This design comes from an exercise in tuning for small area, a short achievable clock period and few clock cycles on the open sky130 flow, not from production work. The RTL was checked by simulation tests, not by an equivalence proof against the original design. Not every run is shown, and edits may drop behaviour that the tests do not exercise.

[design/flow/config.mk]
export PLATFORM = sky130hd
export DESIGN_NAME = mips
export DESIGN_NICKNAME = mips
export VERILOG_FILES = /design/flow/design.v
export SDC_FILE = /design/flow/constraint.sdc
export NUM_CORES = 4
export LEC_CHECK = 0
export CAP_MARGIN = 20
export CORE_MARGIN = 2
export CORE_UTILIZATION = 40
export SLEW_MARGIN = 20
[design/flow/constraint.sdc]
create_clock -name core_clock -period 15.0 [get_ports {clk}]
set_input_delay 3.0000 -clock core_clock [delete_from_list [all_inputs] [get_ports {clk}]]
set_output_delay 3.0000 -clock core_clock [all_outputs]
set_load 0.01 [all_outputs]
[design/flow/design.v]
`timescale 1ns / 1ps
`timescale 1ns / 1ps
 `timescale 1ns / 1ps
module ALU(
    input [3:0] ALUOp,
	 input isvari,
    input [31:0] A,
    input [31:0] B,
	 input [31:0] Instr,
    output reg [31:0] ALUout
    );
	 wire [4:0] s;
	 assign s = isvari ? A[4:0] : Instr[10:6];
	 always@(*) begin
	     case(ALUOp)
		      4'b0000  : ALUout = A + B;
				4'b0001  : ALUout = A - B;
				4'b0010   : ALUout = A | B;
				4'b0011  : ALUout = A & B;
				4'b0100  : ALUout = A ^ B;
				4'b0101  : ALUout = ~(A | B);
				4'b0110  : ALUout = ($signed(A) < $signed(B))? 32'b1 : 32'b0;
				4'b0111 : ALUout = (A < B)? 32'b1 : 32'b0;
				4'b1000  : ALUout = B << s;
				4'b1001  : ALUout = B >> s;
				4'b1010  : ALUout = $signed(B) >>> s;
				default:  ALUout= 32'b0;
		  endcase
	 end
endmodule
`timescale 1ns / 1ps
module CMP(
    input [31:0] A,
    input [31:0] B,
    output zero,
	 output isge,
	 output isgreat
    );
	 assign zero = (A==B)? 1'b1 : 1'b0;
	 assign isge = ($signed(A) >= $signed(0))? 1'b1 : 1'b0;
	 assign isgreat = ($signed(A) > $signed(0))? 1'b1 : 1'b0;
endmodule
`timescale 1ns / 1ps
 `timescale 1ns / 1ps
module ControllerD(
    input [5:0] op,
    input [5:0] funct,
	 input [31:0] Instr_D,
	 input zero,
	 input isge,
	 input isgreat,
    output [1:0] EXTOp,
    output [2:0] NPCOp,
	 output [1:0] M1Sel,
    output [1:0] Tuse_rs,
    output [1:0] Tuse_rt,
	 output isjump,
	 output ismuldiv
    );
	 wire add,addu,sub,subu,andr,orr,xorr,norr,slt,sltu;
	 wire sll,srl,sra,sllv,srlv,srav;
	 wire addi,addiu,andi,ori,xori,lui,slti,sltiu;
	 wire lb,lbu,lh,lhu,lw;
	 wire sb,sh,sw;
	 wire beq,bne,blez,bgtz,bltz,bgez;
	 wire j,jal,jalr,jr;
	 wire mfhi,mflo,mthi,mtlo;
	 wire mult,multu,div,divu;
	 assign add  = (op==6'b000000)&&(funct==6'b100000),
	        addu = (op==6'b000000)&&(funct==6'b100001),
			  sub  = (op==6'b000000)&&(funct==6'b100010),
			  subu = (op==6'b000000)&&(funct==6'b100011),
			  andr = (op==6'b000000)&&(funct==6'b100100),
			  orr  = (op==6'b000000)&&(funct==6'b100101),
			  xorr = (op==6'b000000)&&(funct==6'b100110),
			  norr = (op==6'b000000)&&(funct==6'b100111),
			  slt  = (op==6'b000000)&&(funct==6'b101010),
			  sltu = (op==6'b000000)&&(funct==6'b101011);
	 assign sll  = (op==6'b000000)&&(funct==6'b000000),
	        srl  = (op==6'b000000)&&(funct==6'b000010),
			  sra  = (op==6'b000000)&&(funct==6'b000011),
			  sllv = (op==6'b000000)&&(funct==6'b000100),
			  srlv = (op==6'b000000)&&(funct==6'b000110),
			  srav = (op==6'b000000)&&(funct==6'b000111);
	 assign addi = (op==6'b001000),
	        addiu = (op==6'b001001),
			  andi = (op==6'b001100),
			  ori  = (op==6'b001101),
			  xori = (op==6'b001110),
			  lui  = (op==6'b001111),
			  slti = (op==6'b001010),
			  sltiu = (op==6'b001011);
	 assign lb  = (op==6'b100000),
	        lbu = (op==6'b100100),
	        lh  = (op==6'b100001),
			  lhu = (op==6'b100101),
			  lw  = (op==6'b100011);
	 assign sw  = (op==6'b101011),
           sb  = (op==6'b101000),
           sh  = (op==6'b101001);   
    assign beq  = (op==6'b000100),
           bne  = (op==6'b000101),
			  blez = (op==6'b000110),
			  bgtz = (op==6'b000111),
			  bltz = (op==6'b000001)&&(Instr_D[20:16]==5'b0),
			  bgez = (op==6'b000001)&&(Instr_D[20:16]==5'b1);
	 assign j    = (op==6'b000010),
	        jal  = (op==6'b000011),
	        jr   = (op==6'b000000)&&(funct==6'b001000),
	        jalr = (op==6'b000000)&&(funct==6'b001001);  
	 assign mfhi = (op==6'b000000)&&(funct==6'b010000),
	        mflo = (op==6'b000000)&&(funct==6'b010010),
			  mthi = (op==6'b000000)&&(funct==6'b010001),
			  mtlo = (op==6'b000000)&&(funct==6'b010011);
	 assign mult  = (op==6'b000000)&&(funct==6'b011000),
	        multu = (op==6'b000000)&&(funct==6'b011001),
			  div   = (op==6'b000000)&&(funct==6'b011010),
			  divu  = (op==6'b000000)&&(funct==6'b011011);
    wire cal_r,cal_i,shif,shifv,load,store,branch,jump,md;
    assign cal_r = add || addu || sub || subu || andr || orr || xorr || norr || slt || sltu;
	 assign shif = sll || srl || sra; 
	 assign shifv = sllv || srlv || srav;
	 assign cal_i = addi || addiu || andi || ori || xori || lui || slti || sltiu;
	 assign load = lb || lbu || lh || lhu || lw;
	 assign store = sw || sb || sh;
	 assign branch = beq || bne || blez || bgtz || bltz || bgez;
	 assign jump = j || jal || jalr || jr;
	 assign md = mult || multu || div || divu;
    assign EXTOp = (andi || ori || xori) ? 2'b01 : 
                   lui ? 2'b10 :
						 2'b00; 
    assign NPCOp = branch ? 3'b001 : 
                   (j || jal) ? 3'b010 : 
                   (jalr || jr) ? 3'b011 : 
                   3'b000;
    assign M1Sel = (cal_r || shif || shifv || jalr || mfhi || mflo) ? 2'b01 : 
                   jal ? 2'b10 : 
                   (cal_i || load)? 2'b00 : 
                   2'b11;
	 assign Tuse_rs = (branch || jr || jalr)? 2'b00 : 
	                  (cal_r || shifv || cal_i || load || store || md || mthi || mtlo) ? 2'b01 : 
	                  2'b11;
	 assign Tuse_rt = (branch)? 2'b00 : 
	                  (cal_r || shif || shifv || md)? 2'b01 : 
	                  (store)? 2'b10 : 
							2'b11;
	 wire notequal,less,lessequal;
	 assign notequal = !zero;
	 assign less     = !isge;
	 assign lessequal = !isgreat;
	 assign isjump = (beq && zero) || (bne && notequal)|| (bgez && isge) ||
	                 (bgtz && isgreat) || (blez && lessequal) || (bltz && less) || 
						  j || jal || jr || jalr;
	 assign ismuldiv = mult || multu || div || divu || mfhi || mflo || mthi || mtlo;
endmodule
`timescale 1ns / 1ps
 `timescale 1ns / 1ps
module ControllerE(
    input [5:0] op,
    input [5:0] funct,
	 input [31:0] Instr_E,
	 output isjal,
	 output isvari,
	 output [1:0] ismd,
    output [3:0] ALUOp,
    output M3Sel,
	 output [2:0] MDop,
	 output [1:0] Tnew_E,
	 output [4:0] E_RFDst
    );
	 wire add,addu,sub,subu,andr,orr,xorr,norr,slt,sltu;
	 wire sll,srl,sra,sllv,srlv,srav;
	 wire addi,addiu,andi,ori,xori,lui,slti,sltiu;
	 wire lb,lbu,lh,lhu,lw;
	 wire sb,sh,sw;
	 wire beq,bne,blez,bgtz,bltz,bgez;
	 wire j,jal,jalr,jr;
	 wire mfhi,mflo,mthi,mtlo;
	 wire mult,multu,div,divu;
	 assign add  = (op==6'b000000)&&(funct==6'b100000),
	        addu = (op==6'b000000)&&(funct==6'b100001),
			  sub  = (op==6'b000000)&&(funct==6'b100010),
			  subu = (op==6'b000000)&&(funct==6'b100011),
			  andr = (op==6'b000000)&&(funct==6'b100100),
			  orr  = (op==6'b000000)&&(funct==6'b100101),
			  xorr = (op==6'b000000)&&(funct==6'b100110),
			  norr = (op==6'b000000)&&(funct==6'b100111),
			  slt  = (op==6'b000000)&&(funct==6'b101010),
			  sltu = (op==6'b000000)&&(funct==6'b101011);
	 assign sll  = (op==6'b000000)&&(funct==6'b000000),
	        srl  = (op==6'b000000)&&(funct==6'b000010),
			  sra  = (op==6'b000000)&&(funct==6'b000011),
			  sllv = (op==6'b000000)&&(funct==6'b000100),
			  srlv = (op==6'b000000)&&(funct==6'b000110),
			  srav = (op==6'b000000)&&(funct==6'b000111);
	 assign addi = (op==6'b001000),
	        addiu = (op==6'b001001),
			  andi = (op==6'b001100),
			  ori  = (op==6'b001101),
			  xori = (op==6'b001110),
			  lui  = (op==6'b001111),
			  slti = (op==6'b001010),
			  sltiu = (op==6'b001011);
	 assign lb  = (op==6'b100000),
	        lbu = (op==6'b100100),
	        lh  = (op==6'b100001),
			  lhu = (op==6'b100101),
			  lw  = (op==6'b100011);
	 assign sw  = (op==6'b101011),
           sb  = (op==6'b101000),
           sh  = (op==6'b101001);   
    assign beq  = (op==6'b000100),
           bne  = (op==6'b000101),
			  blez = (op==6'b000110),
			  bgtz = (op==6'b000111),
			  bltz = (op==6'b000001)&&(Instr_E[20:16]==5'b0),
			  bgez = (op==6'b000001)&&(Instr_E[20:16]==5'b1);
	 assign j    = (op==6'b000010),
	        jal  = (op==6'b000011),
	        jr   = (op==6'b000000)&&(funct==6'b001000),
	        jalr = (op==6'b000000)&&(funct==6'b001001);  
	 assign mfhi = (op==6'b000000)&&(funct==6'b010000),
	        mflo = (op==6'b000000)&&(funct==6'b010010),
			  mthi = (op==6'b000000)&&(funct==6'b010001),
			  mtlo = (op==6'b000000)&&(funct==6'b010011);
	 assign mult  = (op==6'b000000)&&(funct==6'b011000),
	        multu = (op==6'b000000)&&(funct==6'b011001),
			  div   = (op==6'b000000)&&(funct==6'b011010),
			  divu  = (op==6'b000000)&&(funct==6'b011011);
    wire cal_r,cal_i,shif,shifv,load,store,branch,jump,md;
    assign cal_r = add || addu || sub || subu || andr || orr || xorr || norr || slt || sltu;
	 assign shif = sll || srl || sra;
	 assign shifv = sllv || srlv || srav;
	 assign cal_i = addi || addiu || andi || ori || xori || lui || slti || sltiu;
	 assign load = lb || lbu || lh || lhu || lw;
	 assign store = sw || sb || sh;
	 assign branch = beq || bne || blez || bgtz || bltz || bgez;
	 assign jump = j || jal || jalr || jr;
    assign md = mult || multu || div || divu;
	 assign M3Sel = (cal_i || load || store)? 1'b1 : 1'b0;
    assign ALUOp = (sub || subu) ?  4'b0001 : 
	                (orr || ori) ?   4'b0010 : 
						 (andr || andi)?  4'b0011 : 
						 (xorr || xori)?  4'b0100 :
						 (norr)        ?  4'b0101 :
						 (slt || slti) ?  4'b0110 :
						 (sltu || sltiu)? 4'b0111 :
						 (sll || sllv)  ? 4'b1000 :
						 (srl || srlv)  ? 4'b1001 :
						 (sra || srav)  ? 4'b1010 :
						 4'b0000;
    assign MDop = mthi  ? 3'b001 : 
	               mtlo  ? 3'b010 :
						mult  ? 3'b011 :
						multu ? 3'b100 :
						div   ? 3'b101 :
						divu  ? 3'b110 : 
						3'b000;
	 assign isjal = jal || jalr;
	 assign isvari = sllv || srlv || srav; 
	 assign ismd = mfhi ? 2'b01 : 
	               mflo ? 2'b10 :
						2'b00;
	 assign E_RFDst = (cal_r || shif || shifv || jalr || mfhi || mflo) ? Instr_E[15:11] : 
                   jal ? 31 : 
                   (cal_i || load)? Instr_E[20:16] : 5'b0; 
    assign Tnew_E = (cal_r || shif || shifv || cal_i || jal || jalr || mfhi || mflo)? 2'b01 : 
                     load ? 2'b10 : 
                     2'b00;							
endmodule
`timescale 1ns / 1ps
 `timescale 1ns / 1ps
module ControllerM(
    input [5:0] op,
	 input [5:0] funct,
	 input [31:0] Instr_M,
	 output [4:0] M_RFDst,
	 output DMWr,
	 output [1:0] STOp,
	 output [1:0] Tnew_M
    );
	 wire add,addu,sub,subu,andr,orr,xorr,norr,slt,sltu;
	 wire sll,srl,sra,sllv,srlv,srav;
	 wire addi,addiu,andi,ori,xori,lui,slti,sltiu;
	 wire lb,lbu,lh,lhu,lw;
	 wire sb,sh,sw;
	 wire beq,bne,blez,bgtz,bltz,bgez;
	 wire j,jal,jalr,jr;
	 wire mfhi,mflo,mthi,mtlo;
	 wire mult,multu,div,divu;
	 assign add  = (op==6'b000000)&&(funct==6'b100000),
	        addu = (op==6'b000000)&&(funct==6'b100001),
			  sub  = (op==6'b000000)&&(funct==6'b100010),
			  subu = (op==6'b000000)&&(funct==6'b100011),
			  andr = (op==6'b000000)&&(funct==6'b100100),
			  orr  = (op==6'b000000)&&(funct==6'b100101),
			  xorr = (op==6'b000000)&&(funct==6'b100110),
			  norr = (op==6'b000000)&&(funct==6'b100111),
			  slt  = (op==6'b000000)&&(funct==6'b101010),
			  sltu = (op==6'b000000)&&(funct==6'b101011);
	 assign sll  = (op==6'b000000)&&(funct==6'b000000),
	        srl  = (op==6'b000000)&&(funct==6'b000010),
			  sra  = (op==6'b000000)&&(funct==6'b000011),
			  sllv = (op==6'b000000)&&(funct==6'b000100),
			  srlv = (op==6'b000000)&&(funct==6'b000110),
			  srav = (op==6'b000000)&&(funct==6'b000111);
	 assign addi = (op==6'b001000),
	        addiu = (op==6'b001001),
			  andi = (op==6'b001100),
			  ori  = (op==6'b001101),
			  xori = (op==6'b001110),
			  lui  = (op==6'b001111),
			  slti = (op==6'b001010),
			  sltiu = (op==6'b001011);
	 assign lb  = (op==6'b100000),
	        lbu = (op==6'b100100),
	        lh  = (op==6'b100001),
			  lhu = (op==6'b100101),
			  lw  = (op==6'b100011);
	 assign sw  = (op==6'b101011),
           sb  = (op==6'b101000),
           sh  = (op==6'b101001);   
    assign beq  = (op==6'b000100),
           bne  = (op==6'b000101),
			  blez = (op==6'b000110),
			  bgtz = (op==6'b000111),
			  bltz = (op==6'b000001)&&(Instr_M[20:16]==5'b0),
			  bgez = (op==6'b000001)&&(Instr_M[20:16]==5'b1);
	 assign j    = (op==6'b000010),
	        jal  = (op==6'b000011),
	        jr   = (op==6'b000000)&&(funct==6'b001000),
	        jalr = (op==6'b000000)&&(funct==6'b001001);  
	 assign mfhi = (op==6'b000000)&&(funct==6'b010000),
	        mflo = (op==6'b000000)&&(funct==6'b010010),
			  mthi = (op==6'b000000)&&(funct==6'b010001),
			  mtlo = (op==6'b000000)&&(funct==6'b010011);
	 assign mult  = (op==6'b000000)&&(funct==6'b011000),
	        multu = (op==6'b000000)&&(funct==6'b011001),
			  div   = (op==6'b000000)&&(funct==6'b011010),
			  divu  = (op==6'b000000)&&(funct==6'b011011);
    wire cal_r,shif,shifv,cal_i,load,store,branch,jump,md;
    assign cal_r = add || addu || sub || subu || andr || orr || xorr || norr || slt || sltu;
	 assign shif = sll || srl || sra;
	 assign shifv = sllv || srlv || srav;
	 assign cal_i = addi || addiu || andi || ori || xori || lui || slti || sltiu;
	 assign load = lb || lbu || lh || lhu || lw;
	 assign store = sw || sb || sh;
	 assign branch = beq || bne || blez || bgtz || bltz || bgez;
	 assign jump = j || jal || jalr || jr;
	 assign md = mult || multu || div || divu;
	 assign DMWr = store;
	 assign STOp = sw ? 2'b00 : 
	               sh ? 2'b01 :
						sb ? 2'b10 : 2'b11;
	 assign M_RFDst = (cal_r || shif || shifv || jalr || mfhi || mflo) ? Instr_M[15:11] : 
                   jal ? 31 : 
                   (cal_i || load)? Instr_M[20:16] : 5'b0;
	 assign Tnew_M = load ? 2'b01 : 2'b00;
endmodule
`timescale 1ns / 1ps
 `timescale 1ns / 1ps
module ControllerW(
    input [5:0] op,
    input [5:0] funct,
	 input [31:0] Instr_W,
	 output [4:0] W_RFDst,
    output RFWr,
	 output [1:0] M2Sel,
	 output [2:0] LDOp
    );
	 wire add,addu,sub,subu,andr,orr,xorr,norr,slt,sltu;
	 wire sll,srl,sra,sllv,srlv,srav;
	 wire addi,addiu,andi,ori,xori,lui,slti,sltiu;
	 wire lb,lbu,lh,lhu,lw;
	 wire sb,sh,sw;
	 wire beq,bne,blez,bgtz,bltz,bgez;
	 wire j,jal,jalr,jr;
	 wire mfhi,mflo,mthi,mtlo;
	 wire mult,multu,div,divu;
	 assign add  = (op==6'b000000)&&(funct==6'b100000),
	        addu = (op==6'b000000)&&(funct==6'b100001),
			  sub  = (op==6'b000000)&&(funct==6'b100010),
			  subu = (op==6'b000000)&&(funct==6'b100011),
			  andr = (op==6'b000000)&&(funct==6'b100100),
			  orr  = (op==6'b000000)&&(funct==6'b100101),
			  xorr = (op==6'b000000)&&(funct==6'b100110),
			  norr = (op==6'b000000)&&(funct==6'b100111),
			  slt  = (op==6'b000000)&&(funct==6'b101010),
			  sltu = (op==6'b000000)&&(funct==6'b101011);
	 assign sll  = (op==6'b000000)&&(funct==6'b000000),
	        srl  = (op==6'b000000)&&(funct==6'b000010),
			  sra  = (op==6'b000000)&&(funct==6'b000011),
			  sllv = (op==6'b000000)&&(funct==6'b000100),
			  srlv = (op==6'b000000)&&(funct==6'b000110),
			  srav = (op==6'b000000)&&(funct==6'b000111);
	 assign addi = (op==6'b001000),
	        addiu = (op==6'b001001),
			  andi = (op==6'b001100),
			  ori  = (op==6'b001101),
			  xori = (op==6'b001110),
			  lui  = (op==6'b001111),
			  slti = (op==6'b001010),
			  sltiu = (op==6'b001011);
	 assign lb  = (op==6'b100000),
	        lbu = (op==6'b100100),
	        lh  = (op==6'b100001),
			  lhu = (op==6'b100101),
			  lw  = (op==6'b100011);
	 assign sw  = (op==6'b101011),
           sb  = (op==6'b101000),
           sh  = (op==6'b101001);   
    assign beq  = (op==6'b000100),
           bne  = (op==6'b000101),
			  blez = (op==6'b000110),
			  bgtz = (op==6'b000111),
			  bltz = (op==6'b000001)&&(Instr_W[20:16]==5'b0),
			  bgez = (op==6'b000001)&&(Instr_W[20:16]==5'b1);
	 assign j    = (op==6'b000010),
	        jal  = (op==6'b000011),
	        jr   = (op==6'b000000)&&(funct==6'b001000),
	        jalr = (op==6'b000000)&&(funct==6'b001001);  
	 assign mfhi = (op==6'b000000)&&(funct==6'b010000),
	        mflo = (op==6'b000000)&&(funct==6'b010010),
			  mthi = (op==6'b000000)&&(funct==6'b010001),
			  mtlo = (op==6'b000000)&&(funct==6'b010011);
	 assign mult  = (op==6'b000000)&&(funct==6'b011000),
	        multu = (op==6'b000000)&&(funct==6'b011001),
			  div   = (op==6'b000000)&&(funct==6'b011010),
			  divu  = (op==6'b000000)&&(funct==6'b011011);
    wire cal_r,cal_i,shif,shifv,load,store,branch,jump,md;
    assign cal_r = add || addu || sub || subu || andr || orr || xorr || norr || slt || sltu;
	 assign shif = sll || srl || sra;
	 assign shifv = sllv || srlv || srav;
	 assign cal_i = addi || addiu || andi || ori || xori || lui || slti || sltiu;
	 assign load = lb || lbu || lh || lhu || lw;
	 assign store = sw || sb || sh;
	 assign branch = beq || bne || blez || bgtz || bltz || bgez;
	 assign jump = j || jal || jalr || jr;
	 assign md = mult || multu || div || divu;
	 assign RFWr = cal_r || shif || shifv || cal_i || load || (jal || jalr) || mfhi || mflo;
	 assign M2Sel = (cal_r || shif || shifv || cal_i || mfhi || mflo) ? 2'b00 :
	               (load)? 2'b01 : 
						(jal || jalr) ? 2'b10 : 
						2'b00;
	 assign LDOp = lw ? 3'b000 : 
	               lb ? 3'b001 : 
						lbu ? 3'b010 : 
						lh ? 3'b011 :
						lhu ? 3'b100 : 3'b101;
	 assign W_RFDst = (cal_r || shif || shifv || jalr || mfhi || mflo) ? Instr_W[15:11] : 
                   jal ? 31 : 
                   (cal_i || load)? Instr_W[20:16] : 5'b0;
endmodule
`timescale 1ns / 1ps
module Dreg(
    input Clk,
    input Reset,
    input DregEn,
    input [31:0] Instr_F,
    input [31:0] PC_F,
	 input [31:0] PC4F,
    output reg [31:0] Instr_D,
    output reg [31:0] PC_D,
	 output reg [31:0] PC4D
    );
	 always@(posedge Clk) begin
	     if(Reset) begin
		      Instr_D <= 32'b0;
				PC_D <= 32'b0;
				PC4D <= 32'b0;
		  end
		  else if(DregEn) begin
		      Instr_D <= Instr_F;
				PC_D <= PC_F;
				PC4D <= PC4F;
		  end
	 end
endmodule
`timescale 1ns / 1ps
module EXT(
    input [1:0] EXTOp,
    input [15:0] imm,
    output reg [31:0] EXTout
    );
	 parameter sign   = 2'b00,  
	           unsign = 2'b01,  
				  lui    = 2'b10;  
	always@(*) begin
	     case(EXTOp)
		      sign   : EXTout = {{16{imm[15]}},imm[15:0]};
				unsign : EXTout = {16'b0,imm[15:0]};
				lui    : EXTout = {imm[15:0],16'b0};
				default: EXTout = 32'b0;
		  endcase
	 end
endmodule
`timescale 1ns / 1ps
module Ereg(
    input Clk,
    input Reset,
    input EClr,
    input [31:0] Instr_D,
	 input [31:0] PC_D,
	 input [4:0] A3D,
    input [31:0] EXToutD,
	 input [31:0] RD1D,
    input [31:0] RD2D,
    output reg [31:0] Instr_E,
	 output reg [31:0] PC_E,
	 output reg [4:0] A3E,
    output reg [31:0] RD1E,
    output reg [31:0] RD2E,
    output reg [31:0] EXToutE
    );
	 always@(posedge Clk) begin
	     if(Reset || EClr) begin
		      Instr_E <= 32'b0;
				RD1E    <= 32'b0;
				RD2E    <= 32'b0;
				A3E     <= 5'b0;
				EXToutE <= 32'b0;
				PC_E    <= 32'b0;
		  end
		  else begin
		      Instr_E <= Instr_D;
				RD1E    <= RD1D;
				RD2E    <= RD2D;
				A3E     <= A3D;
				EXToutE <= EXToutD;
				PC_E    <= PC_D;
		  end
	 end
endmodule
`timescale 1ns / 1ps
module ForwardUnit(
    input [4:0] D_rs_addr,
    input [4:0] D_rt_addr,
    input [4:0] E_rs_addr,
    input [4:0] E_rt_addr,
    input [4:0] M_rt_addr,
    input [4:0] M_RFDst,
	 input [4:0] W_RFDst,
	 input [31:0] D_rs,
	 input [31:0] D_rt,
	 input [31:0] E_rs,
	 input [31:0] E_rt,
	 input [31:0] M_rt,
    input [31:0] WDM,
	 input [31:0] WDW,
    output [31:0] FWD_D1,
    output [31:0] FWD_D2,
    output [31:0] FWD_E1,
    output [31:0] FWD_E2,
    output [31:0] FWD_M
    );
	 assign FWD_D1 = (D_rs_addr==5'b0)? 0 : 
                    (D_rs_addr==M_RFDst)? WDM : 
						  D_rs;
	 assign FWD_D2 = (D_rt_addr==5'b0)? 0 : 
	                 (D_rt_addr==M_RFDst)? WDM :
						  D_rt;
	 assign FWD_E1 = (E_rs_addr==5'b0)? 0 :
	                 (E_rs_addr==M_RFDst)? WDM :
						  (E_rs_addr==W_RFDst)? WDW :
						  E_rs;
	 assign FWD_E2 = (E_rt_addr==5'b0)? 0 :
	                 (E_rt_addr==M_RFDst)? WDM :
						  (E_rt_addr==W_RFDst)? WDW :
						  E_rt;
	 assign FWD_M = (M_rt_addr==5'b0)? 0 :
	                (M_rt_addr==W_RFDst)? WDW : 
						 M_rt;
endmodule
`timescale 1ns / 1ps
module GRF(
    input Clk,
    input Reset,
    input RFWr,
    input [4:0] A1,
    input [4:0] A2,
    input [4:0] A3,
    input [31:0] WData,
    input [31:0] WPC,
    output [31:0] RD1,
    output [31:0] RD2
    );
	 reg [31:0] GRFreg [0:31];
	 integer i;
	 always@(posedge Clk) begin
	     if(Reset) begin
		      for(i = 0; i <= 31; i = i + 1)
				GRFreg[i] <= 32'b0;
		  end
		  else if(RFWr && (A3!=5'b0)) begin
		      GRFreg[A3] <= WData;
		  end
	 end
	 assign RD1 = (A3==A1&&A3!=0&&RFWr)? WData : GRFreg[A1];
	 assign RD2 = (A3==A2&&A3!=0&&RFWr)? WData : GRFreg[A2];
endmodule
`timescale 1ns / 1ps
module Load(
    input [31:0] DMreadW,
	 input [31:0] addr,
    input [2:0] LDOp,
    output reg [31:0] LoadData
    );
	 always@(*) begin
	     case(LDOp)
		      3'b000 : LoadData = DMreadW;   
				3'b001 : begin  
				    case(addr[1:0])
					     2'b00 : LoadData = {{24{DMreadW[7]}},DMreadW[7:0]};
						  2'b01 : LoadData = {{24{DMreadW[15]}},DMreadW[15:8]};
						  2'b10 : LoadData = {{24{DMreadW[23]}},DMreadW[23:16]};
						  2'b11 : LoadData = {{24{DMreadW[31]}},DMreadW[31:24]};
					 endcase
				end
				3'b010 : begin  
				    case(addr[1:0])
					     2'b00 : LoadData = {24'b0,DMreadW[7:0]};
						  2'b01 : LoadData = {24'b0,DMreadW[15:8]};
						  2'b10 : LoadData = {24'b0,DMreadW[23:16]};
						  2'b11 : LoadData = {24'b0,DMreadW[31:24]};
					 endcase
				end
				3'b011 : begin  
				    case(addr[1:0])
					     2'b00 : LoadData = {{16{DMreadW[15]}},DMreadW[15:0]};
						  2'b10 : LoadData = {{16{DMreadW[31]}},DMreadW[31:16]};
						  default : LoadData = DMreadW;
					 endcase
				end
				3'b100 : begin  
				    case(addr[1:0])
					     2'b00 : LoadData = {16'b0,DMreadW[15:0]};
						  2'b10 : LoadData = {16'b0,DMreadW[31:16]};
						  default : LoadData = DMreadW;
					 endcase
				end
				default : LoadData = DMreadW;
		  endcase
	 end
endmodule
`timescale 1ns / 1ps
module MD_Unit(
    input Clk,
	 input Reset,
    input [31:0] D1,
    input [31:0] D2,
    input [2:0] MDop,
	 output start,
	 output reg busy,
    output [31:0] HIE,
    output [31:0] LOE
    );
	 reg [2:0] state;
	 reg [5:0] cnt;
	 reg [31:0] HI,LO;
    reg [31:0] VHI,VLO;
	 reg [31:0] DVS;
	 reg neg_q,neg_r,dz;
	 parameter IDLE = 3'b000,MUL = 3'b001,DIV = 3'b010;
    parameter mthi = 3'b001,mtlo = 3'b010,
	           mult = 3'b011,multu = 3'b100,
				  div = 3'b101,divu = 3'b110;
	 wire [32:0] trial = {VHI,VLO[31]} - {1'b0,DVS};
	 always@(posedge Clk) begin
	     if(Reset) begin
		      HI  <= 32'b0;
				LO  <= 32'b0;
				VHI <= 32'b0;
				VLO <= 32'b0;
				DVS <= 32'b0;
				neg_q <= 1'b0;
				neg_r <= 1'b0;
				dz <= 1'b0;
				state <= IDLE;
				busy  <= 1'b0;
				cnt <= 6'b0;
		  end
		  else begin
		      case(state)
				    IDLE : begin
					     case(MDop)
						      mthi : begin
								    HI <= D1;
									 busy  <= 1'b0;
									 cnt   <= 4'b0;
								end
								mtlo : begin
								    LO <= D1;
									 busy  <= 1'b0;
									 cnt   <= 4'b0;
								end
								mult : begin   
								    state <= MUL;
									 busy <= 1'b1;
									 cnt  <= 6'b1;
									 {VHI,VLO} <= $signed(D1) * $signed(D2);
								end
								multu : begin
								    state <= MUL;
									 busy <= 1'b1;
									 cnt  <= 6'b1;
									 {VHI,VLO} <= D1 * D2;
								end
								div : begin
								    state <= DIV;
									 busy <= 1'b1;
									 cnt  <= 6'b1;
									 VHI   <= 32'b0;
									 VLO   <= D1[31] ? -D1 : D1;
									 DVS   <= D2[31] ? -D2 : D2;
									 neg_q <= D1[31] ^ D2[31];
									 neg_r <= D1[31];
									 dz    <= (D2 == 32'b0);
								end
								divu : begin
								    state <= DIV;
									 busy <= 1'b1;
									 cnt  <= 6'b1;
									 VHI   <= 32'b0;
									 VLO   <= D1;
									 DVS   <= D2;
									 neg_q <= 1'b0;
									 neg_r <= 1'b0;
									 dz    <= (D2 == 32'b0);
								end
						  endcase
					 end
					 MUL : begin
					     if(cnt==5) begin
								HI <= VHI;
								LO <= VLO;
								cnt <= 6'b0;
								busy <= 1'b0;
								state <= IDLE;
						  end
						  else begin
						      cnt <= cnt + 6'b1;
						  end
					 end
					 DIV : begin
					     if(cnt==33) begin
						      HI <= neg_r ? -VHI : VHI;
								LO <= dz ? 32'hffff_ffff : neg_q ? -VLO : VLO;
								cnt <= 6'b0;
								busy <= 1'b0;
								state <= IDLE;
						  end
						  else begin
						      cnt <= cnt + 6'b1;
						      if(trial[32]) begin
						          VHI <= {VHI[30:0],VLO[31]};
						          VLO <= {VLO[30:0],1'b0};
						      end
						      else begin
						          VHI <= trial[31:0];
						          VLO <= {VLO[30:0],1'b1};
						      end
						  end
					 end
				endcase
		  end
	 end
	 assign start = (MDop==3'b011) || (MDop==3'b100) || (MDop==3'b101) || (MDop==3'b110);
	 assign HIE = HI;
	 assign LOE = LO;
endmodule
`timescale 1ns / 1ps
module MUX1(
    input [4:0] rt,
    input [4:0] rd,
    input [1:0] M1Sel,
    output [4:0] M1out
    );
	 assign M1out = (M1Sel==2'b00)? rt :
	                (M1Sel==2'b01)? rd :
						 (M1Sel==2'b10)? 31 :
						                    5'b00000; 
endmodule
`timescale 1ns / 1ps
module MUX2(
    input [31:0] ALUout,
    input [31:0] DMread,
    input [31:0] PCeg,
    input [1:0] M2Sel,
    output [31:0] M2out
    );
	 assign M2out = (M2Sel==2'b00)? ALUout : 
	                (M2Sel==2'b01)? DMread :
						 (M2Sel==2'b10)? PCeg   :
						                        32'b0;
endmodule
`timescale 1ns / 1ps
module MUX3(
    input [31:0] grf,
    input [31:0] EXTout,
    input M3Sel,
    output [31:0] M3out
    );
	 assign M3out = (M3Sel==1)? EXTout : grf;
endmodule
`timescale 1ns / 1ps
module Mreg(
    input Clk,
    input Reset,
    input [31:0] Instr_E,
    input [4:0] A3E,
    input [31:0] PC_E,
	 input [31:0] ALUoutE,
	 input [31:0] RD2E,
    output reg [31:0] Instr_M,
    output reg [4:0] A3M,
    output reg [31:0] PC_M,
    output reg [31:0] ALUoutM,
	 output reg [31:0] RD2M
    );
	 always@(posedge Clk) begin
	     if(Reset) begin
		      Instr_M <= 32'b0;
				A3M     <= 5'b0;
				PC_M    <= 32'b0;
				ALUoutM <= 32'b0;
				RD2M    <= 32'b0;
		  end
		  else begin
		      Instr_M <= Instr_E;
				A3M     <= A3E;
				PC_M    <= PC_E;
				ALUoutM <= ALUoutE;
				RD2M    <= RD2E;		   
		  end
	 end
endmodule
`timescale 1ns / 1ps
module NPC(
    input [31:0] PC,
    input [2:0] NPCOp,
    input [31:0] Instr,
    input [31:0] RA,
    output reg [31:0] NPC
    );
	 parameter PC_4 = 3'b000,
	           Branch  = 3'b001,
				  JJAL  = 3'b010,
				  JR   = 3'b011;
	 always@(*) begin
	     case(NPCOp)
		      PC_4 : NPC = PC + 4;
				Branch  : NPC = PC + {{14{Instr[15]}},Instr[15:0],2'b00};
				JJAL : NPC = {PC[31:28],Instr[25:0],2'b00};
				JR   : NPC = RA;
				default : NPC = PC + 4;	      
		  endcase
	 end
endmodule
`timescale 1ns / 1ps
module PC(
    input Clk,
    input Reset,
    input [31:0] NPC,
    input PCEn,
    output reg [31:0] PC
    );
	 always@(posedge Clk) begin
	     if (Reset) begin
		      PC <= 32'h0000_3000;
		  end
		  else if(PCEn) begin
		      PC <= NPC;
		  end
	 end
endmodule
`timescale 1ns / 1ps
module PartD(
    input Clk,
    input Reset,
	 input RFWr,
    input [31:0] Instr_D,
    input [31:0] PC_D,
	 input [31:0] PC4D,
    input [31:0] FWD_D1,
    input [31:0] FWD_D2,
	 input [31:0] PC_W,
    input [4:0] A3W,
    input [31:0] WData,
	 output [31:0] Instr_D2E,
	 output [31:0] PC_D2E,
	 output [4:0] A3D2E,
    output [31:0] EXToutD,
    output [31:0] RD1D,
    output [31:0] RD2D,	 
	 output [31:0] NPC,
	 output [4:0] D_rs_addr,
	 output [4:0] D_rt_addr,
	 output [1:0] Tuse_rs,
	 output [1:0] Tuse_rt,
	 output isjump,
	 output ismuldiv
    );
	 assign D_rs_addr = Instr_D[25:21];
	 assign D_rt_addr = Instr_D[20:16];
	 wire [1:0] EXTOp;
	 wire [2:0] NPCOp;
	 wire [1:0] M1Sel;
	 wire zero;
	 wire isge;
	 wire isgreat;
	 ControllerD CtrlD_instance(
	 .op(Instr_D[31:26]),
	 .funct(Instr_D[5:0]),
	 .Instr_D(Instr_D),
	 .zero(zero),
	 .isge(isge),
	 .isgreat(isgreat),
	 .EXTOp(EXTOp),
	 .NPCOp(NPCOp),
	 .M1Sel(M1Sel),
	 .Tuse_rs(Tuse_rs),
	 .Tuse_rt(Tuse_rt),
	 .isjump(isjump),
	 .ismuldiv(ismuldiv)
	 );
	 CMP CMP_instance(
	 .A(FWD_D1),
	 .B(FWD_D2),
	 .zero(zero),
	 .isge(isge),
	 .isgreat(isgreat)
	 );
	 wire [4:0] A1,A2;
	 assign A1 = Instr_D[25:21];
	 assign A2 = Instr_D[20:16];
	 assign Instr_D2E = Instr_D;
	 assign PC_D2E = PC_D;
	 MUX1 MUX1_instance(
	 .rt(Instr_D[20:16]),
	 .rd(Instr_D[15:11]),
	 .M1Sel(M1Sel),
	 .M1out(A3D2E)
	 );
    GRF GRF_instance(
	 .Clk(Clk),
	 .Reset(Reset),
	 .RFWr(RFWr),
	 .A1(A1),
	 .A2(A2),
	 .A3(A3W),
	 .WData(WData),
	 .WPC(PC_W),
	 .RD1(RD1D),
	 .RD2(RD2D)
	 );
	 EXT EXT_instance(
	 .EXTOp(EXTOp),
	 .imm(Instr_D[15:0]),
	 .EXTout(EXToutD)
	 );
	 NPC NPC_instance(
	 .PC(PC4D),
	 .NPCOp(NPCOp),
	 .Instr(Instr_D),
	 .RA(FWD_D1),
	 .NPC(NPC)
	 );
endmodule
`timescale 1ns / 1ps
module PartE(
    input Clk,
	 input Reset,
    input [31:0] Instr_E,
    input [31:0] PC_E,
    input [4:0] A3E,
    input [31:0] EXToutE,
	 input [31:0] FWD_E1,
	 input [31:0] FWD_E2,
	 output [4:0] E_rs_addr,
	 output [4:0] E_rt_addr,
	 output [4:0] E_RFDst,
	 output [1:0] Tnew_E,
	 output start,
	 output busy,
    output [31:0] ALUoutE,
    output [31:0] RD2E2M,
    output [31:0] Instr_E2M,
    output [31:0] PC_E2M,
    output [4:0] A3E2M
    );
	 assign E_rs_addr = Instr_E[25:21];
	 assign E_rt_addr = Instr_E[20:16];
	 wire [3:0] ALUOp;
	 wire M3Sel;
	 wire isjal;
	 wire isvari;
	 wire [2:0] MDop;
	 wire [1:0] ismd;
	 wire [4:0] E_Dst;
	 assign E_RFDst = A3E;
	 ControllerE CtrlE_instance(
	 .op(Instr_E[31:26]),
	 .funct(Instr_E[5:0]),
	 .Instr_E(Instr_E),
	 .isjal(isjal),
	 .isvari(isvari),
	 .ismd(ismd),
	 .ALUOp(ALUOp),
	 .M3Sel(M3Sel),
	 .MDop(MDop),
	 .Tnew_E(Tnew_E),
	 .E_RFDst(E_Dst)
	 );
	 wire [31:0] M3out;
	 MUX3 MUX3instance(
	 .grf(FWD_E2),
	 .EXTout(EXToutE),
	 .M3Sel(M3Sel),
	 .M3out(M3out)
	 );
	 wire [31:0] ALUout;
	 ALU ALUinstance(
	 .ALUOp(ALUOp),
	 .isvari(isvari),
	 .A(FWD_E1),
	 .B(M3out),
	 .Instr(Instr_E),
	 .ALUout(ALUout)
	 );
	 wire [31:0] HIE,LOE;
	 MD_Unit MD_instance(
	 .Clk(Clk),
	 .Reset(Reset),
	 .D1(FWD_E1),
	 .D2(FWD_E2),
	 .MDop(MDop),
	 .start(start),
	 .busy(busy),
	 .HIE(HIE),
	 .LOE(LOE)
	 );
    assign RD2E2M = FWD_E2;
	 assign Instr_E2M = Instr_E;
	 assign PC_E2M = PC_E;
	 assign A3E2M = A3E;
	 assign ALUoutE = isjal ? (PC_E + 8) : 
	                  (ismd==2'b01)? HIE : 
							(ismd==2'b10)? LOE :
							ALUout;
endmodule
`timescale 1ns / 1ps
module PartM(
    input Clk,
    input Reset,
    input [31:0] Instr_M,
    input [31:0] PC_M,
    input [4:0] A3M,
    input [31:0] ALUoutM,
    input [31:0] RD2M,
    input [31:0] FWD_M,
	 input [31:0] m_data_rdata,
	 output [31:0] m_data_addr,
	 output reg [31:0] m_data_wdata,
	 output reg [3:0] m_data_byteen,
	 output [31:0] m_inst_addr,
	 output [4:0] M_rt_addr,
	 output [4:0] M_RFDst,
	 output [1:0] Tnew_M,
    output [31:0] Instr_M2W,
    output [31:0] PC_M2W,
    output [4:0] A3M2W,
    output [31:0] DMread,
    output [31:0] ALUoutM2W
    );
	 assign M_rt_addr = Instr_M[20:16];
	 wire DMWr;
	 wire [1:0] STOp;
	 wire [4:0] M_Dst;
	 assign M_RFDst = A3M;
	 ControllerM CtrlM_instance(
	 .op(Instr_M[31:26]),
	 .funct(Instr_M[5:0]),
	 .Instr_M(Instr_M),
	 .M_RFDst(M_Dst),
	 .DMWr(DMWr),
	 .STOp(STOp),
	 .Tnew_M(Tnew_M)
	 );
	 assign m_data_addr = ALUoutM;
	 assign m_inst_addr = PC_M;
	 assign DMread = m_data_rdata;
	 always@(*) begin
	     m_data_byteen = 4'b0000;
	     m_data_wdata = FWD_M;
	     if(DMWr) begin
	         case(STOp)
	             2'b01 : begin   
	                 m_data_byteen = ALUoutM[1] ? 4'b1100 : 4'b0011;
	                 m_data_wdata = {FWD_M[15:0],FWD_M[15:0]};
	             end
	             2'b10 : begin   
	                 m_data_byteen = 4'b0001 << ALUoutM[1:0];
	                 m_data_wdata = {FWD_M[7:0],FWD_M[7:0],FWD_M[7:0],FWD_M[7:0]};
	             end
	             default : begin   
	                 m_data_byteen = 4'b1111;
	                 m_data_wdata = FWD_M;
	             end
	         endcase
	     end
	 end
	 assign Instr_M2W = Instr_M;
	 assign PC_M2W = PC_M;
	 assign A3M2W = A3M;
	 assign ALUoutM2W = ALUoutM;
endmodule
`timescale 1ns / 1ps
module PartW(
    input [31:0] Instr_W,
    input [31:0] PC_W,
    input [4:0] A3W,
    input [31:0] ALUoutW,
    input [31:0] DMread,
	 output [4:0] W_RFDst,
	 output RFWr,
    output [31:0] WData,
    output [4:0] A3W2D,
    output [31:0] PC_W2D
    );
	 wire [1:0] M2Sel;
	 wire [2:0] LDOp;
	 wire [4:0] W_Dst;
	 assign W_RFDst = A3W;
	 ControllerW CtrlW_instance(
	 .op(Instr_W[31:26]),
	 .funct(Instr_W[5:0]),
	 .Instr_W(Instr_W),
	 .W_RFDst(W_Dst),
	 .RFWr(RFWr),
	 .M2Sel(M2Sel),
	 .LDOp(LDOp)
	 );
	 wire [31:0] LoadData;
	 Load Load_instance(
	 .DMreadW(DMread),
	 .addr(ALUoutW),
	 .LDOp(LDOp),
	 .LoadData(LoadData)
	 );
	 wire [31:0] PCeg;
	 assign PCeg = PC_W + 8;
	 MUX2 MUX2_instance(
	 .ALUout(ALUoutW),
	 .DMread(LoadData),
	 .PCeg(PCeg),
	 .M2Sel(M2Sel),
	 .M2out(WData)
	 );
	 assign PC_W2D = PC_W;
	 assign A3W2D = A3W;
endmodule
`timescale 1ns / 1ps
module Stall(
    input [1:0] Tuse_rs,
    input [1:0] Tuse_rt,
    input [1:0] Tnew_E,
    input [1:0] Tnew_M,
    input [4:0] D_rs_addr,
    input [4:0] D_rt_addr,
	 input [4:0] E_RFDst,
    input [4:0] M_RFDst,
	 input start,
	 input busy,
	 input ismuldiv,
    output stall
    );
	 wire stall_rs_e,stall_rs_m;
	 wire stall_rt_e,stall_rt_m;
	 wire stall_rs,stall_rt;
	 wire stall_md;
	 assign stall_rs_e = (Tuse_rs < Tnew_E) && (D_rs_addr!=0 && D_rs_addr==E_RFDst);
	 assign stall_rs_m = (Tuse_rs < Tnew_M) && (D_rs_addr!=0 && D_rs_addr==M_RFDst);
	 assign stall_rt_e = (Tuse_rt < Tnew_E) && (D_rt_addr!=0 && D_rt_addr==E_RFDst);
	 assign stall_rt_m = (Tuse_rt < Tnew_M) && (D_rt_addr!=0 && D_rt_addr==M_RFDst);
    assign stall_rs = stall_rs_e || stall_rs_m;
	 assign stall_rt = stall_rt_e || stall_rt_m;
	 assign stall_md = ismuldiv && (start | busy);
	 assign stall = stall_rs || stall_rt || stall_md;
endmodule
`timescale 1ns / 1ps
module Wreg(
    input Clk,
    input Reset,
    input [31:0] Instr_M,
    input [4:0] A3M,
    input [31:0] PC_M,
    input [31:0] DMreadM,
	 input [31:0] ALUoutM,
    output reg [31:0] Instr_W,
    output reg [4:0] A3W,
    output reg [31:0] PC_W,
    output reg [31:0] ALUoutW,
	 output reg [31:0] DMreadW
    );
	 always@(posedge Clk) begin
	     if(Reset) begin
		      Instr_W <= 32'b0;
				A3W     <= 5'b0;
				PC_W    <= 32'b0;
				ALUoutW <= 32'b0;
				DMreadW <= 32'b0;
		  end
		  else begin
		      Instr_W <= Instr_M;
				A3W     <= A3M;		
				PC_W    <= PC_M;
				ALUoutW <= ALUoutM;
				DMreadW <= DMreadM;
		  end
	 end
endmodule
`timescale 1ns / 1ps
module mips(
    input wire clk,
    input wire reset,
    input wire [31:0] i_inst_rdata,
    output wire [31:0] i_inst_addr,
    input wire [31:0] m_data_rdata,
    output wire [31:0] m_data_addr,
    output wire [31:0] m_data_wdata,
    output wire [3:0] m_data_byteen,
    output wire [31:0] m_inst_addr,
    output wire w_grf_we,
    output wire [4:0] w_grf_addr,
    output wire [31:0] w_grf_wdata,
    output wire [31:0] w_inst_addr
    );
	 wire PCEn,DregEn,EClr;
	 wire [31:0] RD1D2E,RD2D2E;
	 wire [31:0] RD1E,RD2E;
	 wire [31:0] RD2M;
	 wire [31:0] ALUoutM;
	 wire RFWr;
	 wire [31:0] WData;
	 wire [4:0] A3W2D;
	 wire [31:0] PC_W2D;
	 wire [31:0] PC,Instr_F;
	 wire [31:0] PCin,Npcout;
	 wire [31:0] PC4F;
	 wire isjump;
	 assign PCin = isjump? Npcout : (PC+4);
	 assign PC4F = PC + 4;
	 PC PCinstance(
	 .Clk(clk),
	 .Reset(reset),
	 .NPC(PCin),
	 .PCEn(PCEn),
	 .PC(PC)
	 );
	 assign i_inst_addr = PC;
	 assign Instr_F = i_inst_rdata;
	 wire [4:0] D_rs_addr,D_rt_addr;
	 wire [4:0] E_rs_addr,E_rt_addr;
    wire [4:0] M_rt_addr;
	 wire [4:0] E_RFDst;
    wire [4:0] M_RFDst;
	 wire [4:0] W_RFDst;
	 wire [31:0] FWD_D1,FWD_D2;
	 wire [31:0] FWD_E1,FWD_E2;
	 wire [31:0] FWD_M;
	 ForwardUnit FWDinstance(
	 .D_rs_addr(D_rs_addr),
	 .D_rt_addr(D_rt_addr),
	 .E_rs_addr(E_rs_addr),
	 .E_rt_addr(E_rt_addr),
	 .M_rt_addr(M_rt_addr),
	 .M_RFDst(M_RFDst),
	 .W_RFDst(W_RFDst),
	 .D_rs(RD1D2E),
	 .D_rt(RD2D2E),
	 .E_rs(RD1E),
	 .E_rt(RD2E),
	 .M_rt(RD2M),
	 .WDM(ALUoutM),
	 .WDW(WData),
	 .FWD_D1(FWD_D1),
	 .FWD_D2(FWD_D2),
	 .FWD_E1(FWD_E1),
	 .FWD_E2(FWD_E2),
	 .FWD_M(FWD_M)
	 );
	 wire [1:0] Tuse_rs,Tuse_rt;
	 wire [1:0] Tnew_E;
	 wire [1:0] Tnew_M;
	 wire stall;
	 wire start,busy;
	 wire ismuldiv;
	 Stall stall_Unit(
	 .Tuse_rs(Tuse_rs),
	 .Tuse_rt(Tuse_rt),
	 .Tnew_E(Tnew_E),
	 .Tnew_M(Tnew_M),
	 .D_rs_addr(D_rs_addr),
	 .D_rt_addr(D_rt_addr),
	 .E_RFDst(E_RFDst),
	 .M_RFDst(M_RFDst),
	 .start(start),
	 .busy(busy),
	 .ismuldiv(ismuldiv),
	 .stall(stall)
	 );
	 assign PCEn = ~stall;
	 assign DregEn = ~stall;
	 assign EClr = stall;
	 wire [31:0] Instr_D,PC_D;
	 wire [31:0] PC4D;
	 Dreg Dreg_instance(
	 .Clk(clk),
	 .Reset(reset),
	 .DregEn(DregEn),  
	 .Instr_F(Instr_F),
	 .PC_F(PC),
	 .PC4F(PC4F),
	 .Instr_D(Instr_D),
	 .PC_D(PC_D),
	 .PC4D(PC4D)
	 );
	 wire [31:0] Instr_D2E;
	 wire [31:0] PC_D2E;
	 wire [4:0] A3D2E; 	 
	 wire [31:0] EXToutD2E;
	 PartD PartD_instance(
	 .Clk(clk),
	 .Reset(reset),
	 .RFWr(RFWr),   
	 .Instr_D(Instr_D),
	 .PC_D(PC_D),
	 .PC4D(PC4D),
	 .FWD_D1(FWD_D1),   
	 .FWD_D2(FWD_D2),   
	 .PC_W(PC_W2D),
	 .A3W(A3W2D),
	 .WData(WData),
	 .Instr_D2E(Instr_D2E),
	 .PC_D2E(PC_D2E),
	 .A3D2E(A3D2E),
	 .EXToutD(EXToutD2E),
	 .RD1D(RD1D2E),
	 .RD2D(RD2D2E),
	 .NPC(Npcout),
	 .D_rs_addr(D_rs_addr),
	 .D_rt_addr(D_rt_addr),
	 .Tuse_rs(Tuse_rs),
	 .Tuse_rt(Tuse_rt),
	 .isjump(isjump),
	 .ismuldiv(ismuldiv)
	 );
	 wire [31:0] Instr_E,PC_E;
	 wire [4:0] A3E;
	 wire [31:0] EXToutE;
	 Ereg Ereg_instance(
	 .Clk(clk),
	 .Reset(reset),
	 .EClr(EClr),   
	 .Instr_D(Instr_D2E),
	 .PC_D(PC_D2E),
	 .A3D(A3D2E),
	 .EXToutD(EXToutD2E),
	 .RD1D(FWD_D1),
	 .RD2D(FWD_D2),
	 .Instr_E(Instr_E),
	 .PC_E(PC_E),
	 .A3E(A3E), 
	 .RD1E(RD1E),
	 .RD2E(RD2E), 
	 .EXToutE(EXToutE)	 	 
	 );
	 wire [31:0] ALUoutE2M;
	 wire [31:0] Instr_E2M,PC_E2M;
	 wire [4:0] A3E2M;
	 wire [31:0] RD2E2M;
	 PartE PartE_instance(
	 .Clk(clk),
	 .Reset(reset),
	 .Instr_E(Instr_E),
	 .PC_E(PC_E),
	 .A3E(A3E),
	 .EXToutE(EXToutE),
	 .FWD_E1(FWD_E1),  
	 .FWD_E2(FWD_E2),  
	 .E_rs_addr(E_rs_addr),
	 .E_rt_addr(E_rt_addr),
	 .E_RFDst(E_RFDst),
	 .Tnew_E(Tnew_E),   
	 .start(start),
	 .busy(busy),
	 .ALUoutE(ALUoutE2M),
	 .RD2E2M(RD2E2M),
	 .Instr_E2M(Instr_E2M),
	 .PC_E2M(PC_E2M),
	 .A3E2M(A3E2M)
	 );
	 wire [31:0] Instr_M,PC_M;
	 wire [4:0] A3M;
	 Mreg Mreg_instance(
	 .Clk(clk),
	 .Reset(reset),
	 .Instr_E(Instr_E2M),
	 .A3E(A3E2M),
	 .PC_E(PC_E2M),
	 .ALUoutE(ALUoutE2M),
	 .RD2E(RD2E2M),
	 .Instr_M(Instr_M),
	 .A3M(A3M),
	 .PC_M(PC_M),
	 .ALUoutM(ALUoutM),
	 .RD2M(RD2M)
	 );
	 wire [31:0] Instr_M2W,PC_M2W;
	 wire [4:0] A3M2W;
	 wire [31:0] ALUoutM2W;
	 wire [31:0] DMreadM2W;
	 PartM PartM_instance(
	 .Clk(clk),
	 .Reset(reset),
	 .Instr_M(Instr_M),
	 .PC_M(PC_M),
	 .A3M(A3M),
	 .ALUoutM(ALUoutM),
	 .RD2M(RD2M),
	 .FWD_M(FWD_M),  
	 .m_data_rdata(m_data_rdata),
	 .m_data_addr(m_data_addr),
	 .m_data_wdata(m_data_wdata),
	 .m_data_byteen(m_data_byteen),
	 .m_inst_addr(m_inst_addr),
	 .M_rt_addr(M_rt_addr),
	 .M_RFDst(M_RFDst),
	 .Tnew_M(Tnew_M),
	 .Instr_M2W(Instr_M2W),
	 .PC_M2W(PC_M2W),
	 .A3M2W(A3M2W),
	 .DMread(DMreadM2W),
	 .ALUoutM2W(ALUoutM2W)
	 );
	 wire [31:0] Instr_W,PC_W;
	 wire [4:0] A3W;
	 wire [31:0] ALUoutW,DMreadW;
	 Wreg Wreg_instance(
	 .Clk(clk),
	 .Reset(reset),
	 .Instr_M(Instr_M2W),
	 .A3M(A3M2W),
	 .PC_M(PC_M2W),
	 .ALUoutM(ALUoutM2W),
	 .DMreadM(DMreadM2W),
	 .Instr_W(Instr_W),	 
	 .A3W(A3W),
	 .PC_W(PC_W),
	 .ALUoutW(ALUoutW),
	 .DMreadW(DMreadW)
	 );
	 PartW PartW_instance(
	 .Instr_W(Instr_W),
	 .PC_W(PC_W),
	 .A3W(A3W),
	 .ALUoutW(ALUoutW),
	 .DMread(DMreadW),
	 .W_RFDst(W_RFDst),
	 .RFWr(RFWr),
	 .WData(WData),
	 .A3W2D(A3W2D),
	 .PC_W2D(PC_W2D)
	 );
	 assign w_grf_we = RFWr;
	 assign w_grf_addr = A3W2D;
	 assign w_grf_wdata = WData;
	 assign w_inst_addr = PC_W2D;
endmodule
[design/flow/run.sh]
#!/bin/bash
# synth_recipe.tcl (not shown) runs the flow's synth.tcl, then flattens the netlist and writes it again
# the make line also repeats each setting of config.mk as NAME=value (left out here)
make -C /OpenROAD-flow-scripts/flow DESIGN_CONFIG=/design/flow/config.mk WORK_HOME=/design/flow/orfs CLKGATE_MAP_FILE= SYNTH_SCRIPT=/design/flow/synth_recipe.tcl finish
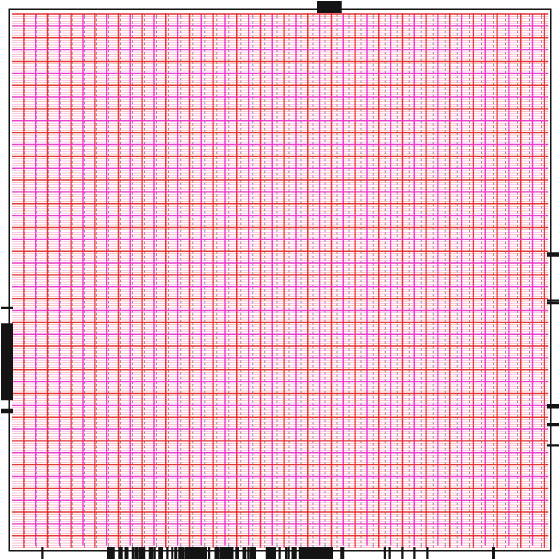
(run_1/pdn.png)
Pins as bars on the die edge. Tap cells in gray.
legend:
  VDD:
    color: magenta
  VSS:
    color: red
met5 straps: 45
rows: 225
signal pins: 268
met1 rails: 226
tap cells: 4994

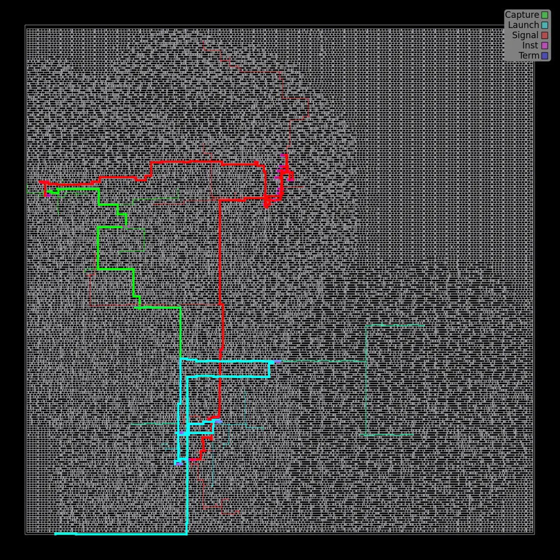
(run_1/final_worst_path.png)
final worst slack: 0.5175 ns
fin crit period: 14.48 ns
Finished Layout Cells: 21.02k

==> impl_metrics.ini, run 1 <==
[floorplanning]
io_pins = 268
core_area_mm2 = 0.3764
die_w_um = 619.4
rows = 225
start_util = 0.4024
die_h_um = 619.4

[detailed_routing]
drc = 0

[logic_synthesis]
synth_cell_type_count = 112
synthArstFlopShare = 0
ys_seq_elements = 1723
synth-edff-count = 1024
synth.area.top_cells = edfxtp_1, fa_1, dfxtp_1
synth-warning-count = 12
netlist_instances = 16010
yosysTopAreaCellShare = 0.2030

[critical_path]
critical_path_class = reg -> reg
crit_path_max_fanout = 18
cp.required_ns = 15.73
setup.worst_path.end = PartE_instance.MD_instance.VHI[30]
cpMaxStageDelayCell = clkinv_1
reg2reg_depth = 34
cpMostUsedCell = fa_1
endpoint_kind = flop

[run_status]
status = timing/DRC/antenna clean

[placed_design]
dp_cells = 20660
dp_slack_ns = 1.078
dp_hpwl_um = 516300

[timing]
worstMarginPinSlew_ns = 1.366
grt_setup_unrepaired = no
fmax_mhz = 69.05
clock_skew_ns = 0.08919
relSlewSlack = 0.08375

[layout]
final_nets = 17960
final_common_cell = nor2_1
final_cell_mix = nor2_1, inv_1, fa_1, nand2_1, edfxtp_1
area_delta_synth_final_pct = 10.12

[clock_tree]
cts_tree = yes
cts_buffers = 184

[flow_run]
drv_cap = 0

[grt]
grt_max_degree = 205

[pwr]
Testbench counts for the RTL of run 1, summed over its fixed seeds: cycles 81,048.
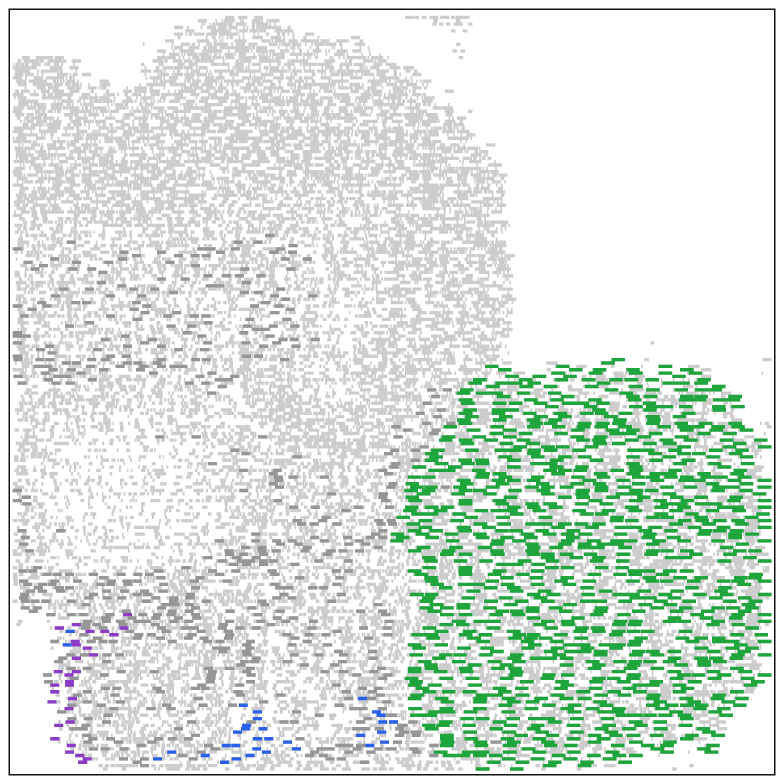
(run_1/registers.png)
Other sequential cells in the stronger gray, the rest of the logic in the fainter gray.
legend:
  `Dreg_instance.PC_D`:
    color: purple
    placed_flops: 30
    where: south-west
  `Dreg_instance.Instr_D`:
    color: blue
    placed_flops: 32
  `PartD_instance.GRF_instance.GRFreg`:
    color: green
    placed_flops: 1024

-- run 1: how the worst min path moves through the flow --
stage | start | endpoint | slack [ns]
after floorplan | Mreg_instance.Instr_M[0] | Wreg_instance.Instr_W[0] | 0.41
after global placement | PartE_instance.MD_instance.LO[26] | PartE_instance.MD_instance.LO[26] | 0.44
after global routing | Dreg_instance.PC_D[8] | Dreg_instance.PC_D[8] | 0.47
after detailed placement | Dreg_instance.PC_D[8] | Dreg_instance.PC_D[8] | 0.44
final | Dreg_instance.PC_D[5] | Dreg_instance.PC_D[5] | 0.45
after CTS | Dreg_instance.PC_D[8] | Dreg_instance.PC_D[8] | 0.45
-- run 1: kinds of logic (layout without fill, tap and decap cells) --
group / after synthesis / count (layout) / share of synthesized area
AND/OR/NAND/NOR: 5140 / 5140 / 0.1470
buffers and inverters: 2956 / 2899 / 0.07459
AO/OA/AOI/OAI: 2881 / 2881 / 0.1267
adder cells (fa/ha/maj): 2039 / 2039 / 0.2400
flip-flops: 1723 / 1723 / 0.2954
multiplexers: 861 / 861 / 0.09237
XOR/XNOR: 413 / 413 / 0.02388
other: 1 / 74 / 0.00002476
-- run 1: per-stage QoR --
step,instance area [µm²],util
floorplan,151600,-
global placement,160600,0.4268
detailed placement,160700,0.4268
CTS,166600,0.4426
global route,166700,0.4429
finish,166800,0.4431
-- run 1: cells in the mapped netlist (232+ instances only) --
library cell,count
edfxtp_1,1024
o21ai_0,519
inv_1,1787
ha_1,595
clkbuf_1,886
a21oi_1,718
nor2b_1,232
mux4_2,425
xnor2_1,265
fa_1,1444
dfxtp_1,699
mux2i_1,392
nand2_1,1481
nor2_1,2383
-- run 1: metal layers --
metal,vias to the layer above,GRT usage,share of wire
met5,-,0.004924,0.00055
met1,66270,0.4483,0.35
met4,28,0.2989,0.10
met2,9465,0.5248,0.41
li1,54290,-,-
met3,2325,0.1192,0.13
-- run 1: layout make-up --
cell class                      count  area, µm²
Multi-Input combinational cell  11370      96410
Clock inverter                     86      912.1
Inverter                         1811       6802
Clock buffer                      236       5026
Tap cell                         4994       6248
Sequential cell                  1723      44770
Antenna cell                       42      105.1
Fill cell                       36160     209600
Timing Repair Buffer              766       6525
-- run 1: flip-flops by register name (all words and copies together) (netlist names), 6 cells and up, named ones only --
signal and count:
Mreg_instance.PC_M 32, PartD_instance.GRF_instance.GRFreg 1024, PartE_instance.MD_instance.LO 32, PartE_instance.MD_instance.VHI 32, PCinstance.PC 32, Wreg_instance.ALUoutW 32, Ereg_instance.RD1E 32, Mreg_instance.Instr_M 17
Ereg_instance.Instr_E 27, Mreg_instance.ALUoutM 32, Wreg_instance.DMreadW 32, Ereg_instance.RD2E 32, Mreg_instance.RD2M 32, Wreg_instance.Instr_W 12, Ereg_instance.EXToutE 32, Dreg_instance.Instr_D 32
Wreg_instance.PC_W 32, PartE_instance.MD_instance.VLO 32, Ereg_instance.PC_E 32, Dreg_instance.PC4D 32, Dreg_instance.PC_D 30, PartE_instance.MD_instance.HI 32, PartE_instance.MD_instance.cnt 6, PartE_instance.MD_instance.DVS 32
-- run 1: worst max-delay path, delay by kind of cell, from the launching register on --
| family | cells | cell delay (ns) |
|---|---|---|
| buffers and inverters | 3 | 1.20 |
| DFF | 1 | 0.52 |
| and+or+nand+nor | 6 | 2.72 |
| xor gates and xnor gates | 1 | 0.10 |
| adders and majority gates | 9 | 4.44 |
| AOI/OAI and AO/OA | 15 | 5.33 |
==> run_1/wire_density.png <==
31 x 31 tiles, from black (low) to pale yellow (high), scaled to the fullest tile. Values are wire area over tile area, all layers added.
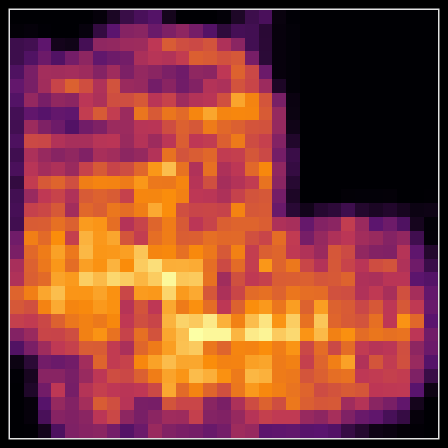

==> run 2: a larger rewrite; changed files in full <==
==> design/flow/design.v <==
`timescale 1ns / 1ps
module mips(
    input wire clk,
    input wire reset,
    input wire [31:0] i_inst_rdata,
    output wire [31:0] i_inst_addr,
    input wire [31:0] m_data_rdata,
    output wire [31:0] m_data_addr,
    output wire [31:0] m_data_wdata,
    output wire [3:0] m_data_byteen,
    output wire [31:0] m_inst_addr,
    output wire w_grf_we,
    output wire [4:0] w_grf_addr,
    output wire [31:0] w_grf_wdata,
    output wire [31:0] w_inst_addr
    );
    reg  [29:0] pcF;
    reg         vD;
    reg  [31:0] irD;
    reg  [29:0] pcD;
    reg  [4:0]  dstE;
    reg         ldE, stE;
    reg  [1:0]  szE;         
    reg         lsuE;        
    reg  [31:0] aE, bE;
    reg         fwdAE, fwdBE;
    reg  [15:0] immE;
    reg         useImmE;
    reg  [1:0]  extE;        
    reg  [29:0] pcE;
    reg         subE;
    reg  [2:0]  rselE;       
    reg  [1:0]  lopE;        
    reg         shLeftE, shArithE, shVarE;
    reg         brE, jrE;
    reg  [2:0]  bcE;         
    reg         mdStE, mdDivE, mdSgnE, mthiE, mtloE;
    reg  [31:0] resM;
    reg  [4:0]  dstM;
    reg         ldM;
    reg  [1:0]  szM;
    reg         lsuM;
    reg  [3:0]  beM;
    reg  [31:0] wdM;
    reg  [29:0] pcM;
    reg  [31:0] resW;
    reg  [4:0]  dstW;
    reg  [29:0] pcW;
    reg  [31:0] grf [1:31];
    reg  [31:1] gv;
    reg  [31:0] HI, LO, MDr;
    reg  [1:0]  accx;
    reg         busy, mdiv, msgn, nneg, dneg;
    reg  [4:0]  cnt;
    reg  [1:0]  ph;          
    assign i_inst_addr = {pcF, 2'b00};
    wire [5:0] op = irD[31:26];
    wire [5:0] fn = irD[5:0];
    wire [4:0] rs = irD[25:21];
    wire [4:0] rt = irD[20:16];
    wire [4:0] rd = irD[15:11];
    wire rtype   = (op == 6'b000000);
    wire d_ralu  = rtype & fn[5];                     
    wire d_sh    = rtype & (fn[5:3] == 3'b000);       
    wire d_jr    = rtype & (fn[5:1] == 5'b00100);     
    wire d_jalr  = d_jr & fn[0];
    wire d_mfmt  = rtype & (fn[5:2] == 4'b0100);
    wire d_mf    = d_mfmt & ~fn[0];
    wire d_mt    = d_mfmt & fn[0];
    wire d_md    = rtype & (fn[5:2] == 4'b0110);
    wire d_regimm= (op == 6'b000001);
    wire d_br    = d_regimm | (op[5:2] == 4'b0001);
    wire d_j     = (op[5:1] == 5'b00001);
    wire d_jal   = (op == 6'b000011);
    wire d_ialu  = (op[5:3] == 3'b001);
    wire d_ld    = (op[5:3] == 3'b100);
    wire d_st    = (op[5:3] == 3'b101);
    wire [4:0] d_dst = (d_ralu | d_sh | d_jalr | d_mf) ? rd :
                       (d_ialu | d_ld) ? rt :
                       d_jal ? 5'd31 : 5'd0;
    wire d_use_rs = ~(d_j | d_mf | (d_sh & ~fn[2]));
    wire d_use_rt = rtype | (op[5:1] == 5'b00010) | d_st;
    wire ld_haz = ldE & (((dstE == rs) & d_use_rs) | ((dstE == rt) & d_use_rt));
    wire md_last;
    wire md_haz = (d_md | d_mfmt) & (mdStE | (busy & ~md_last));
    wire stall  = vD & (ld_haz | md_haz);
    wire go     = vD & ~stall;
    wire [31:0] r1 = (rs != 5'd0 && gv[rs]) ? grf[rs] : 32'b0;
    wire [31:0] r2 = (rt != 5'd0 && gv[rt]) ? grf[rt] : 32'b0;
    wire [31:0] ldval;
    wire [31:0] valM = ldM ? ldval : resM;
    wire weE = (dstE != 5'd0);
    wire weM = (dstM != 5'd0);
    wire weW = (dstW != 5'd0);
    wire fa_e = weE & (dstE == rs);
    wire fb_e = weE & (dstE == rt);
    wire [31:0] fa = (weM & (dstM == rs)) ? valM : (weW & (dstW == rs)) ? resW : r1;
    wire [31:0] fb = (weM & (dstM == rt)) ? valM : (weW & (dstW == rt)) ? resW : r2;
    wire [31:0] A  = fwdAE ? resM : aE;
    wire [31:0] Bv = fwdBE ? resM : bE;
    wire [31:0] immx = (extE == 2'd2) ? {immE, 16'b0} :
                       (extE == 2'd1) ? {16'b0, immE} : {{16{immE[15]}}, immE};
    wire [31:0] B  = useImmE ? immx : Bv;
    wire [32:0] sum = {1'b0, A} + {1'b0, subE ? ~B : B} + {32'b0, subE};
    wire lt  = (A[31] ^ B[31]) ? A[31] : sum[31];
    wire ltu = ~sum[32];
    reg  [31:0] lg;
    always @(*) begin
        case (lopE)
            2'd0: lg = A & B;
            2'd1: lg = A | B;
            2'd2: lg = A ^ B;
            default: lg = ~(A | B);
        endcase
    end
    wire [4:0]  sa = shVarE ? A[4:0] : immE[10:6];
    wire [31:0] Brev;
    genvar gi;
    generate for (gi = 0; gi < 32; gi = gi + 1) begin : g_rev
        assign Brev[gi] = B[31-gi];
    end endgenerate
    wire [31:0] shin = shLeftE ? Brev : B;
    wire [32:0] shx  = {shArithE & B[31], shin};
    wire [32:0] shr  = $signed(shx) >>> sa;
    wire [31:0] shres;
    generate for (gi = 0; gi < 32; gi = gi + 1) begin : g_rev2
        assign shres[gi] = shLeftE ? shr[31-gi] : shr[gi];
    end endgenerate
    wire [29:0] tgt = pcE + {{14{immE[15]}}, immE} + 30'd1;
    reg [31:0] resE;
    always @(*) begin
        case (rselE)
            3'd0: resE = sum[31:0];
            3'd1: resE = {31'b0, lt};
            3'd2: resE = {31'b0, ltu};
            3'd3: resE = lg;
            3'd4: resE = shres;
            3'd5: resE = {tgt, 2'b00};
            3'd6: resE = HI;
            default: resE = LO;
        endcase
    end
    wire eq   = (A == Bv);
    wire zA   = (A == 32'b0);
    reg  cond;
    always @(*) begin
        case (bcE)
            3'd0: cond = eq;
            3'd1: cond = ~eq;
            3'd2: cond = A[31] | zA;
            3'd3: cond = ~A[31] & ~zA;
            3'd4: cond = A[31];
            default: cond = ~A[31];
        endcase
    end
    wire taken = (brE & cond) | jrE;
    wire [29:0] rtgt = jrE ? A[31:2] : tgt;
    wire [1:0] ea = sum[1:0];
    wire [3:0] be_e = ~stE ? 4'b0000 :
                      (szE == 2'd2) ? 4'b1111 :
                      (szE == 2'd1) ? (ea[1] ? 4'b1100 : 4'b0011) :
                      (4'b0001 << ea);
    wire [31:0] wd_e = (szE == 2'd0) ? {4{Bv[7:0]}} :
                       (szE == 2'd1) ? {2{Bv[15:0]}} : Bv;
    assign m_data_addr   = resM;
    assign m_data_wdata  = wdM;
    assign m_data_byteen = beM;
    assign m_inst_addr   = {pcM, 2'b00};
    wire [7:0]  lbyte = resM[1] ? (resM[0] ? m_data_rdata[31:24] : m_data_rdata[23:16])
                                : (resM[0] ? m_data_rdata[15:8]  : m_data_rdata[7:0]);
    wire [15:0] lhalf = resM[1] ? m_data_rdata[31:16] : m_data_rdata[15:0];
    assign ldval = (szM == 2'd2) ? m_data_rdata :
                   (szM == 2'd1) ? {{16{~lsuM & lhalf[15]}}, lhalf} :
                                   {{24{~lsuM & lbyte[7]}}, lbyte};
    assign w_grf_we    = weW;
    assign w_grf_addr  = dstW;
    assign w_grf_wdata = resW;
    assign w_inst_addr = {pcW, 2'b00};
    wire [35:0] mext = {{4{msgn & MDr[31]}}, MDr};
    wire mlast = (cnt == 5'd15);
    wire dz = (MDr == 32'b0);
    wire needQ = (nneg ^ dneg) & ~dz;
    reg  [35:0] P, Q, R;
    reg         cin;
    always @(*) begin
        P = 36'b0; Q = 36'b0; R = 36'b0; cin = 1'b0;
        if (!mdiv) begin
            P = {{2{accx[1]}}, accx, HI};
            Q = LO[0] ? mext : 36'b0;
            R = LO[1] ? ((mlast & msgn) ? ~{mext[34:0], 1'b0} : {mext[34:0], 1'b0}) : 36'b0;
            cin = LO[1] & mlast & msgn;
        end else if (ph == 2'd0) begin
            P = {3'b0, HI, LO[31]};
            Q = dneg ? {4'b1111, MDr} : ~{4'b0000, MDr};
            cin = ~dneg;
        end else if (ph == 2'd3) begin
            Q = ~{4'b0000, HI};
            cin = 1'b1;
        end else begin
            Q = ~{4'b0000, LO};
            cin = 1'b1;
        end
    end
    wire [35:0] S = P + Q + R + {35'b0, cin};
    wire ge = ~S[35];
    assign md_last = ~mdiv ? mlast :
                     (ph == 2'd0) ? ((cnt == 5'd31) & ~needQ & ~nneg) :
                     (ph == 2'd2) ? ~nneg :
                     (ph == 2'd3);
    always @(posedge clk) begin
        if (reset) begin
            HI <= 32'b0; LO <= 32'b0; busy <= 1'b0; mdiv <= 1'b0; cnt <= 5'd0; ph <= 2'd0;
        end else if (busy) begin
            if (!mdiv) begin
                HI <= S[33:2];
                LO <= {S[1:0], LO[31:2]};
                cnt <= cnt + 5'd1;
                if (mlast) busy <= 1'b0;
            end else begin
                case (ph)
                    2'd0: begin
                        HI <= ge ? S[31:0] : {HI[30:0], LO[31]};
                        LO <= {LO[30:0], ge};
                        cnt <= cnt + 5'd1;
                        if (cnt == 5'd31) begin
                            if (needQ) ph <= 2'd2;
                            else if (nneg) ph <= 2'd3;
                            else busy <= 1'b0;
                        end
                    end
                    2'd1: begin
                        LO <= S[31:0];
                        ph <= 2'd0;
                    end
                    2'd2: begin
                        LO <= S[31:0];
                        if (nneg) ph <= 2'd3;
                        else begin busy <= 1'b0; ph <= 2'd0; end
                    end
                    default: begin
                        HI <= S[31:0];
                        busy <= 1'b0;
                        ph <= 2'd0;
                    end
                endcase
            end
        end else if (mdStE) begin
            busy <= 1'b1;
            mdiv <= mdDivE;
            cnt  <= 5'd0;
            HI   <= 32'b0;
            if (mdDivE) begin
                LO  <= A;
                MDr <= Bv;
                ph  <= (mdSgnE & A[31]) ? 2'd1 : 2'd0;
            end else begin
                LO  <= Bv;
                MDr <= A;
            end
        end else if (mthiE) begin
            HI <= A;
        end else if (mtloE) begin
            LO <= A;
        end
    end
    always @(posedge clk) begin
        if (mdStE & ~busy) begin
            msgn <= mdSgnE;
            accx <= 2'b00;
            nneg <= mdSgnE & A[31];
            dneg <= mdSgnE & Bv[31];
        end else if (busy & ~mdiv) begin
            accx <= S[35:34];
        end
    end
    wire [29:0] jtgt = {pcF[29:26], irD[25:0]};
    always @(posedge clk) begin
        if (reset) begin
            pcF <= 30'h0000_0c00;
            vD  <= 1'b0;
        end else begin
            if (taken) pcF <= rtgt;
            else if (!stall) pcF <= (vD & d_j) ? jtgt : pcF + 30'd1;
            if (!stall) vD <= ~taken;
        end
        if (!stall) begin
            irD <= i_inst_rdata;
            pcD <= pcF;
        end
    end
    always @(posedge clk) begin
        if (reset | ~go) begin
            dstE <= 5'd0; ldE <= 1'b0; stE <= 1'b0; brE <= 1'b0; jrE <= 1'b0;
            mdStE <= 1'b0; mthiE <= 1'b0; mtloE <= 1'b0;
        end else begin
            dstE  <= d_dst;
            ldE   <= d_ld;
            stE   <= d_st;
            brE   <= d_br;
            jrE   <= d_jr;
            mdStE <= d_md;
            mthiE <= d_mt & ~fn[1];
            mtloE <= d_mt & fn[1];
        end
        aE      <= fa;
        bE      <= fb;
        fwdAE   <= fa_e;
        fwdBE   <= fb_e;
        immE    <= (d_jal | d_jalr) ? 16'd1 : irD[15:0];
        pcE     <= pcD;
        useImmE <= ~rtype;
        extE    <= (op == 6'b001111) ? 2'd2 : (op[5:2] == 4'b0011) ? 2'd1 : 2'd0;
        szE     <= (op[1:0] == 2'b11) ? 2'd2 : {1'b0, op[0]};
        lsuE    <= op[2];
        subE    <= rtype ? fn[1] : (op[5:1] == 5'b00101);
        rselE   <= (d_jal | d_jalr) ? 3'd5 :
                   d_mf ? (fn[1] ? 3'd7 : 3'd6) :
                   d_sh ? 3'd4 :
                   (rtype ? (fn[3:1] == 3'b101) : (op[5:1] == 5'b00101)) ? ((rtype ? fn[0] : op[0]) ? 3'd2 : 3'd1) :
                   ((rtype & fn[2]) | (~rtype & op[5:2] == 4'b0011)) ? 3'd3 : 3'd0;
        lopE    <= rtype ? fn[1:0] : ((op[1:0] == 2'b11) ? 2'd1 : op[1:0]);
        shLeftE <= ~fn[1];
        shArithE<= fn[0];
        shVarE  <= fn[2];
        bcE     <= d_regimm ? (rt[0] ? 3'd5 : 3'd4) : {1'b0, op[1:0]};
        mdDivE  <= fn[1];
        mdSgnE  <= ~fn[0];
    end
    always @(posedge clk) begin
        if (reset) begin
            dstM <= 5'd0; ldM <= 1'b0; beM <= 4'b0;
        end else begin
            dstM <= dstE;
            ldM  <= ldE;
            beM  <= be_e;
        end
        resM <= resE;
        szM  <= szE;
        lsuM <= lsuE;
        wdM  <= wd_e;
        pcM  <= pcE;
    end
    always @(posedge clk) begin
        if (reset) dstW <= 5'd0;
        else dstW <= dstM;
        resW <= valM;
        pcW  <= pcM;
    end
    integer k;
    always @(posedge clk) begin
        for (k = 1; k < 32; k = k + 1)
            if (weW && dstW == k) grf[k] <= resW;
    end
    always @(posedge clk) begin
        if (reset) gv <= 31'b0;
        else if (weW) gv[dstW] <= 1'b1;
    end
endmodule
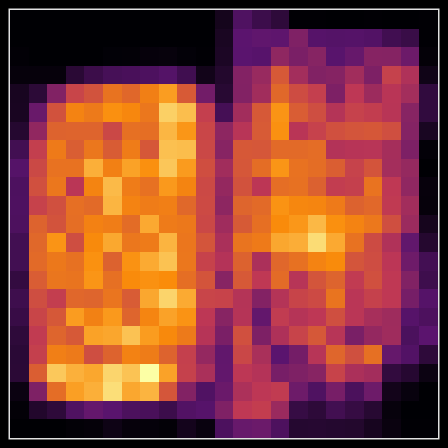
(run_2/wire_density.png)
23 x 23 tiles, from black (low) to pale yellow (high), scaled to the fullest tile. Values are wire area over tile area, all layers added.
nearly empty tiles: 12%
tiles over half the peak: 49%
mean over tiles: 0.39
fullest tile: 0.90
wire per inst: 40.84 µm
GRT Util Overall: 0.4062
Via Count: 75.44k
final wirelength: 429900 µm

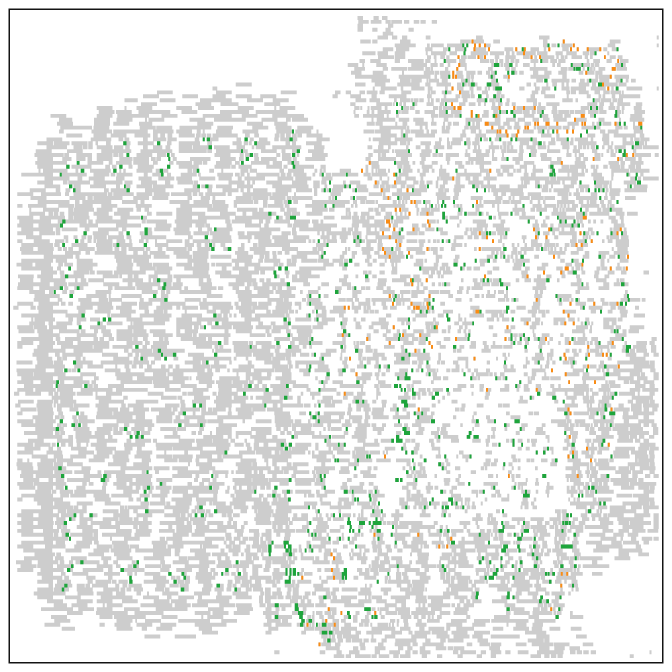
(run_2/gate_families.png)
legend:
  inverters:
    color: orange
    cells: 234
  NAND gates:
    color: green
    cells: 822
    where: spread over the die

==> run 2 against run 1 <==
  * Core utilization is 2.2 points higher
  * Final cell count fell by 50%
  * Via count fell by 43%
  * Critical path type unchanged
==> impl_metrics.ini, run 2 <==
[grt]
grt_first_pass_wirelength_um = 581300
grt_max_degree = 105

[run_status]
status = timing/DRC/antenna clean

[layout]
area_delta_synth_final_pct = 15.42
final_nets = 8003
finish.utilization = 0.4652
regMostFlops = grf
final.fill_count = 18400
largest_reg_flops = 992
final_cell_mix = edfxtp_1, a21oi_1, nand2_1, nor2_1, a221oi_1
final_common_cell = edfxtp_1

[floorplanning]
start_util = 0.4031
die_h_um = 453.0
die_w_um = 453.0
core_area_mm2 = 0.2001
rows = 164
io_pins = 268

[critical_path]
cp.required_ns = 15.70
endpoint_kind = flop
reg2reg_depth = 18
critical_path_class = reg -> reg
setup.worst_path.end = resM[0]
cpMaxStageDelayCell = o31ai_1

[logic_synthesis]
synth.area.top_cells = edfxtp_1, dfxtp_1, a221oi_1
yosys.area_share.simple = 0.1053
ys_top_cells_by_count = edfxtp_1, nor2_1, a21oi_1
synthArstFlopShare = 0
synth_compound_area_frac = 0.2294
synth_cell_type_count = 97
synth_fa_ha_area_frac = 0.03851
synth-edff-count = 1089
synth_top_family_by_area = compound AO/OA/AOI/OAI gates
synth.mux.area_fraction = 0.03693
netlist_instances = 7537
ys_seq_elements = 1544

[clock_tree]
cts_tree = yes
path_clk_slew_ns = 0.07
cts_buffers = 167

[placed_design]
dp_hpwl_um = 274000
postPlaceCellArea_mm2 = 0.08751

[detailed_routing]
antenna_left = 0

[timing]
relSlewSlack = 0.08848
fin_crit_sh = 0.4215
clock_skew_ns = 0.06001
worstMarginPinSlew_ns = 1.364
period_minus_slack_ns = 6.323
fmax_mhz = 158.2
grt_setup_unrepaired = no

[flow_run]
drv_cap = 0
Testbench counts for the RTL of run 2, summed over its fixed seeds: cycles 83,841.
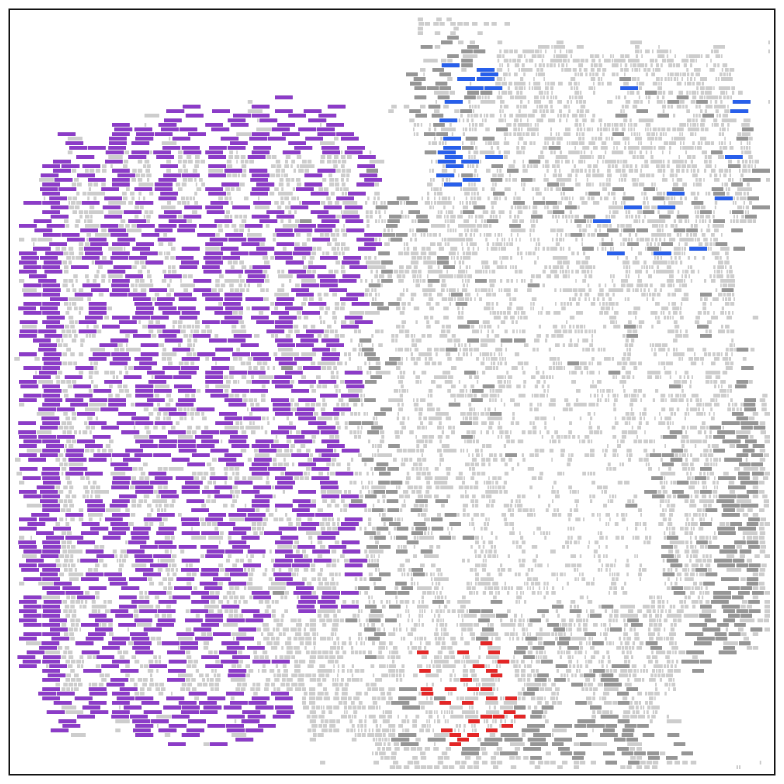
(run_2/registers.png)
Other sequential cells in the stronger gray, the rest of the logic in the fainter gray.
legend:
  `grf`:
    color: purple
    placed_flops: 992
  `gv`:
    color: red
    placed_flops: 31
    where: south
  `MDr`:
    color: blue
    placed_flops: 32
not colored: 489

-- run 2: kinds of logic (layout without fill, tap and decap cells) --
group                    Yosys count  after routing
multiplexers                     252            252
flip-flops                      1544           1544
buffers and inverters            792           1102
adder cells (fa/ha/maj)          226            226
other                              1             25
XOR/XNOR                         305            305
AO/OA/AOI/OAI                   2595           2595
AND/OR/NAND/NOR                 1822           1822
-- run 2: metrics by stage --
stage | setup WS (ns) | hold WS, ns
final | 8.677 | 0.3292
after global routing | 8.345 | 0.3397
after CTS | 8.909 | 0.3358
after detailed placement | 8.931 | 0.3187
after global placement | 8.972 | 0.3198
after floorplan | 9.597 | 0.3096
-- run 2: worst min-delay path by stage --
stage,slack [ns],from,cells past startpoint,endpoint
4_1_cts,0.34,pcD[23],0,pcE[23]
3_3_place_gp,0.32,lsuE,0,lsuM
2_1_floorplan,0.31,lsuE,0,lsuM
6_report,0.33,pcM[2],0,pcW[2]
5_1_grt,0.34,pcD[23],0,pcE[23]
3_5_place_dp,0.32,lsuE,0,lsuM
-- run 2: critical path, delay by kind of cell, from the launching register on --
family / cells / cell delay, ns
compound gates: 9 / 2.76
xor+xnor: 1 / 0.22
fa+ha+maj: 1 / 0.46
buf+inv: 4 / 1.27
flops: 1 / 0.31
simple gates: 3 / 1.11
-- run 2: routing by layer --
metal | global-route usage | part of all wire
met5 | 0.005364 | 0.00057
met4 | 0.3476 | 0.11
met3 | 0.1529 | 0.14
met2 | 0.5914 | 0.42
met1 | 0.4696 | 0.33
-- run 2: layout make-up --
cell class	instances	area [µm²]	area share
Tap cell	2656	3323	0.03571
Clock buffer	204	4392	0.04719
Clock inverter	106	1069	0.01148
Inverter	234	878.3	0.009437
Sequential cell	1544	41830	0.4495
Timing Repair Buffer	558	4840	0.05200
Antenna cell	19	47.55	0.0005109
Multi-Input combinational cell	5206	36690	0.3942
==> run_2/final_worst_path.png <==
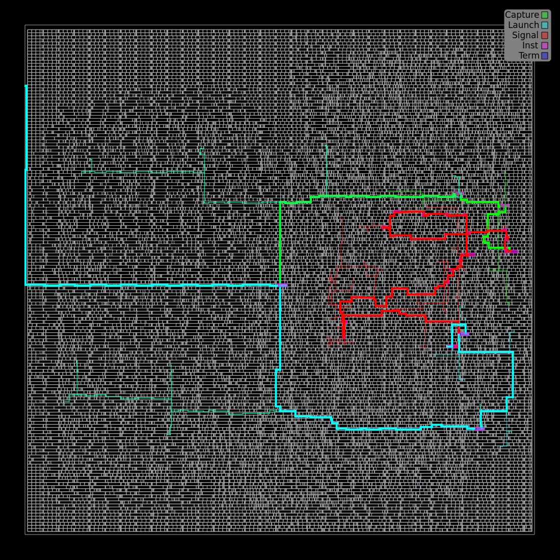

--- run 3 (diff from run 2) ---
--- a/design/flow/design.v
+++ b/design/flow/design.v
@@ -51,7 +51,7 @@
     reg  [31:0] HI, LO, MDr;
     reg  [1:0]  accx;
-    reg         busy, mdiv, msgn, nneg, dneg;
+    reg         sMul, sDiv, sNegLO, sNegHI, post;
+    reg         msgn, nneg, dneg, xb, qx, mlast, mneg;
     reg  [4:0]  cnt;
-    reg  [1:0]  ph;          
     assign i_inst_addr = {pcF, 2'b00};
     wire [5:0] op = irD[31:26];
@@ -90,7 +90,5 @@
     wire [31:0] ldval;
     wire [31:0] valM = ldM ? ldval : resM;
-    wire weE = (dstE != 5'd0);
-    wire weM = (dstM != 5'd0);
-    wire weW = (dstW != 5'd0);
+    reg weE, weM, weW;
     wire fa_e = weE & (dstE == rs);
     wire fb_e = weE & (dstE == rt);
@@ -177,99 +175,115 @@
     assign w_grf_wdata = resW;
     assign w_inst_addr = {pcW, 2'b00};
-    wire [35:0] mext = {{4{msgn & MDr[31]}}, MDr};
-    wire mlast = (cnt == 5'd15);
-    wire dz = (MDr == 32'b0);
+    wire busy = sMul | sDiv | sNegLO | sNegHI;
+    wire [35:0] mext = {{4{xb}}, MDr};
+    wire dz    = (MDr == 32'b0);
     wire needQ = (nneg ^ dneg) & ~dz;
-    reg  [35:0] P, Q, R;
-    reg         cin;
-    always @(*) begin
-        P = 36'b0; Q = 36'b0; R = 36'b0; cin = 1'b0;
-        if (!mdiv) begin
-            P = {{2{accx[1]}}, accx, HI};
-            Q = LO[0] ? mext : 36'b0;
-            R = LO[1] ? ((mlast & msgn) ? ~{mext[34:0], 1'b0} : {mext[34:0], 1'b0}) : 36'b0;
-            cin = LO[1] & mlast & msgn;
-        end else if (ph == 2'd0) begin
-            P = {3'b0, HI, LO[31]};
-            Q = dneg ? {4'b1111, MDr} : ~{4'b0000, MDr};
-            cin = ~dneg;
-        end else if (ph == 2'd3) begin
-            Q = ~{4'b0000, HI};
-            cin = 1'b1;
-        end else begin
-            Q = ~{4'b0000, LO};
-            cin = 1'b1;
-        end
-    end
+    wire skipM = sMul & (LO[7:0] == 8'b0) & (cnt <= 5'd12);
+    wire skipD = sDiv & (HI == 32'b0) & (LO[31:24] == 8'b0) & ~dz & (cnt <= 5'd24);
+    wire mdone = sMul & (mlast | (skipM & (cnt == 5'd12)));
+    wire ddone = sDiv & (skipD ? (cnt == 5'd24) : (cnt == 5'd31));
+    wire qa    = (sMul & LO[0]) | sDiv;
+    wire ra    = sMul & LO[1];
+    wire [35:0] P = ({36{sMul}}   & {{2{accx[1]}}, accx, HI}) |
+                    ({36{sDiv}}   & {3'b0, HI, LO[31]}) |
+                    ({36{sNegLO}} & ~{4'b0, LO}) |
+                    ({36{sNegHI}} & ~{4'b0, HI});
+    wire qxe   = qx & sDiv;
+    wire [35:0] Q = (mext & {36{qa}}) ^ {36{qxe}};
+    wire [35:0] R = ({mext[34:0], 1'b0} & {36{ra}}) ^ {36{ra & mneg}};
+    wire cin = qxe | sNegLO | sNegHI | (ra & mneg);
     wire [35:0] S = P + Q + R + {35'b0, cin};
     wire ge = ~S[35];
-    assign md_last = ~mdiv ? mlast :
-                     (ph == 2'd0) ? ((cnt == 5'd31) & ~needQ & ~nneg) :
-                     (ph == 2'd2) ? ~nneg :
-                     (ph == 2'd3);
+    assign md_last = mdone | (ddone & ~needQ & ~nneg) | (sNegLO & post & ~nneg) | sNegHI;
+    wire mswap = (A[31:24] == 8'b0) & (Bv[31:24] != 8'b0);
     always @(posedge clk) begin
         if (reset) begin
-            HI <= 32'b0; LO <= 32'b0; busy <= 1'b0; mdiv <= 1'b0; cnt <= 5'd0; ph <= 2'd0;
-        end else if (busy) begin
-            if (!mdiv) begin
-                HI <= S[33:2];
-                LO <= {S[1:0], LO[31:2]};
-                cnt <= cnt + 5'd1;
-                if (mlast) busy <= 1'b0;
-            end else begin
-                case (ph)
-                    2'd0: begin
-                        HI <= ge ? S[31:0] : {HI[30:0], LO[31]};
-                        LO <= {LO[30:0], ge};
-                        cnt <= cnt + 5'd1;
-                        if (cnt == 5'd31) begin
-                            if (needQ) ph <= 2'd2;
-                            else if (nneg) ph <= 2'd3;
-                            else busy <= 1'b0;
-                        end
-                    end
-                    2'd1: begin
-                        LO <= S[31:0];
-                        ph <= 2'd0;
-                    end
-                    2'd2: begin
-                        LO <= S[31:0];
-                        if (nneg) ph <= 2'd3;
-                        else begin busy <= 1'b0; ph <= 2'd0; end
-                    end
-                    default: begin
-                        HI <= S[31:0];
-                        busy <= 1'b0;
-                        ph <= 2'd0;
-                    end
-                endcase
+            HI <= 32'b0; LO <= 32'b0;
+            sMul <= 1'b0; sDiv <= 1'b0; sNegLO <= 1'b0; sNegHI <= 1'b0;
+        end else begin
+            if (sMul) begin
+                if (skipM) begin
+                    HI <= {{6{accx[1]}}, accx, HI[31:8]};
+                    LO <= {HI[7:0], LO[31:8]};
+                end else begin
+                    HI <= S[33:2];
+                    LO <= {S[1:0], LO[31:2]};
+                end
+                if (mdone) sMul <= 1'b0;
             end
-        end else if (mdStE) begin
-            busy <= 1'b1;
-            mdiv <= mdDivE;
-            cnt  <= 5'd0;
-            HI   <= 32'b0;
-            if (mdDivE) begin
-                LO  <= A;
-                MDr <= Bv;
-                ph  <= (mdSgnE & A[31]) ? 2'd1 : 2'd0;
-            end else begin
-                LO  <= Bv;
-                MDr <= A;
+            if (sDiv) begin
+                if (skipD) begin
+                    LO <= {LO[23:0], 8'b0};
+                end else begin
+                    HI <= ge ? S[31:0] : {HI[30:0], LO[31]};
+                    LO <= {LO[30:0], ge};
+                end
+                if (ddone) begin
+                    sDiv <= 1'b0;
+                    if (needQ) sNegLO <= 1'b1;
+                    else if (nneg) sNegHI <= 1'b1;
+                end
+            end
+            if (sNegLO) begin
+                LO <= S[31:0];
+                sNegLO <= 1'b0;
+                if (!post) sDiv <= 1'b1;
+                else if (nneg) sNegHI <= 1'b1;
+            end
+            if (sNegHI) begin
+                HI <= S[31:0];
+                sNegHI <= 1'b0;
+            end
+            if (!busy) begin
+                if (mdStE) begin
+                    HI <= 32'b0;
+                    if (mdDivE) begin
+                        LO <= A;
+                        if (mdSgnE & A[31]) sNegLO <= 1'b1;
+                        else sDiv <= 1'b1;
+                    end else begin
+                        LO <= mswap ? A : Bv;
+                        sMul <= 1'b1;
+                    end
+                end else if (mthiE) begin
+                    HI <= A;
+                end else if (mtloE) begin
+                    LO <= A;
+                end
             end
-        end else if (mthiE) begin
-            HI <= A;
-        end else if (mtloE) begin
-            LO <= A;
         end
     end
     always @(posedge clk) begin
-        if (mdStE & ~busy) begin
-            msgn <= mdSgnE;
-            accx <= 2'b00;
-            nneg <= mdSgnE & A[31];
-            dneg <= mdSgnE & Bv[31];
-        end else if (busy & ~mdiv) begin
-            accx <= S[35:34];
+        if (!busy) begin
+            cnt   <= 5'd0;
+            accx  <= 2'b00;
+            mlast <= 1'b0;
+            mneg  <= 1'b0;
+            post  <= 1'b0;
+            if (mdStE) begin
+                msgn <= mdSgnE;
+                nneg <= mdSgnE & A[31];
+                dneg <= mdSgnE & Bv[31];
+                if (mdDivE) begin
+                    MDr <= Bv;
+                    xb  <= mdSgnE & Bv[31];
+                    qx  <= ~(mdSgnE & Bv[31]);
+                end else begin
+                    MDr <= mswap ? Bv : A;
+                    xb  <= mdSgnE & (mswap ? Bv[31] : A[31]);
+                    qx  <= 1'b0;
+                end
+            end
+        end else begin
+            if (sMul) begin
+                cnt   <= cnt + (skipM ? 5'd4 : 5'd1);
+                accx  <= skipM ? {2{accx[1]}} : S[35:34];
+                mlast <= ~mdone & (skipM ? (cnt == 5'd11) : (cnt == 5'd14));
+                mneg  <= ~mdone & msgn & (skipM ? (cnt == 5'd11) : (cnt == 5'd14));
+            end
+            if (sDiv) begin
+                cnt <= cnt + (skipD ? 5'd8 : 5'd1);
+                if (ddone) begin post <= 1'b1; qx <= 1'b0; end
+            end
         end
     end
@@ -291,8 +305,9 @@
     always @(posedge clk) begin
         if (reset | ~go) begin
-            dstE <= 5'd0; ldE <= 1'b0; stE <= 1'b0; brE <= 1'b0; jrE <= 1'b0;
+            dstE <= 5'd0; weE <= 1'b0; ldE <= 1'b0; stE <= 1'b0; brE <= 1'b0; jrE <= 1'b0;
             mdStE <= 1'b0; mthiE <= 1'b0; mtloE <= 1'b0;
         end else begin
             dstE  <= d_dst;
+            weE   <= (d_dst != 5'd0);
             ldE   <= d_ld;
             stE   <= d_st;
@@ -329,7 +344,8 @@
     always @(posedge clk) begin
         if (reset) begin
-            dstM <= 5'd0; ldM <= 1'b0; beM <= 4'b0;
+            dstM <= 5'd0; weM <= 1'b0; ldM <= 1'b0; beM <= 4'b0;
         end else begin
             dstM <= dstE;
+            weM  <= weE;
             ldM  <= ldE;
             beM  <= be_e;
@@ -342,6 +358,6 @@
     end
     always @(posedge clk) begin
-        if (reset) dstW <= 5'd0;
-        else dstW <= dstM;
+        if (reset) begin dstW <= 5'd0; weW <= 1'b0; end
+        else begin dstW <= dstM; weW <= weM; end
         resW <= valM;
         pcW  <= pcM;
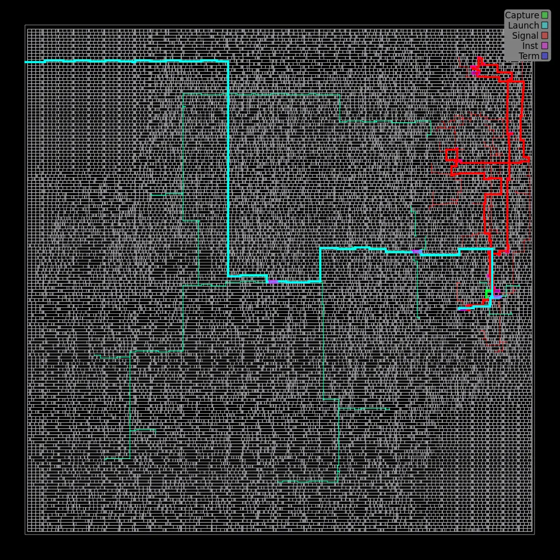
(run_3/final_worst_path.png)
Finished Layout Cells: 10.73k
fin crit period: 6.774 ns
setup TNS: 0 ns
final worst slack: 8.226 ns
fin util: 0.4627

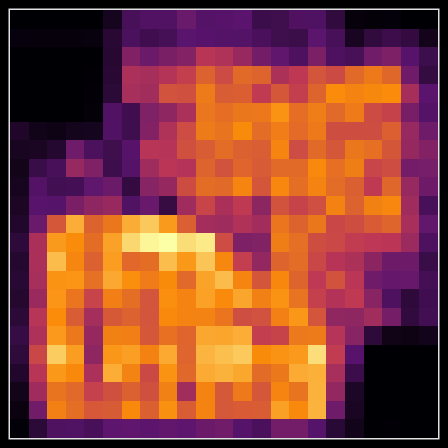
(run_3/wire_density.png)
23 x 23 tiles, from black (low) to pale yellow (high), scaled to the fullest tile. Values are wire area over tile area, all layers added.
mean over tiles: 0.40
emptiest ninth of the die: north-west
nearly empty tiles: 10%
GRT Util Overall: 0.4162
wire per inst: 42.32 µm

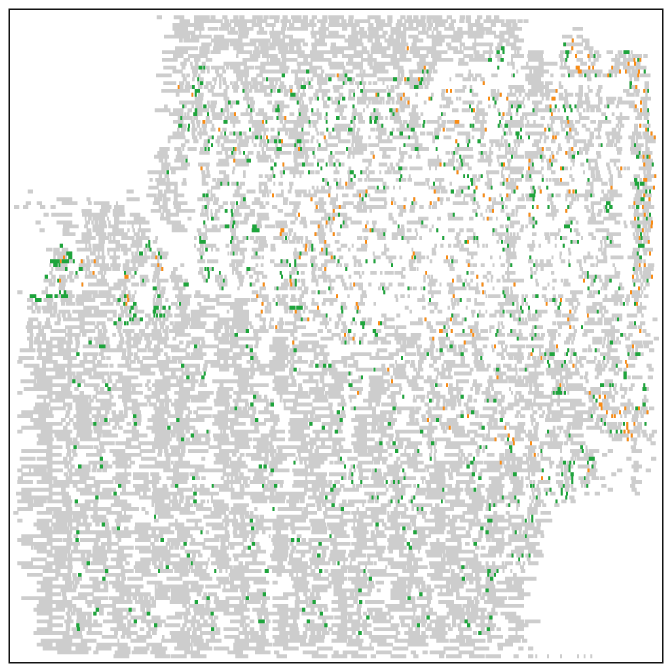
(run_3/gate_families.png)
legend:
  NAND gates:
    color: green
    cells: 885
    where: spread over the die
  inverters:
    color: orange
    cells: 277

==> run 3 against run 2 <==
  * Still clean
  * Critical endpoint is now HI[31]
  * Core utilization is 0.25 points lower
  * First-iteration DRC count is 9.8% higher
==> impl_metrics.ini, run 3 <==
[floorplanning]
die_w_um = 458.0
io_pins = 268
start_util = 0.4026
die_h_um = 458.0
core_area_mm2 = 0.2048
rows = 166

[layout]
final_nets = 8171
largest_reg_flops = 992
final_common_cell = edfxtp_1
regMostFlops = grf
final.fill_count = 18820
final_cell_mix = edfxtp_1, a21oi_1, nand2_1, nor2_1, a221oi_1
area_delta_synth_final_pct = 14.94

[detailed_routing]
drc = 0
wl_um = 453900
antenna_left = 0
dr_total_vias = 78960

[placed_design]
dp_hpwl_um = 287900

[critical_path]
setup.worst_path.end = HI[31]
endpoint_kind = flop
critical_path_class = reg -> reg
crit_family = compound AO/OA/AOI/OAI gates
crit_buf_inv = 3
cp.required_ns = 15.73
timing.rr.end = HI[31]
reg2reg_depth = 18
cpMaxStageDelayCell = nand2_1
worstSetupPathDepth = 18

[logic_synthesis]
netlist_instances = 7769
synth_cell_type_count = 111
synth-edff-count = 1091
ys_top_cells_by_count = edfxtp_1, nor2_1, a21oi_1
ys_seq_elements = 1552
synthArstFlopShare = 0
synth.most_common_cell = edfxtp_1
synth.area.top_cells = edfxtp_1, dfxtp_1, a221oi_1
synth-warning-count = 34

[clock_tree]
cts_tree = yes
path_clk_slew_ns = 0.06
cts_buffers = 167

[run_status]
status = timing/DRC/antenna clean

[timing]
worstMarginPinSlew_ns = 1.256
fmax_mhz = 147.6
relSlewSlack = 0.1626
grt_setup_unrepaired = no

[grt]
grt_max_degree = 102
grt_first_pass_wirelength_um = 608600

[flow_run]
drv_cap = 0
Testbench counts for the RTL of run 3, summed over its fixed seeds: cycles 78,624.
[run 3: cell count changes after synthesis, sizes merged, moves of 40 or more]
cell / previous run / this run
nor2: 567 / 616
inv: 226 / 276
a21oi: 536 / 613
nor3: 160 / 71
a22o: 365 / 408
a211o: 12 / 60
a22oi: 235 / 195
nand2: 480 / 578
nand3: 148 / 72
[run 3: cell type report]
class / instances / area [µm²] / area share
multi-input combinational: 5344 / 37820 / 0.3991
tap: 2688 / 3363 / 0.03549
inverter: 277 / 1046 / 0.01104
sequential: 1552 / 42010 / 0.4433
clock buffer: 219 / 4584 / 0.04838
antenna: 17 / 42.54 / 0.0004489
clock inverter: 88 / 1190 / 0.01256
timing repair buffer: 540 / 4715 / 0.04975
[run 3: logic make-up after synthesis]
family	synth area share
DFF	0.5093
muxes	0.03688
and+or+nand+nor	0.1061
AOI/OAI and AO/OA	0.2392
xor gates and xnor gates	0.02826
buffers and inverters	0.04301
adders and majority gates	0.03721
other	0.00004548
[run 3: metrics by stage]
step / cell area, µm² / cells / hold slack [ns] / worst slack [ns]
6_report: 94770 / 10730 / 0.3287 / 8.226
5_1_grt: 94730 / 10710 / 0.3414 / 8.028
4_1_cts: 94680 / 10710 / 0.3372 / 8.447
3_5_place_dp: 88910 / 10400 / 0.3240 / 8.468
3_3_place_gp: 88880 / 10400 / 0.3173 / 8.476
2_1_floorplan: 82470 / 7774 / 0.3096 / 10.19
[run 3: worst min path at each step]
stage	from	to	cells past startpoint
final	pcD[8]	pcE[8]	0
after global routing	pcD[28]	pcE[28]	0
after floorplan	lsuE	lsuM	0
after detailed placement	lsuE	lsuM	0
after global placement	lsuE	lsuM	0
after CTS	pcD[3]	pcE[3]	0
[run 3: worst reg2reg max path: cells and delay by family, from the launching register on]
kind	cells	cell delay, ns
adders and majority gates	2	0.85
AOI/OAI and AO/OA	10	2.92
and+or+nand+nor	3	1.59
DFF	1	0.31
buffers and inverters	3	0.98
[run 3: routing by layer]
metal,global-route usage,part of all wire,vias up
li1,-,-,30510
met4,0.2635,0.083,40
met2,0.5741,0.39,8064
met1,0.5308,0.36,38160
met5,0.01171,0.0012,-
met3,0.1772,0.16,2191
==> run_3/cts_layout.png <==
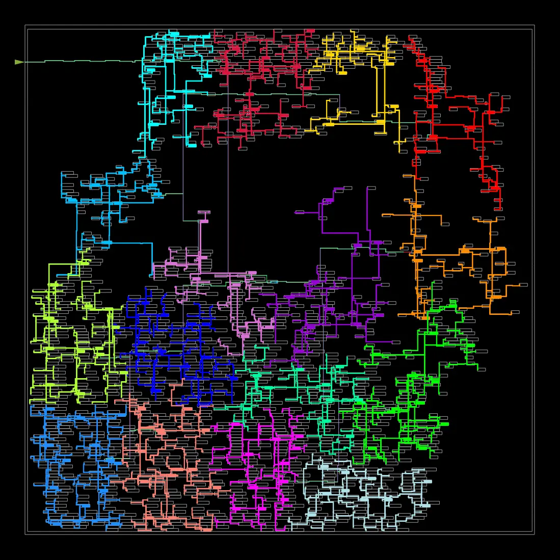

--- run 4 (diff from run 3) ---
--- a/design/flow/design.v
+++ b/design/flow/design.v
@@ -93,6 +93,6 @@
     wire fa_e = weE & (dstE == rs);
     wire fb_e = weE & (dstE == rt);
-    wire [31:0] fa = (weM & (dstM == rs)) ? valM : (weW & (dstW == rs)) ? resW : r1;
-    wire [31:0] fb = (weM & (dstM == rt)) ? valM : (weW & (dstW == rt)) ? resW : r2;
+    wire [31:0] fa = (weM & (dstM == rs)) ? valM : r1;
+    wire [31:0] fb = (weM & (dstM == rt)) ? valM : r2;
     wire [31:0] A  = fwdAE ? resM : aE;
     wire [31:0] Bv = fwdBE ? resM : bE;
@@ -180,5 +180,11 @@
     wire needQ = (nneg ^ dneg) & ~dz;
     wire skipM = sMul & (LO[7:0] == 8'b0) & (cnt <= 5'd12);
-    wire skipD = sDiv & (HI == 32'b0) & (LO[31:24] == 8'b0) & ~dz & (cnt <= 5'd24);
+    wire lg8   = dneg ? ~&MDr[31:8]  : |MDr[31:8];
+    wire lg16  = dneg ? ~&MDr[31:16] : |MDr[31:16];
+    wire lg24  = dneg ? ~&MDr[31:24] : |MDr[31:24];
+    wire skipD = sDiv & ~dz & (cnt <= 5'd24) &
+                 (((HI == 32'b0) & ((LO[31:24] == 8'b0) | lg8)) |
+                  ((HI[31:8] == 24'b0) & lg16) |
+                  ((HI[31:16] == 16'b0) & lg24));
     wire mdone = sMul & (mlast | (skipM & (cnt == 5'd12)));
     wire ddone = sDiv & (skipD ? (cnt == 5'd24) : (cnt == 5'd31));
@@ -214,4 +220,5 @@
             if (sDiv) begin
                 if (skipD) begin
+                    HI <= {HI[23:0], LO[31:24]};
                     LO <= {LO[23:0], 8'b0};
                 end else begin
@@ -366,9 +373,9 @@
     always @(posedge clk) begin
         for (k = 1; k < 32; k = k + 1)
-            if (weW && dstW == k) grf[k] <= resW;
+            if (weM && dstM == k) grf[k] <= valM;
     end
     always @(posedge clk) begin
         if (reset) gv <= 31'b0;
-        else if (weW) gv[dstW] <= 1'b1;
+        else if (weM) gv[dstM] <= 1'b1;
     end
 endmodule
==> design/flow/flow/run.sh (new file) <==
#!/bin/bash
# Layout flow: the standard flow (standard.sh) step by step. Synthesis, floorplan and
# placement are run unchanged; clock tree synthesis and routing then run with
# SETUP_SLACK_MARGIN, so that ORFS's repair_timing keeps sizing and buffering the slowest
# paths until they have that much slack at the design's own clock period and constraints.
set -euo pipefail
MARGIN=10.3
bash standard.sh synth > flow_synth.log 2>&1
bash standard.sh floorplan place > flow_place.log 2>&1
bash standard.sh SETUP_SLACK_MARGIN=$MARGIN cts > flow_cts.log 2>&1
bash standard.sh SETUP_SLACK_MARGIN=$MARGIN finish > flow_finish.log 2>&1
==> design/flow/standard.sh (new file) <==
#!/bin/bash
# synth_recipe.tcl (not shown) runs the flow's synth.tcl, then flattens the netlist and writes it again
# the make line also repeats each setting of config.mk as NAME=value (left out here)
make -C /OpenROAD-flow-scripts/flow DESIGN_CONFIG=/design/flow/config.mk WORK_HOME=/design/flow/orfs CLKGATE_MAP_FILE= SYNTH_SCRIPT=/design/flow/synth_recipe.tcl "${@:-finish}"
--- a/design/flow/config.mk
+++ b/design/flow/config.mk
@@ -8,4 +8,6 @@
 export CAP_MARGIN = 20
 export CORE_MARGIN = 2
-export CORE_UTILIZATION = 40
+export CORE_UTILIZATION = 45
+export CTS_CLUSTER_DIAMETER = 100
+export CTS_CLUSTER_SIZE = 25
 export SLEW_MARGIN = 20
removed: design/flow/run.sh
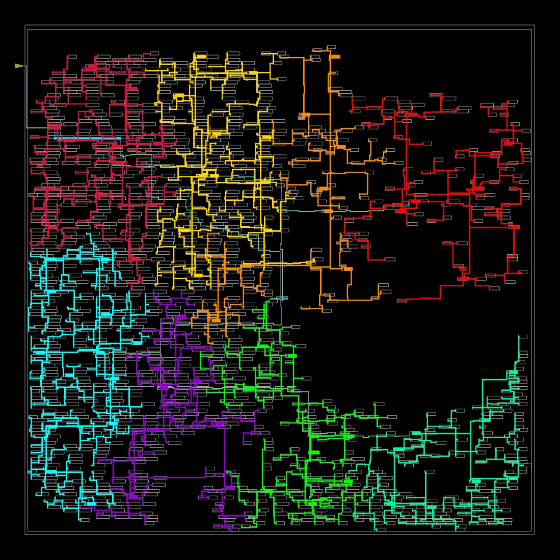
(run_4/cts_layout.png)
H-tree depth: 3
Clock Root Buffer: clkbuf_16
# clock sinks: 1552
Seq cells: 1552
CTS buffer count: 77

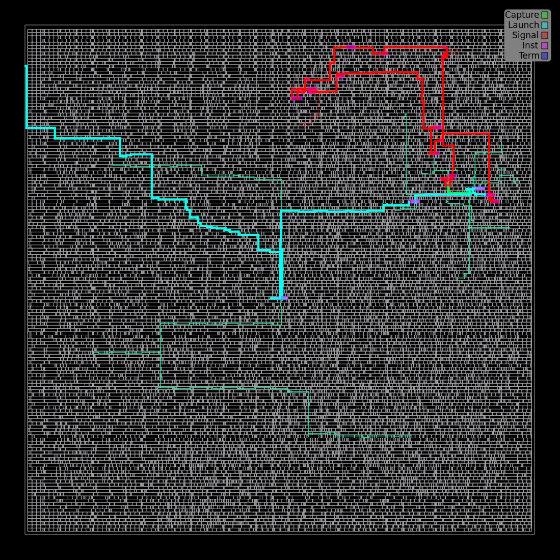
(run_4/final_worst_path.png)
fin crit period: 4.869 ns
final worst slack: 10.13 ns
Finished Layout Cells: 10.41k
fin util: 0.5216

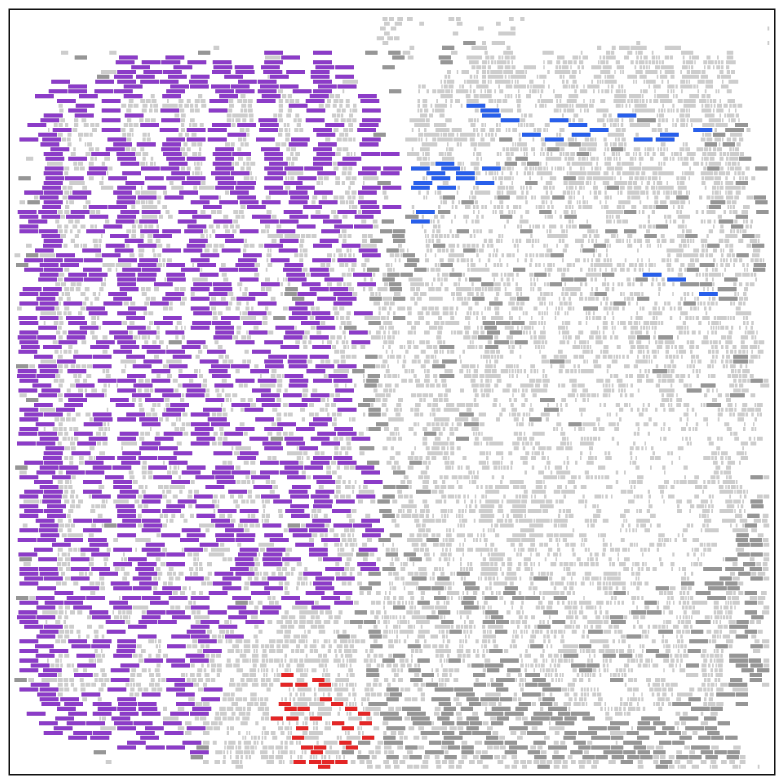
(run_4/registers.png)
Other sequential cells in the stronger gray, the rest of the logic in the fainter gray.
legend:
  `MDr`:
    color: blue
    placed_flops: 32
  `gv`:
    color: red
    placed_flops: 31
    where: south
  `grf`:
    color: purple
    placed_flops: 992
not colored: 497

==> run 4 against run 3 <==
  * Non-clock buffer count rose by 155
  * Register-to-register slack improved by 1.9 ns
  * Final cell count fell by 2.9%
  * Largest cell class unchanged
  * Synthesized cell count rose by 0.18%
  * Clock skew fell by 0.022 ns
==> impl_metrics.ini, run 4 <==
[run_status]
status = timing/DRC/antenna clean

[layout]
largest_reg_flops = 992
area_delta_synth_final_pct = 15.05
regMostFlops = grf
final.fill_count = 16000
final_nets = 8250
final_common_cell = edfxtp_1
final_cell_mix = edfxtp_1, nand2_1, nor2_1, a21oi_1, a22oi_1

[grt]
grt_max_degree = 80
use_met1 = 0.5271
grt_util_all_layers = 0.4560
grt_first_pass_wirelength_um = 590100
met3_usage = 0.1765
top_usage_layer = met2

[detailed_routing]
wl_um = 441100
drt-wirelength-per-cell_um = 42.37
drc = 0
antenna_left = 0
dr_total_vias = 78430
vias_per_cell = 7.534

[logic_synthesis]
ys_top_cells_by_count = edfxtp_1, nand2_1, nor2_1
synth-warning-count = 34
synthArstFlopShare = 0
synth_cell_type_count = 96
ys_seq_elements = 1552
yosysTopAreaCellShare = 0.3998
netlist_instances = 7783
synth.most_common_cell = edfxtp_1

[flow_run]
drv_cap = 0

[floorplanning]
die_w_um = 430.7
die_h_um = 430.7
io_pins = 268
rows = 156
die_area_mm2 = 0.1855
start_util = 0.4533
core_area_mm2 = 0.1807

[timing]
worstMarginPinSlew_ns = 1.346
fmax_mhz = 205.4
clock_skew_ns = 0.04972
final.setup.tns_ns = 0
grt_setup_unrepaired = yes
fin_crit_sh = 0.3246
relSlewSlack = 0.09298

[clock_tree]
cts_tree = yes
path_clk_slew_ns = 0.10

[critical_path]
endpoint_kind = flop
crit_path_max_fanout = 5
critical_path_class = reg -> reg
cp.required_ns = 15.72

[placed_design]
dp_hpwl_um = 276400
Testbench counts for the RTL of run 4, summed over its fixed seeds: cycles 76,896.
-- run 4: cell count changes after synthesis, moves of 51 or more --
cell	delta
a211o_1	-51
a21oi_1	-56
a221oi_1	-111
a22o_1	-74
a22oi_1	+193
nand2_1	+68
nand3_1	+56
-- run 4: final cells by class --
class                           instances  area (µm²)  area share
Sequential cell                      1552       42200      0.4477
Multi-Input combinational cell       5350       38720      0.4107
Timing Repair Buffer                  695        6720     0.07129
Tap cell                             2370        2965     0.03146
Clock buffer                          124        2155     0.02286
Inverter                              276        1075     0.01140
Clock inverter                         18       332.8    0.003531
Timing Repair inverter                  9       60.06   0.0006371
Antenna cell                           16       40.04   0.0004247
-- run 4: path summary, 6_finish.rpt --
check                           startpoint       to  slack [ns]  depth (start not counted)
worst max-delay path                  sDiv   HI[21]       10.13                         21
worst min-delay path               pcD[17]  pcE[17]        0.35                          0
worst max register to register        sDiv   HI[21]       10.13                         21
worst min register to register     pcD[17]  pcE[17]        0.35                          0
-- run 4: stage by stage --
stage          cell area [µm²]  worst slack, ns  instances
4_1_cts                  92530            10.30      10330
2_1_floorplan            81960            9.632       7788
5_1_grt                  94230            9.979      10390
6_report                 94270            10.13      10410
3_3_place_gp             88260            8.279      10110
3_5_place_dp             88270            8.326      10110
-- run 4: repair_timing --
action | CTS | global route
hold buffers | 0 | 0
gates resized for setup | 383 | 241
setup buffers | 65 | 54
pin swaps | 29 | 102
cloned | 16 | 12
setup endpoints to repair | 513 | 446
-- run 4: metal layers --
layer  routed length [µm]  vias to the layer above  part of all wire
met3                65850                     2635              0.15
met2               180100                     7787              0.41
met4                51900                       26              0.12
li1                     -                    30460                 -
met5                  331                        -           0.00075
met1               142900                    37520              0.32
-- run 4: kinds of logic (layout without fill, tap and decap cells) --
logic type               after synthesis  count (layout)  synth area share
other                                  1              22        0.00004577
AO/OA/AOI/OAI                       2677            2677            0.2327
buffers and inverters                886            1122           0.04186
flip-flops                          1552            1552            0.5125
adder cells (fa/ha/maj)              223             223           0.03744
AND/OR/NAND/NOR                     1943            1943            0.1079
XOR/XNOR                             269             269           0.02875
multiplexers                         232             232           0.03888
-- run 4: critical path, stage by stage, from the launching register on --
cell and delay [ns]:
dfxtp_4 0.37, buf_12 0.11, clkinvlp_4 0.17, o22ai_4 0.26, buf_12 0.16, buf_12 0.12
a21oi_4 0.05, fa_1 0.58, inv_2 0.05, ha_4 0.27, o211ai_1 0.10, o211ai_1 0.43
a31oi_4 0.17, a21boi_4 0.24, buf_4 0.15, o21ai_0 0.07, a21oi_1 0.19, xor2_1 0.62
o221ai_1 0.24, a21oi_1 0.18, a221oi_1 0.07, nor2_1 0.16
==> run_4/wire_density.png <==
22 x 22 tiles, from black (low) to pale yellow (high), scaled to the fullest tile. Values are wire area over tile area, all layers added.
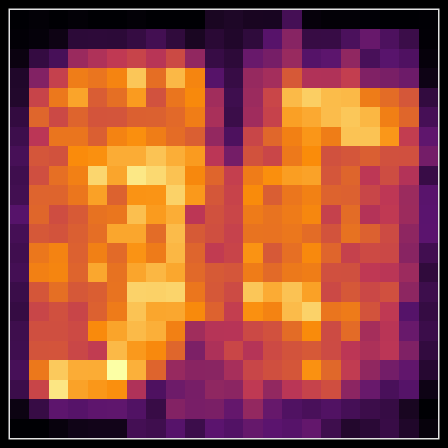

--- run 5 (diff from run 4) ---
--- a/design/flow/flow/run.sh
+++ b/design/flow/flow/run.sh
@@ -5,5 +5,5 @@
 # paths until they have that much slack at the design's own clock period and constraints.
 set -euo pipefail
-MARGIN=10.3
+MARGIN=10.4
 bash standard.sh synth > flow_synth.log 2>&1
 bash standard.sh floorplan place > flow_place.log 2>&1
--- a/design/flow/config.mk
+++ b/design/flow/config.mk
@@ -10,4 +10,4 @@
 export CORE_UTILIZATION = 45
 export CTS_CLUSTER_DIAMETER = 100
-export CTS_CLUSTER_SIZE = 25
+export CTS_CLUSTER_SIZE = 20
 export SLEW_MARGIN = 20
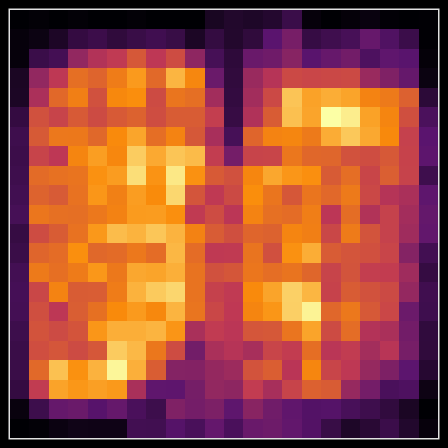
(run_5/wire_density.png)
22 x 22 tiles, from black (low) to pale yellow (high), scaled to the fullest tile. Values are wire area over tile area, all layers added.
mean over tiles: 0.45
nearly empty tiles: 5.0%
tiles over half the peak: 59%
fullest tile: 0.93

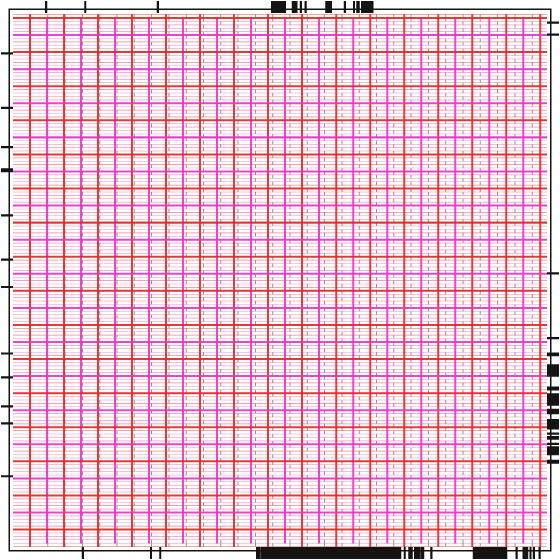
(run_5/pdn.png)
Pins as bars on the die edge. Tap cells in gray.
legend:
  VDD:
    color: magenta
  VSS:
    color: red
signal pins: 268
met1 rails: 157
tap cells: 2370
met4 straps: 31
rows: 156

==> run 5 against run 4 <==
  * Still clean
  * Fmax rose by 1.0%
  * Clock skew rose by 0.032 ns
  * Largest cell class unchanged
==> impl_metrics.ini, run 5 <==
[run_status]
status = timing/DRC/antenna clean

[timing]
relSlewSlack = 0.1877
final.setup.tns_ns = 0
grt_setup_unrepaired = yes
hold_ws_ns = 0.3377
fin_crit_sh = 0.3214
period_minus_slack_ns = 4.821
fmax_mhz = 207.4
clock_skew_ns = 0.08173

[layout]
final_nets = 8288
largest_reg_flops = 992
regMostFlops = grf
final_cell_mix = edfxtp_1, nand2_1, nor2_1, a21oi_1, a22oi_1
final_common_cell = edfxtp_1
area_delta_synth_final_pct = 15.91

[critical_path]
crit_path_max_fanout = 6
cp.required_ns = 15.73
endpoint_kind = flop
critical_path_class = reg -> reg

[detailed_routing]
vias_per_cell = 7.501
wl_um = 442000
antenna_left = 0
dr_total_vias = 78500

[floorplanning]
rows = 156
core_area_mm2 = 0.1807
start_util = 0.4533
die_w_um = 430.7
io_pins = 268
die_h_um = 430.7

[placed_design]
dp_hpwl_um = 276400

[logic_synthesis]
yosys.area_share.simple = 0.1079
synth-warning-count = 34
synth-edff-count = 1091
ys_seq_elements = 1552
synth_cell_type_count = 96
synth_fa_ha_area_frac = 0.03744
synth.most_common_cell = edfxtp_1
synth_xor_area_frac = 0.02875
yosysTopAreaCellShare = 0.3998
netlist_instances = 7783
synth.area.top_cells = edfxtp_1, dfxtp_1, a221oi_1
synthArstFlopShare = 0
synth_compound_area_frac = 0.2327
ys_top_cells_by_count = edfxtp_1, nand2_1, nor2_1

[clock_tree]
htree_levels = 3
cts_buffers = 94
clock_sinks = 1552
path_clk_slew_ns = 0.10
cts_tree = yes

[flow_run]
drv_cap = 0

[grt]
grt_first_pass_wirelength_um = 594500
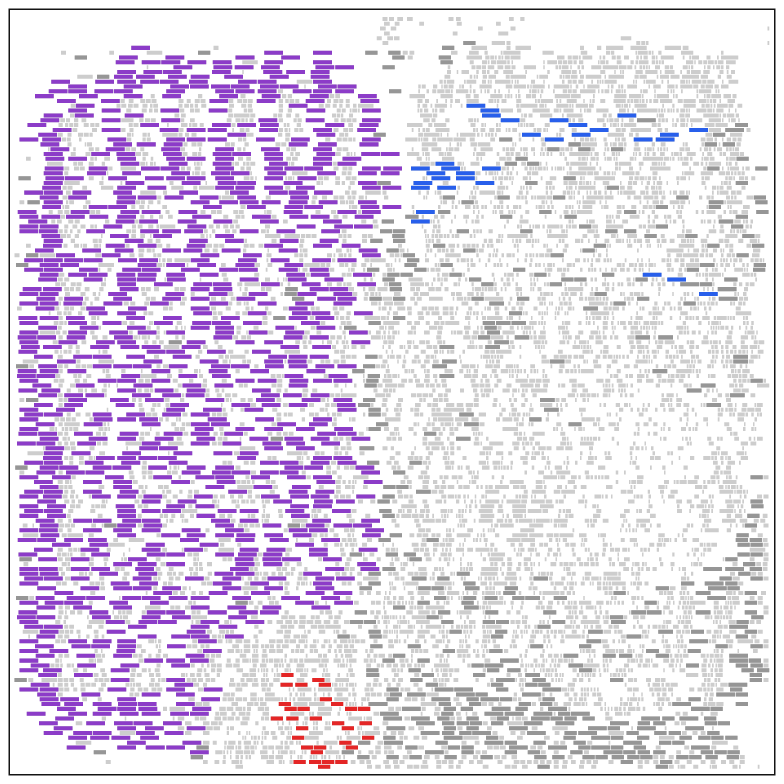
(run_5/registers.png)
Other sequential cells in the stronger gray, the rest of the logic in the fainter gray.
legend:
  `gv`:
    color: red
    placed_flops: 31
    where: south
  `MDr`:
    color: blue
    placed_flops: 32
  `grf`:
    color: purple
    placed_flops: 992
fin util: 0.5255
FF/Latch Area: 0.04222 mm²

-- run 5: cell types whose count changed in the layout (fill, tap and decap cells not counted), sizes merged --
cell	delta
bufinv	-2
dlymetal6s2s	-31
clkinvlp	+1
clkdlybuf4s50	-93
o21ai	+2
diode	-1
clkdlybuf4s15	-1
clkinv	+3
dlygate4sd2	+115
inv	+1
buf	+32
clkbuf	+24
bufbuf	+4
-- run 5: repair_timing --
action	4_1_cts	5_1_grt
setup buffers	70	64
endpoints found under the setup margin	672	472
pin swaps	68	92
hold endpoints to repair	0	0
hold buffers	0	0
resized for setup	611	192
cloned	29	5
-- run 5: area by class of cell --
type,count,area (µm²)
Timing Repair inverter,10,67.56
Sequential cell,1552,42220
Antenna cell,15,37.54
Timing Repair Buffer,713,6694
Multi-Input combinational cell,5352,38980
Clock inverter,20,330.3
Fill cell,15920,85770
Clock buffer,156,2606
Tap cell,2370,2965
Inverter,276,1072
-- run 5: logic make-up (layout without fill, tap and decap cells) --
group | Yosys count | after routing
buffers and inverters | 886 | 1175
DFF | 1552 | 1552
adders and majority gates | 223 | 223
muxes | 232 | 232
AOI/OAI and AO/OA | 2677 | 2679
other | 1 | 21
xor gates and xnor gates | 269 | 269
and+or+nand+nor | 1943 | 1943
-- run 5: path summary, 6_finish.rpt --
kind / endpoint / slack (ns) / cells after the start / from
max: HI[14] / 10.18 / 24 / sDiv
min: pcE[18] / 0.34 / 0 / pcD[18]
max reg2reg: HI[14] / 10.18 / 24 / sDiv
min reg2reg: pcE[18] / 0.34 / 0 / pcD[18]
-- run 5: routing by layer --
metal / global-route usage / part of all wire / routed length [µm]
met5: 0.007026 / 0.00098 / 432
met4: 0.4148 / 0.12 / 52440
met3: 0.1797 / 0.15 / 65620
met2: 0.6575 / 0.41 / 180100
met1: 0.5289 / 0.32 / 143500
-- run 5: worst max-delay path: stages, from the launching register on --
cell and delay [ns]:
dfxtp_4 0.38, buf_12 0.12, clkinvlp_4 0.16, o22ai_4 0.27
buf_4 0.17, buf_12 0.12, a21oi_2 0.06, fa_1 0.54
inv_2 0.07, ha_4 0.22, a211oi_4 0.26, o211ai_1 0.13
buf_4 0.16, a31oi_4 0.20, a21boi_4 0.11, a311oi_4 0.34
a211oi_2 0.12, buf_4 0.17, nor2_4 0.14, buf_12 0.18
buf_16 0.15, a31oi_1 0.11, nor3_2 0.25, a22oi_1 0.12
a21oi_1 0.17
-- run 5: through the flow --
step | cell area (µm²) | setup slack [ns] | cells | util
6_report | 94970 | 10.18 | 10460 | 0.5255
4_1_cts | 93450 | 10.29 | 10380 | 0.5170
3_5_place_dp | 88270 | 8.326 | 10110 | 0.4884
3_3_place_gp | 88260 | 8.279 | 10110 | 0.4883
5_1_grt | 94940 | 10.03 | 10450 | 0.5253
2_1_floorplan | 81960 | 9.632 | 7788 | -

==> afterwards: timing with drivers on the ports <==
The flow's constraints put no driver on any port. The routed layouts listed below were extracted and timed again, unchanged, in two steps.
Step 1 (the two cells are an assumption about what drives the block):
set clk [get_ports {clk}]
set_driving_cell -lib_cell sky130_fd_sc_hd__clkbuf_16 $clk
set_driving_cell -lib_cell sky130_fd_sc_hd__buf_2 [delete_from_list [all_inputs] $clk]
Step 2 adds t to the input delays and takes it off the output delays; t is the mean of the earliest and latest rising clock arrival at the registers after step 1. Input paths then give back, and output paths get back, about the clock's delay inside the block.
Slacks: ideal / step 1 / step 2; pairs: ideal / step 1.
run | shift t [ns] | setup WS [ns] | worst data-port slew with drivers (ns)
run 1 | 0.956 | 0.518 / 0.518 / 0.518 | 0.11
run 2 | 0.933 | 8.677 / 8.677 / 8.677 | 0.10
run 3 | 0.950 | 8.226 / 8.226 / 8.226 | 0.11
run 4 | 0.895 | 10.131 / 10.131 / 9.426 | 0.08
run 5 | 0.904 | 10.179 / 10.179 / 9.496 | 0.09
After both steps setup and hold are still met in every run listed. The setup slack of run 4, which loses most, moves by 0.000 ns with the drivers and by -0.705 ns with both steps.
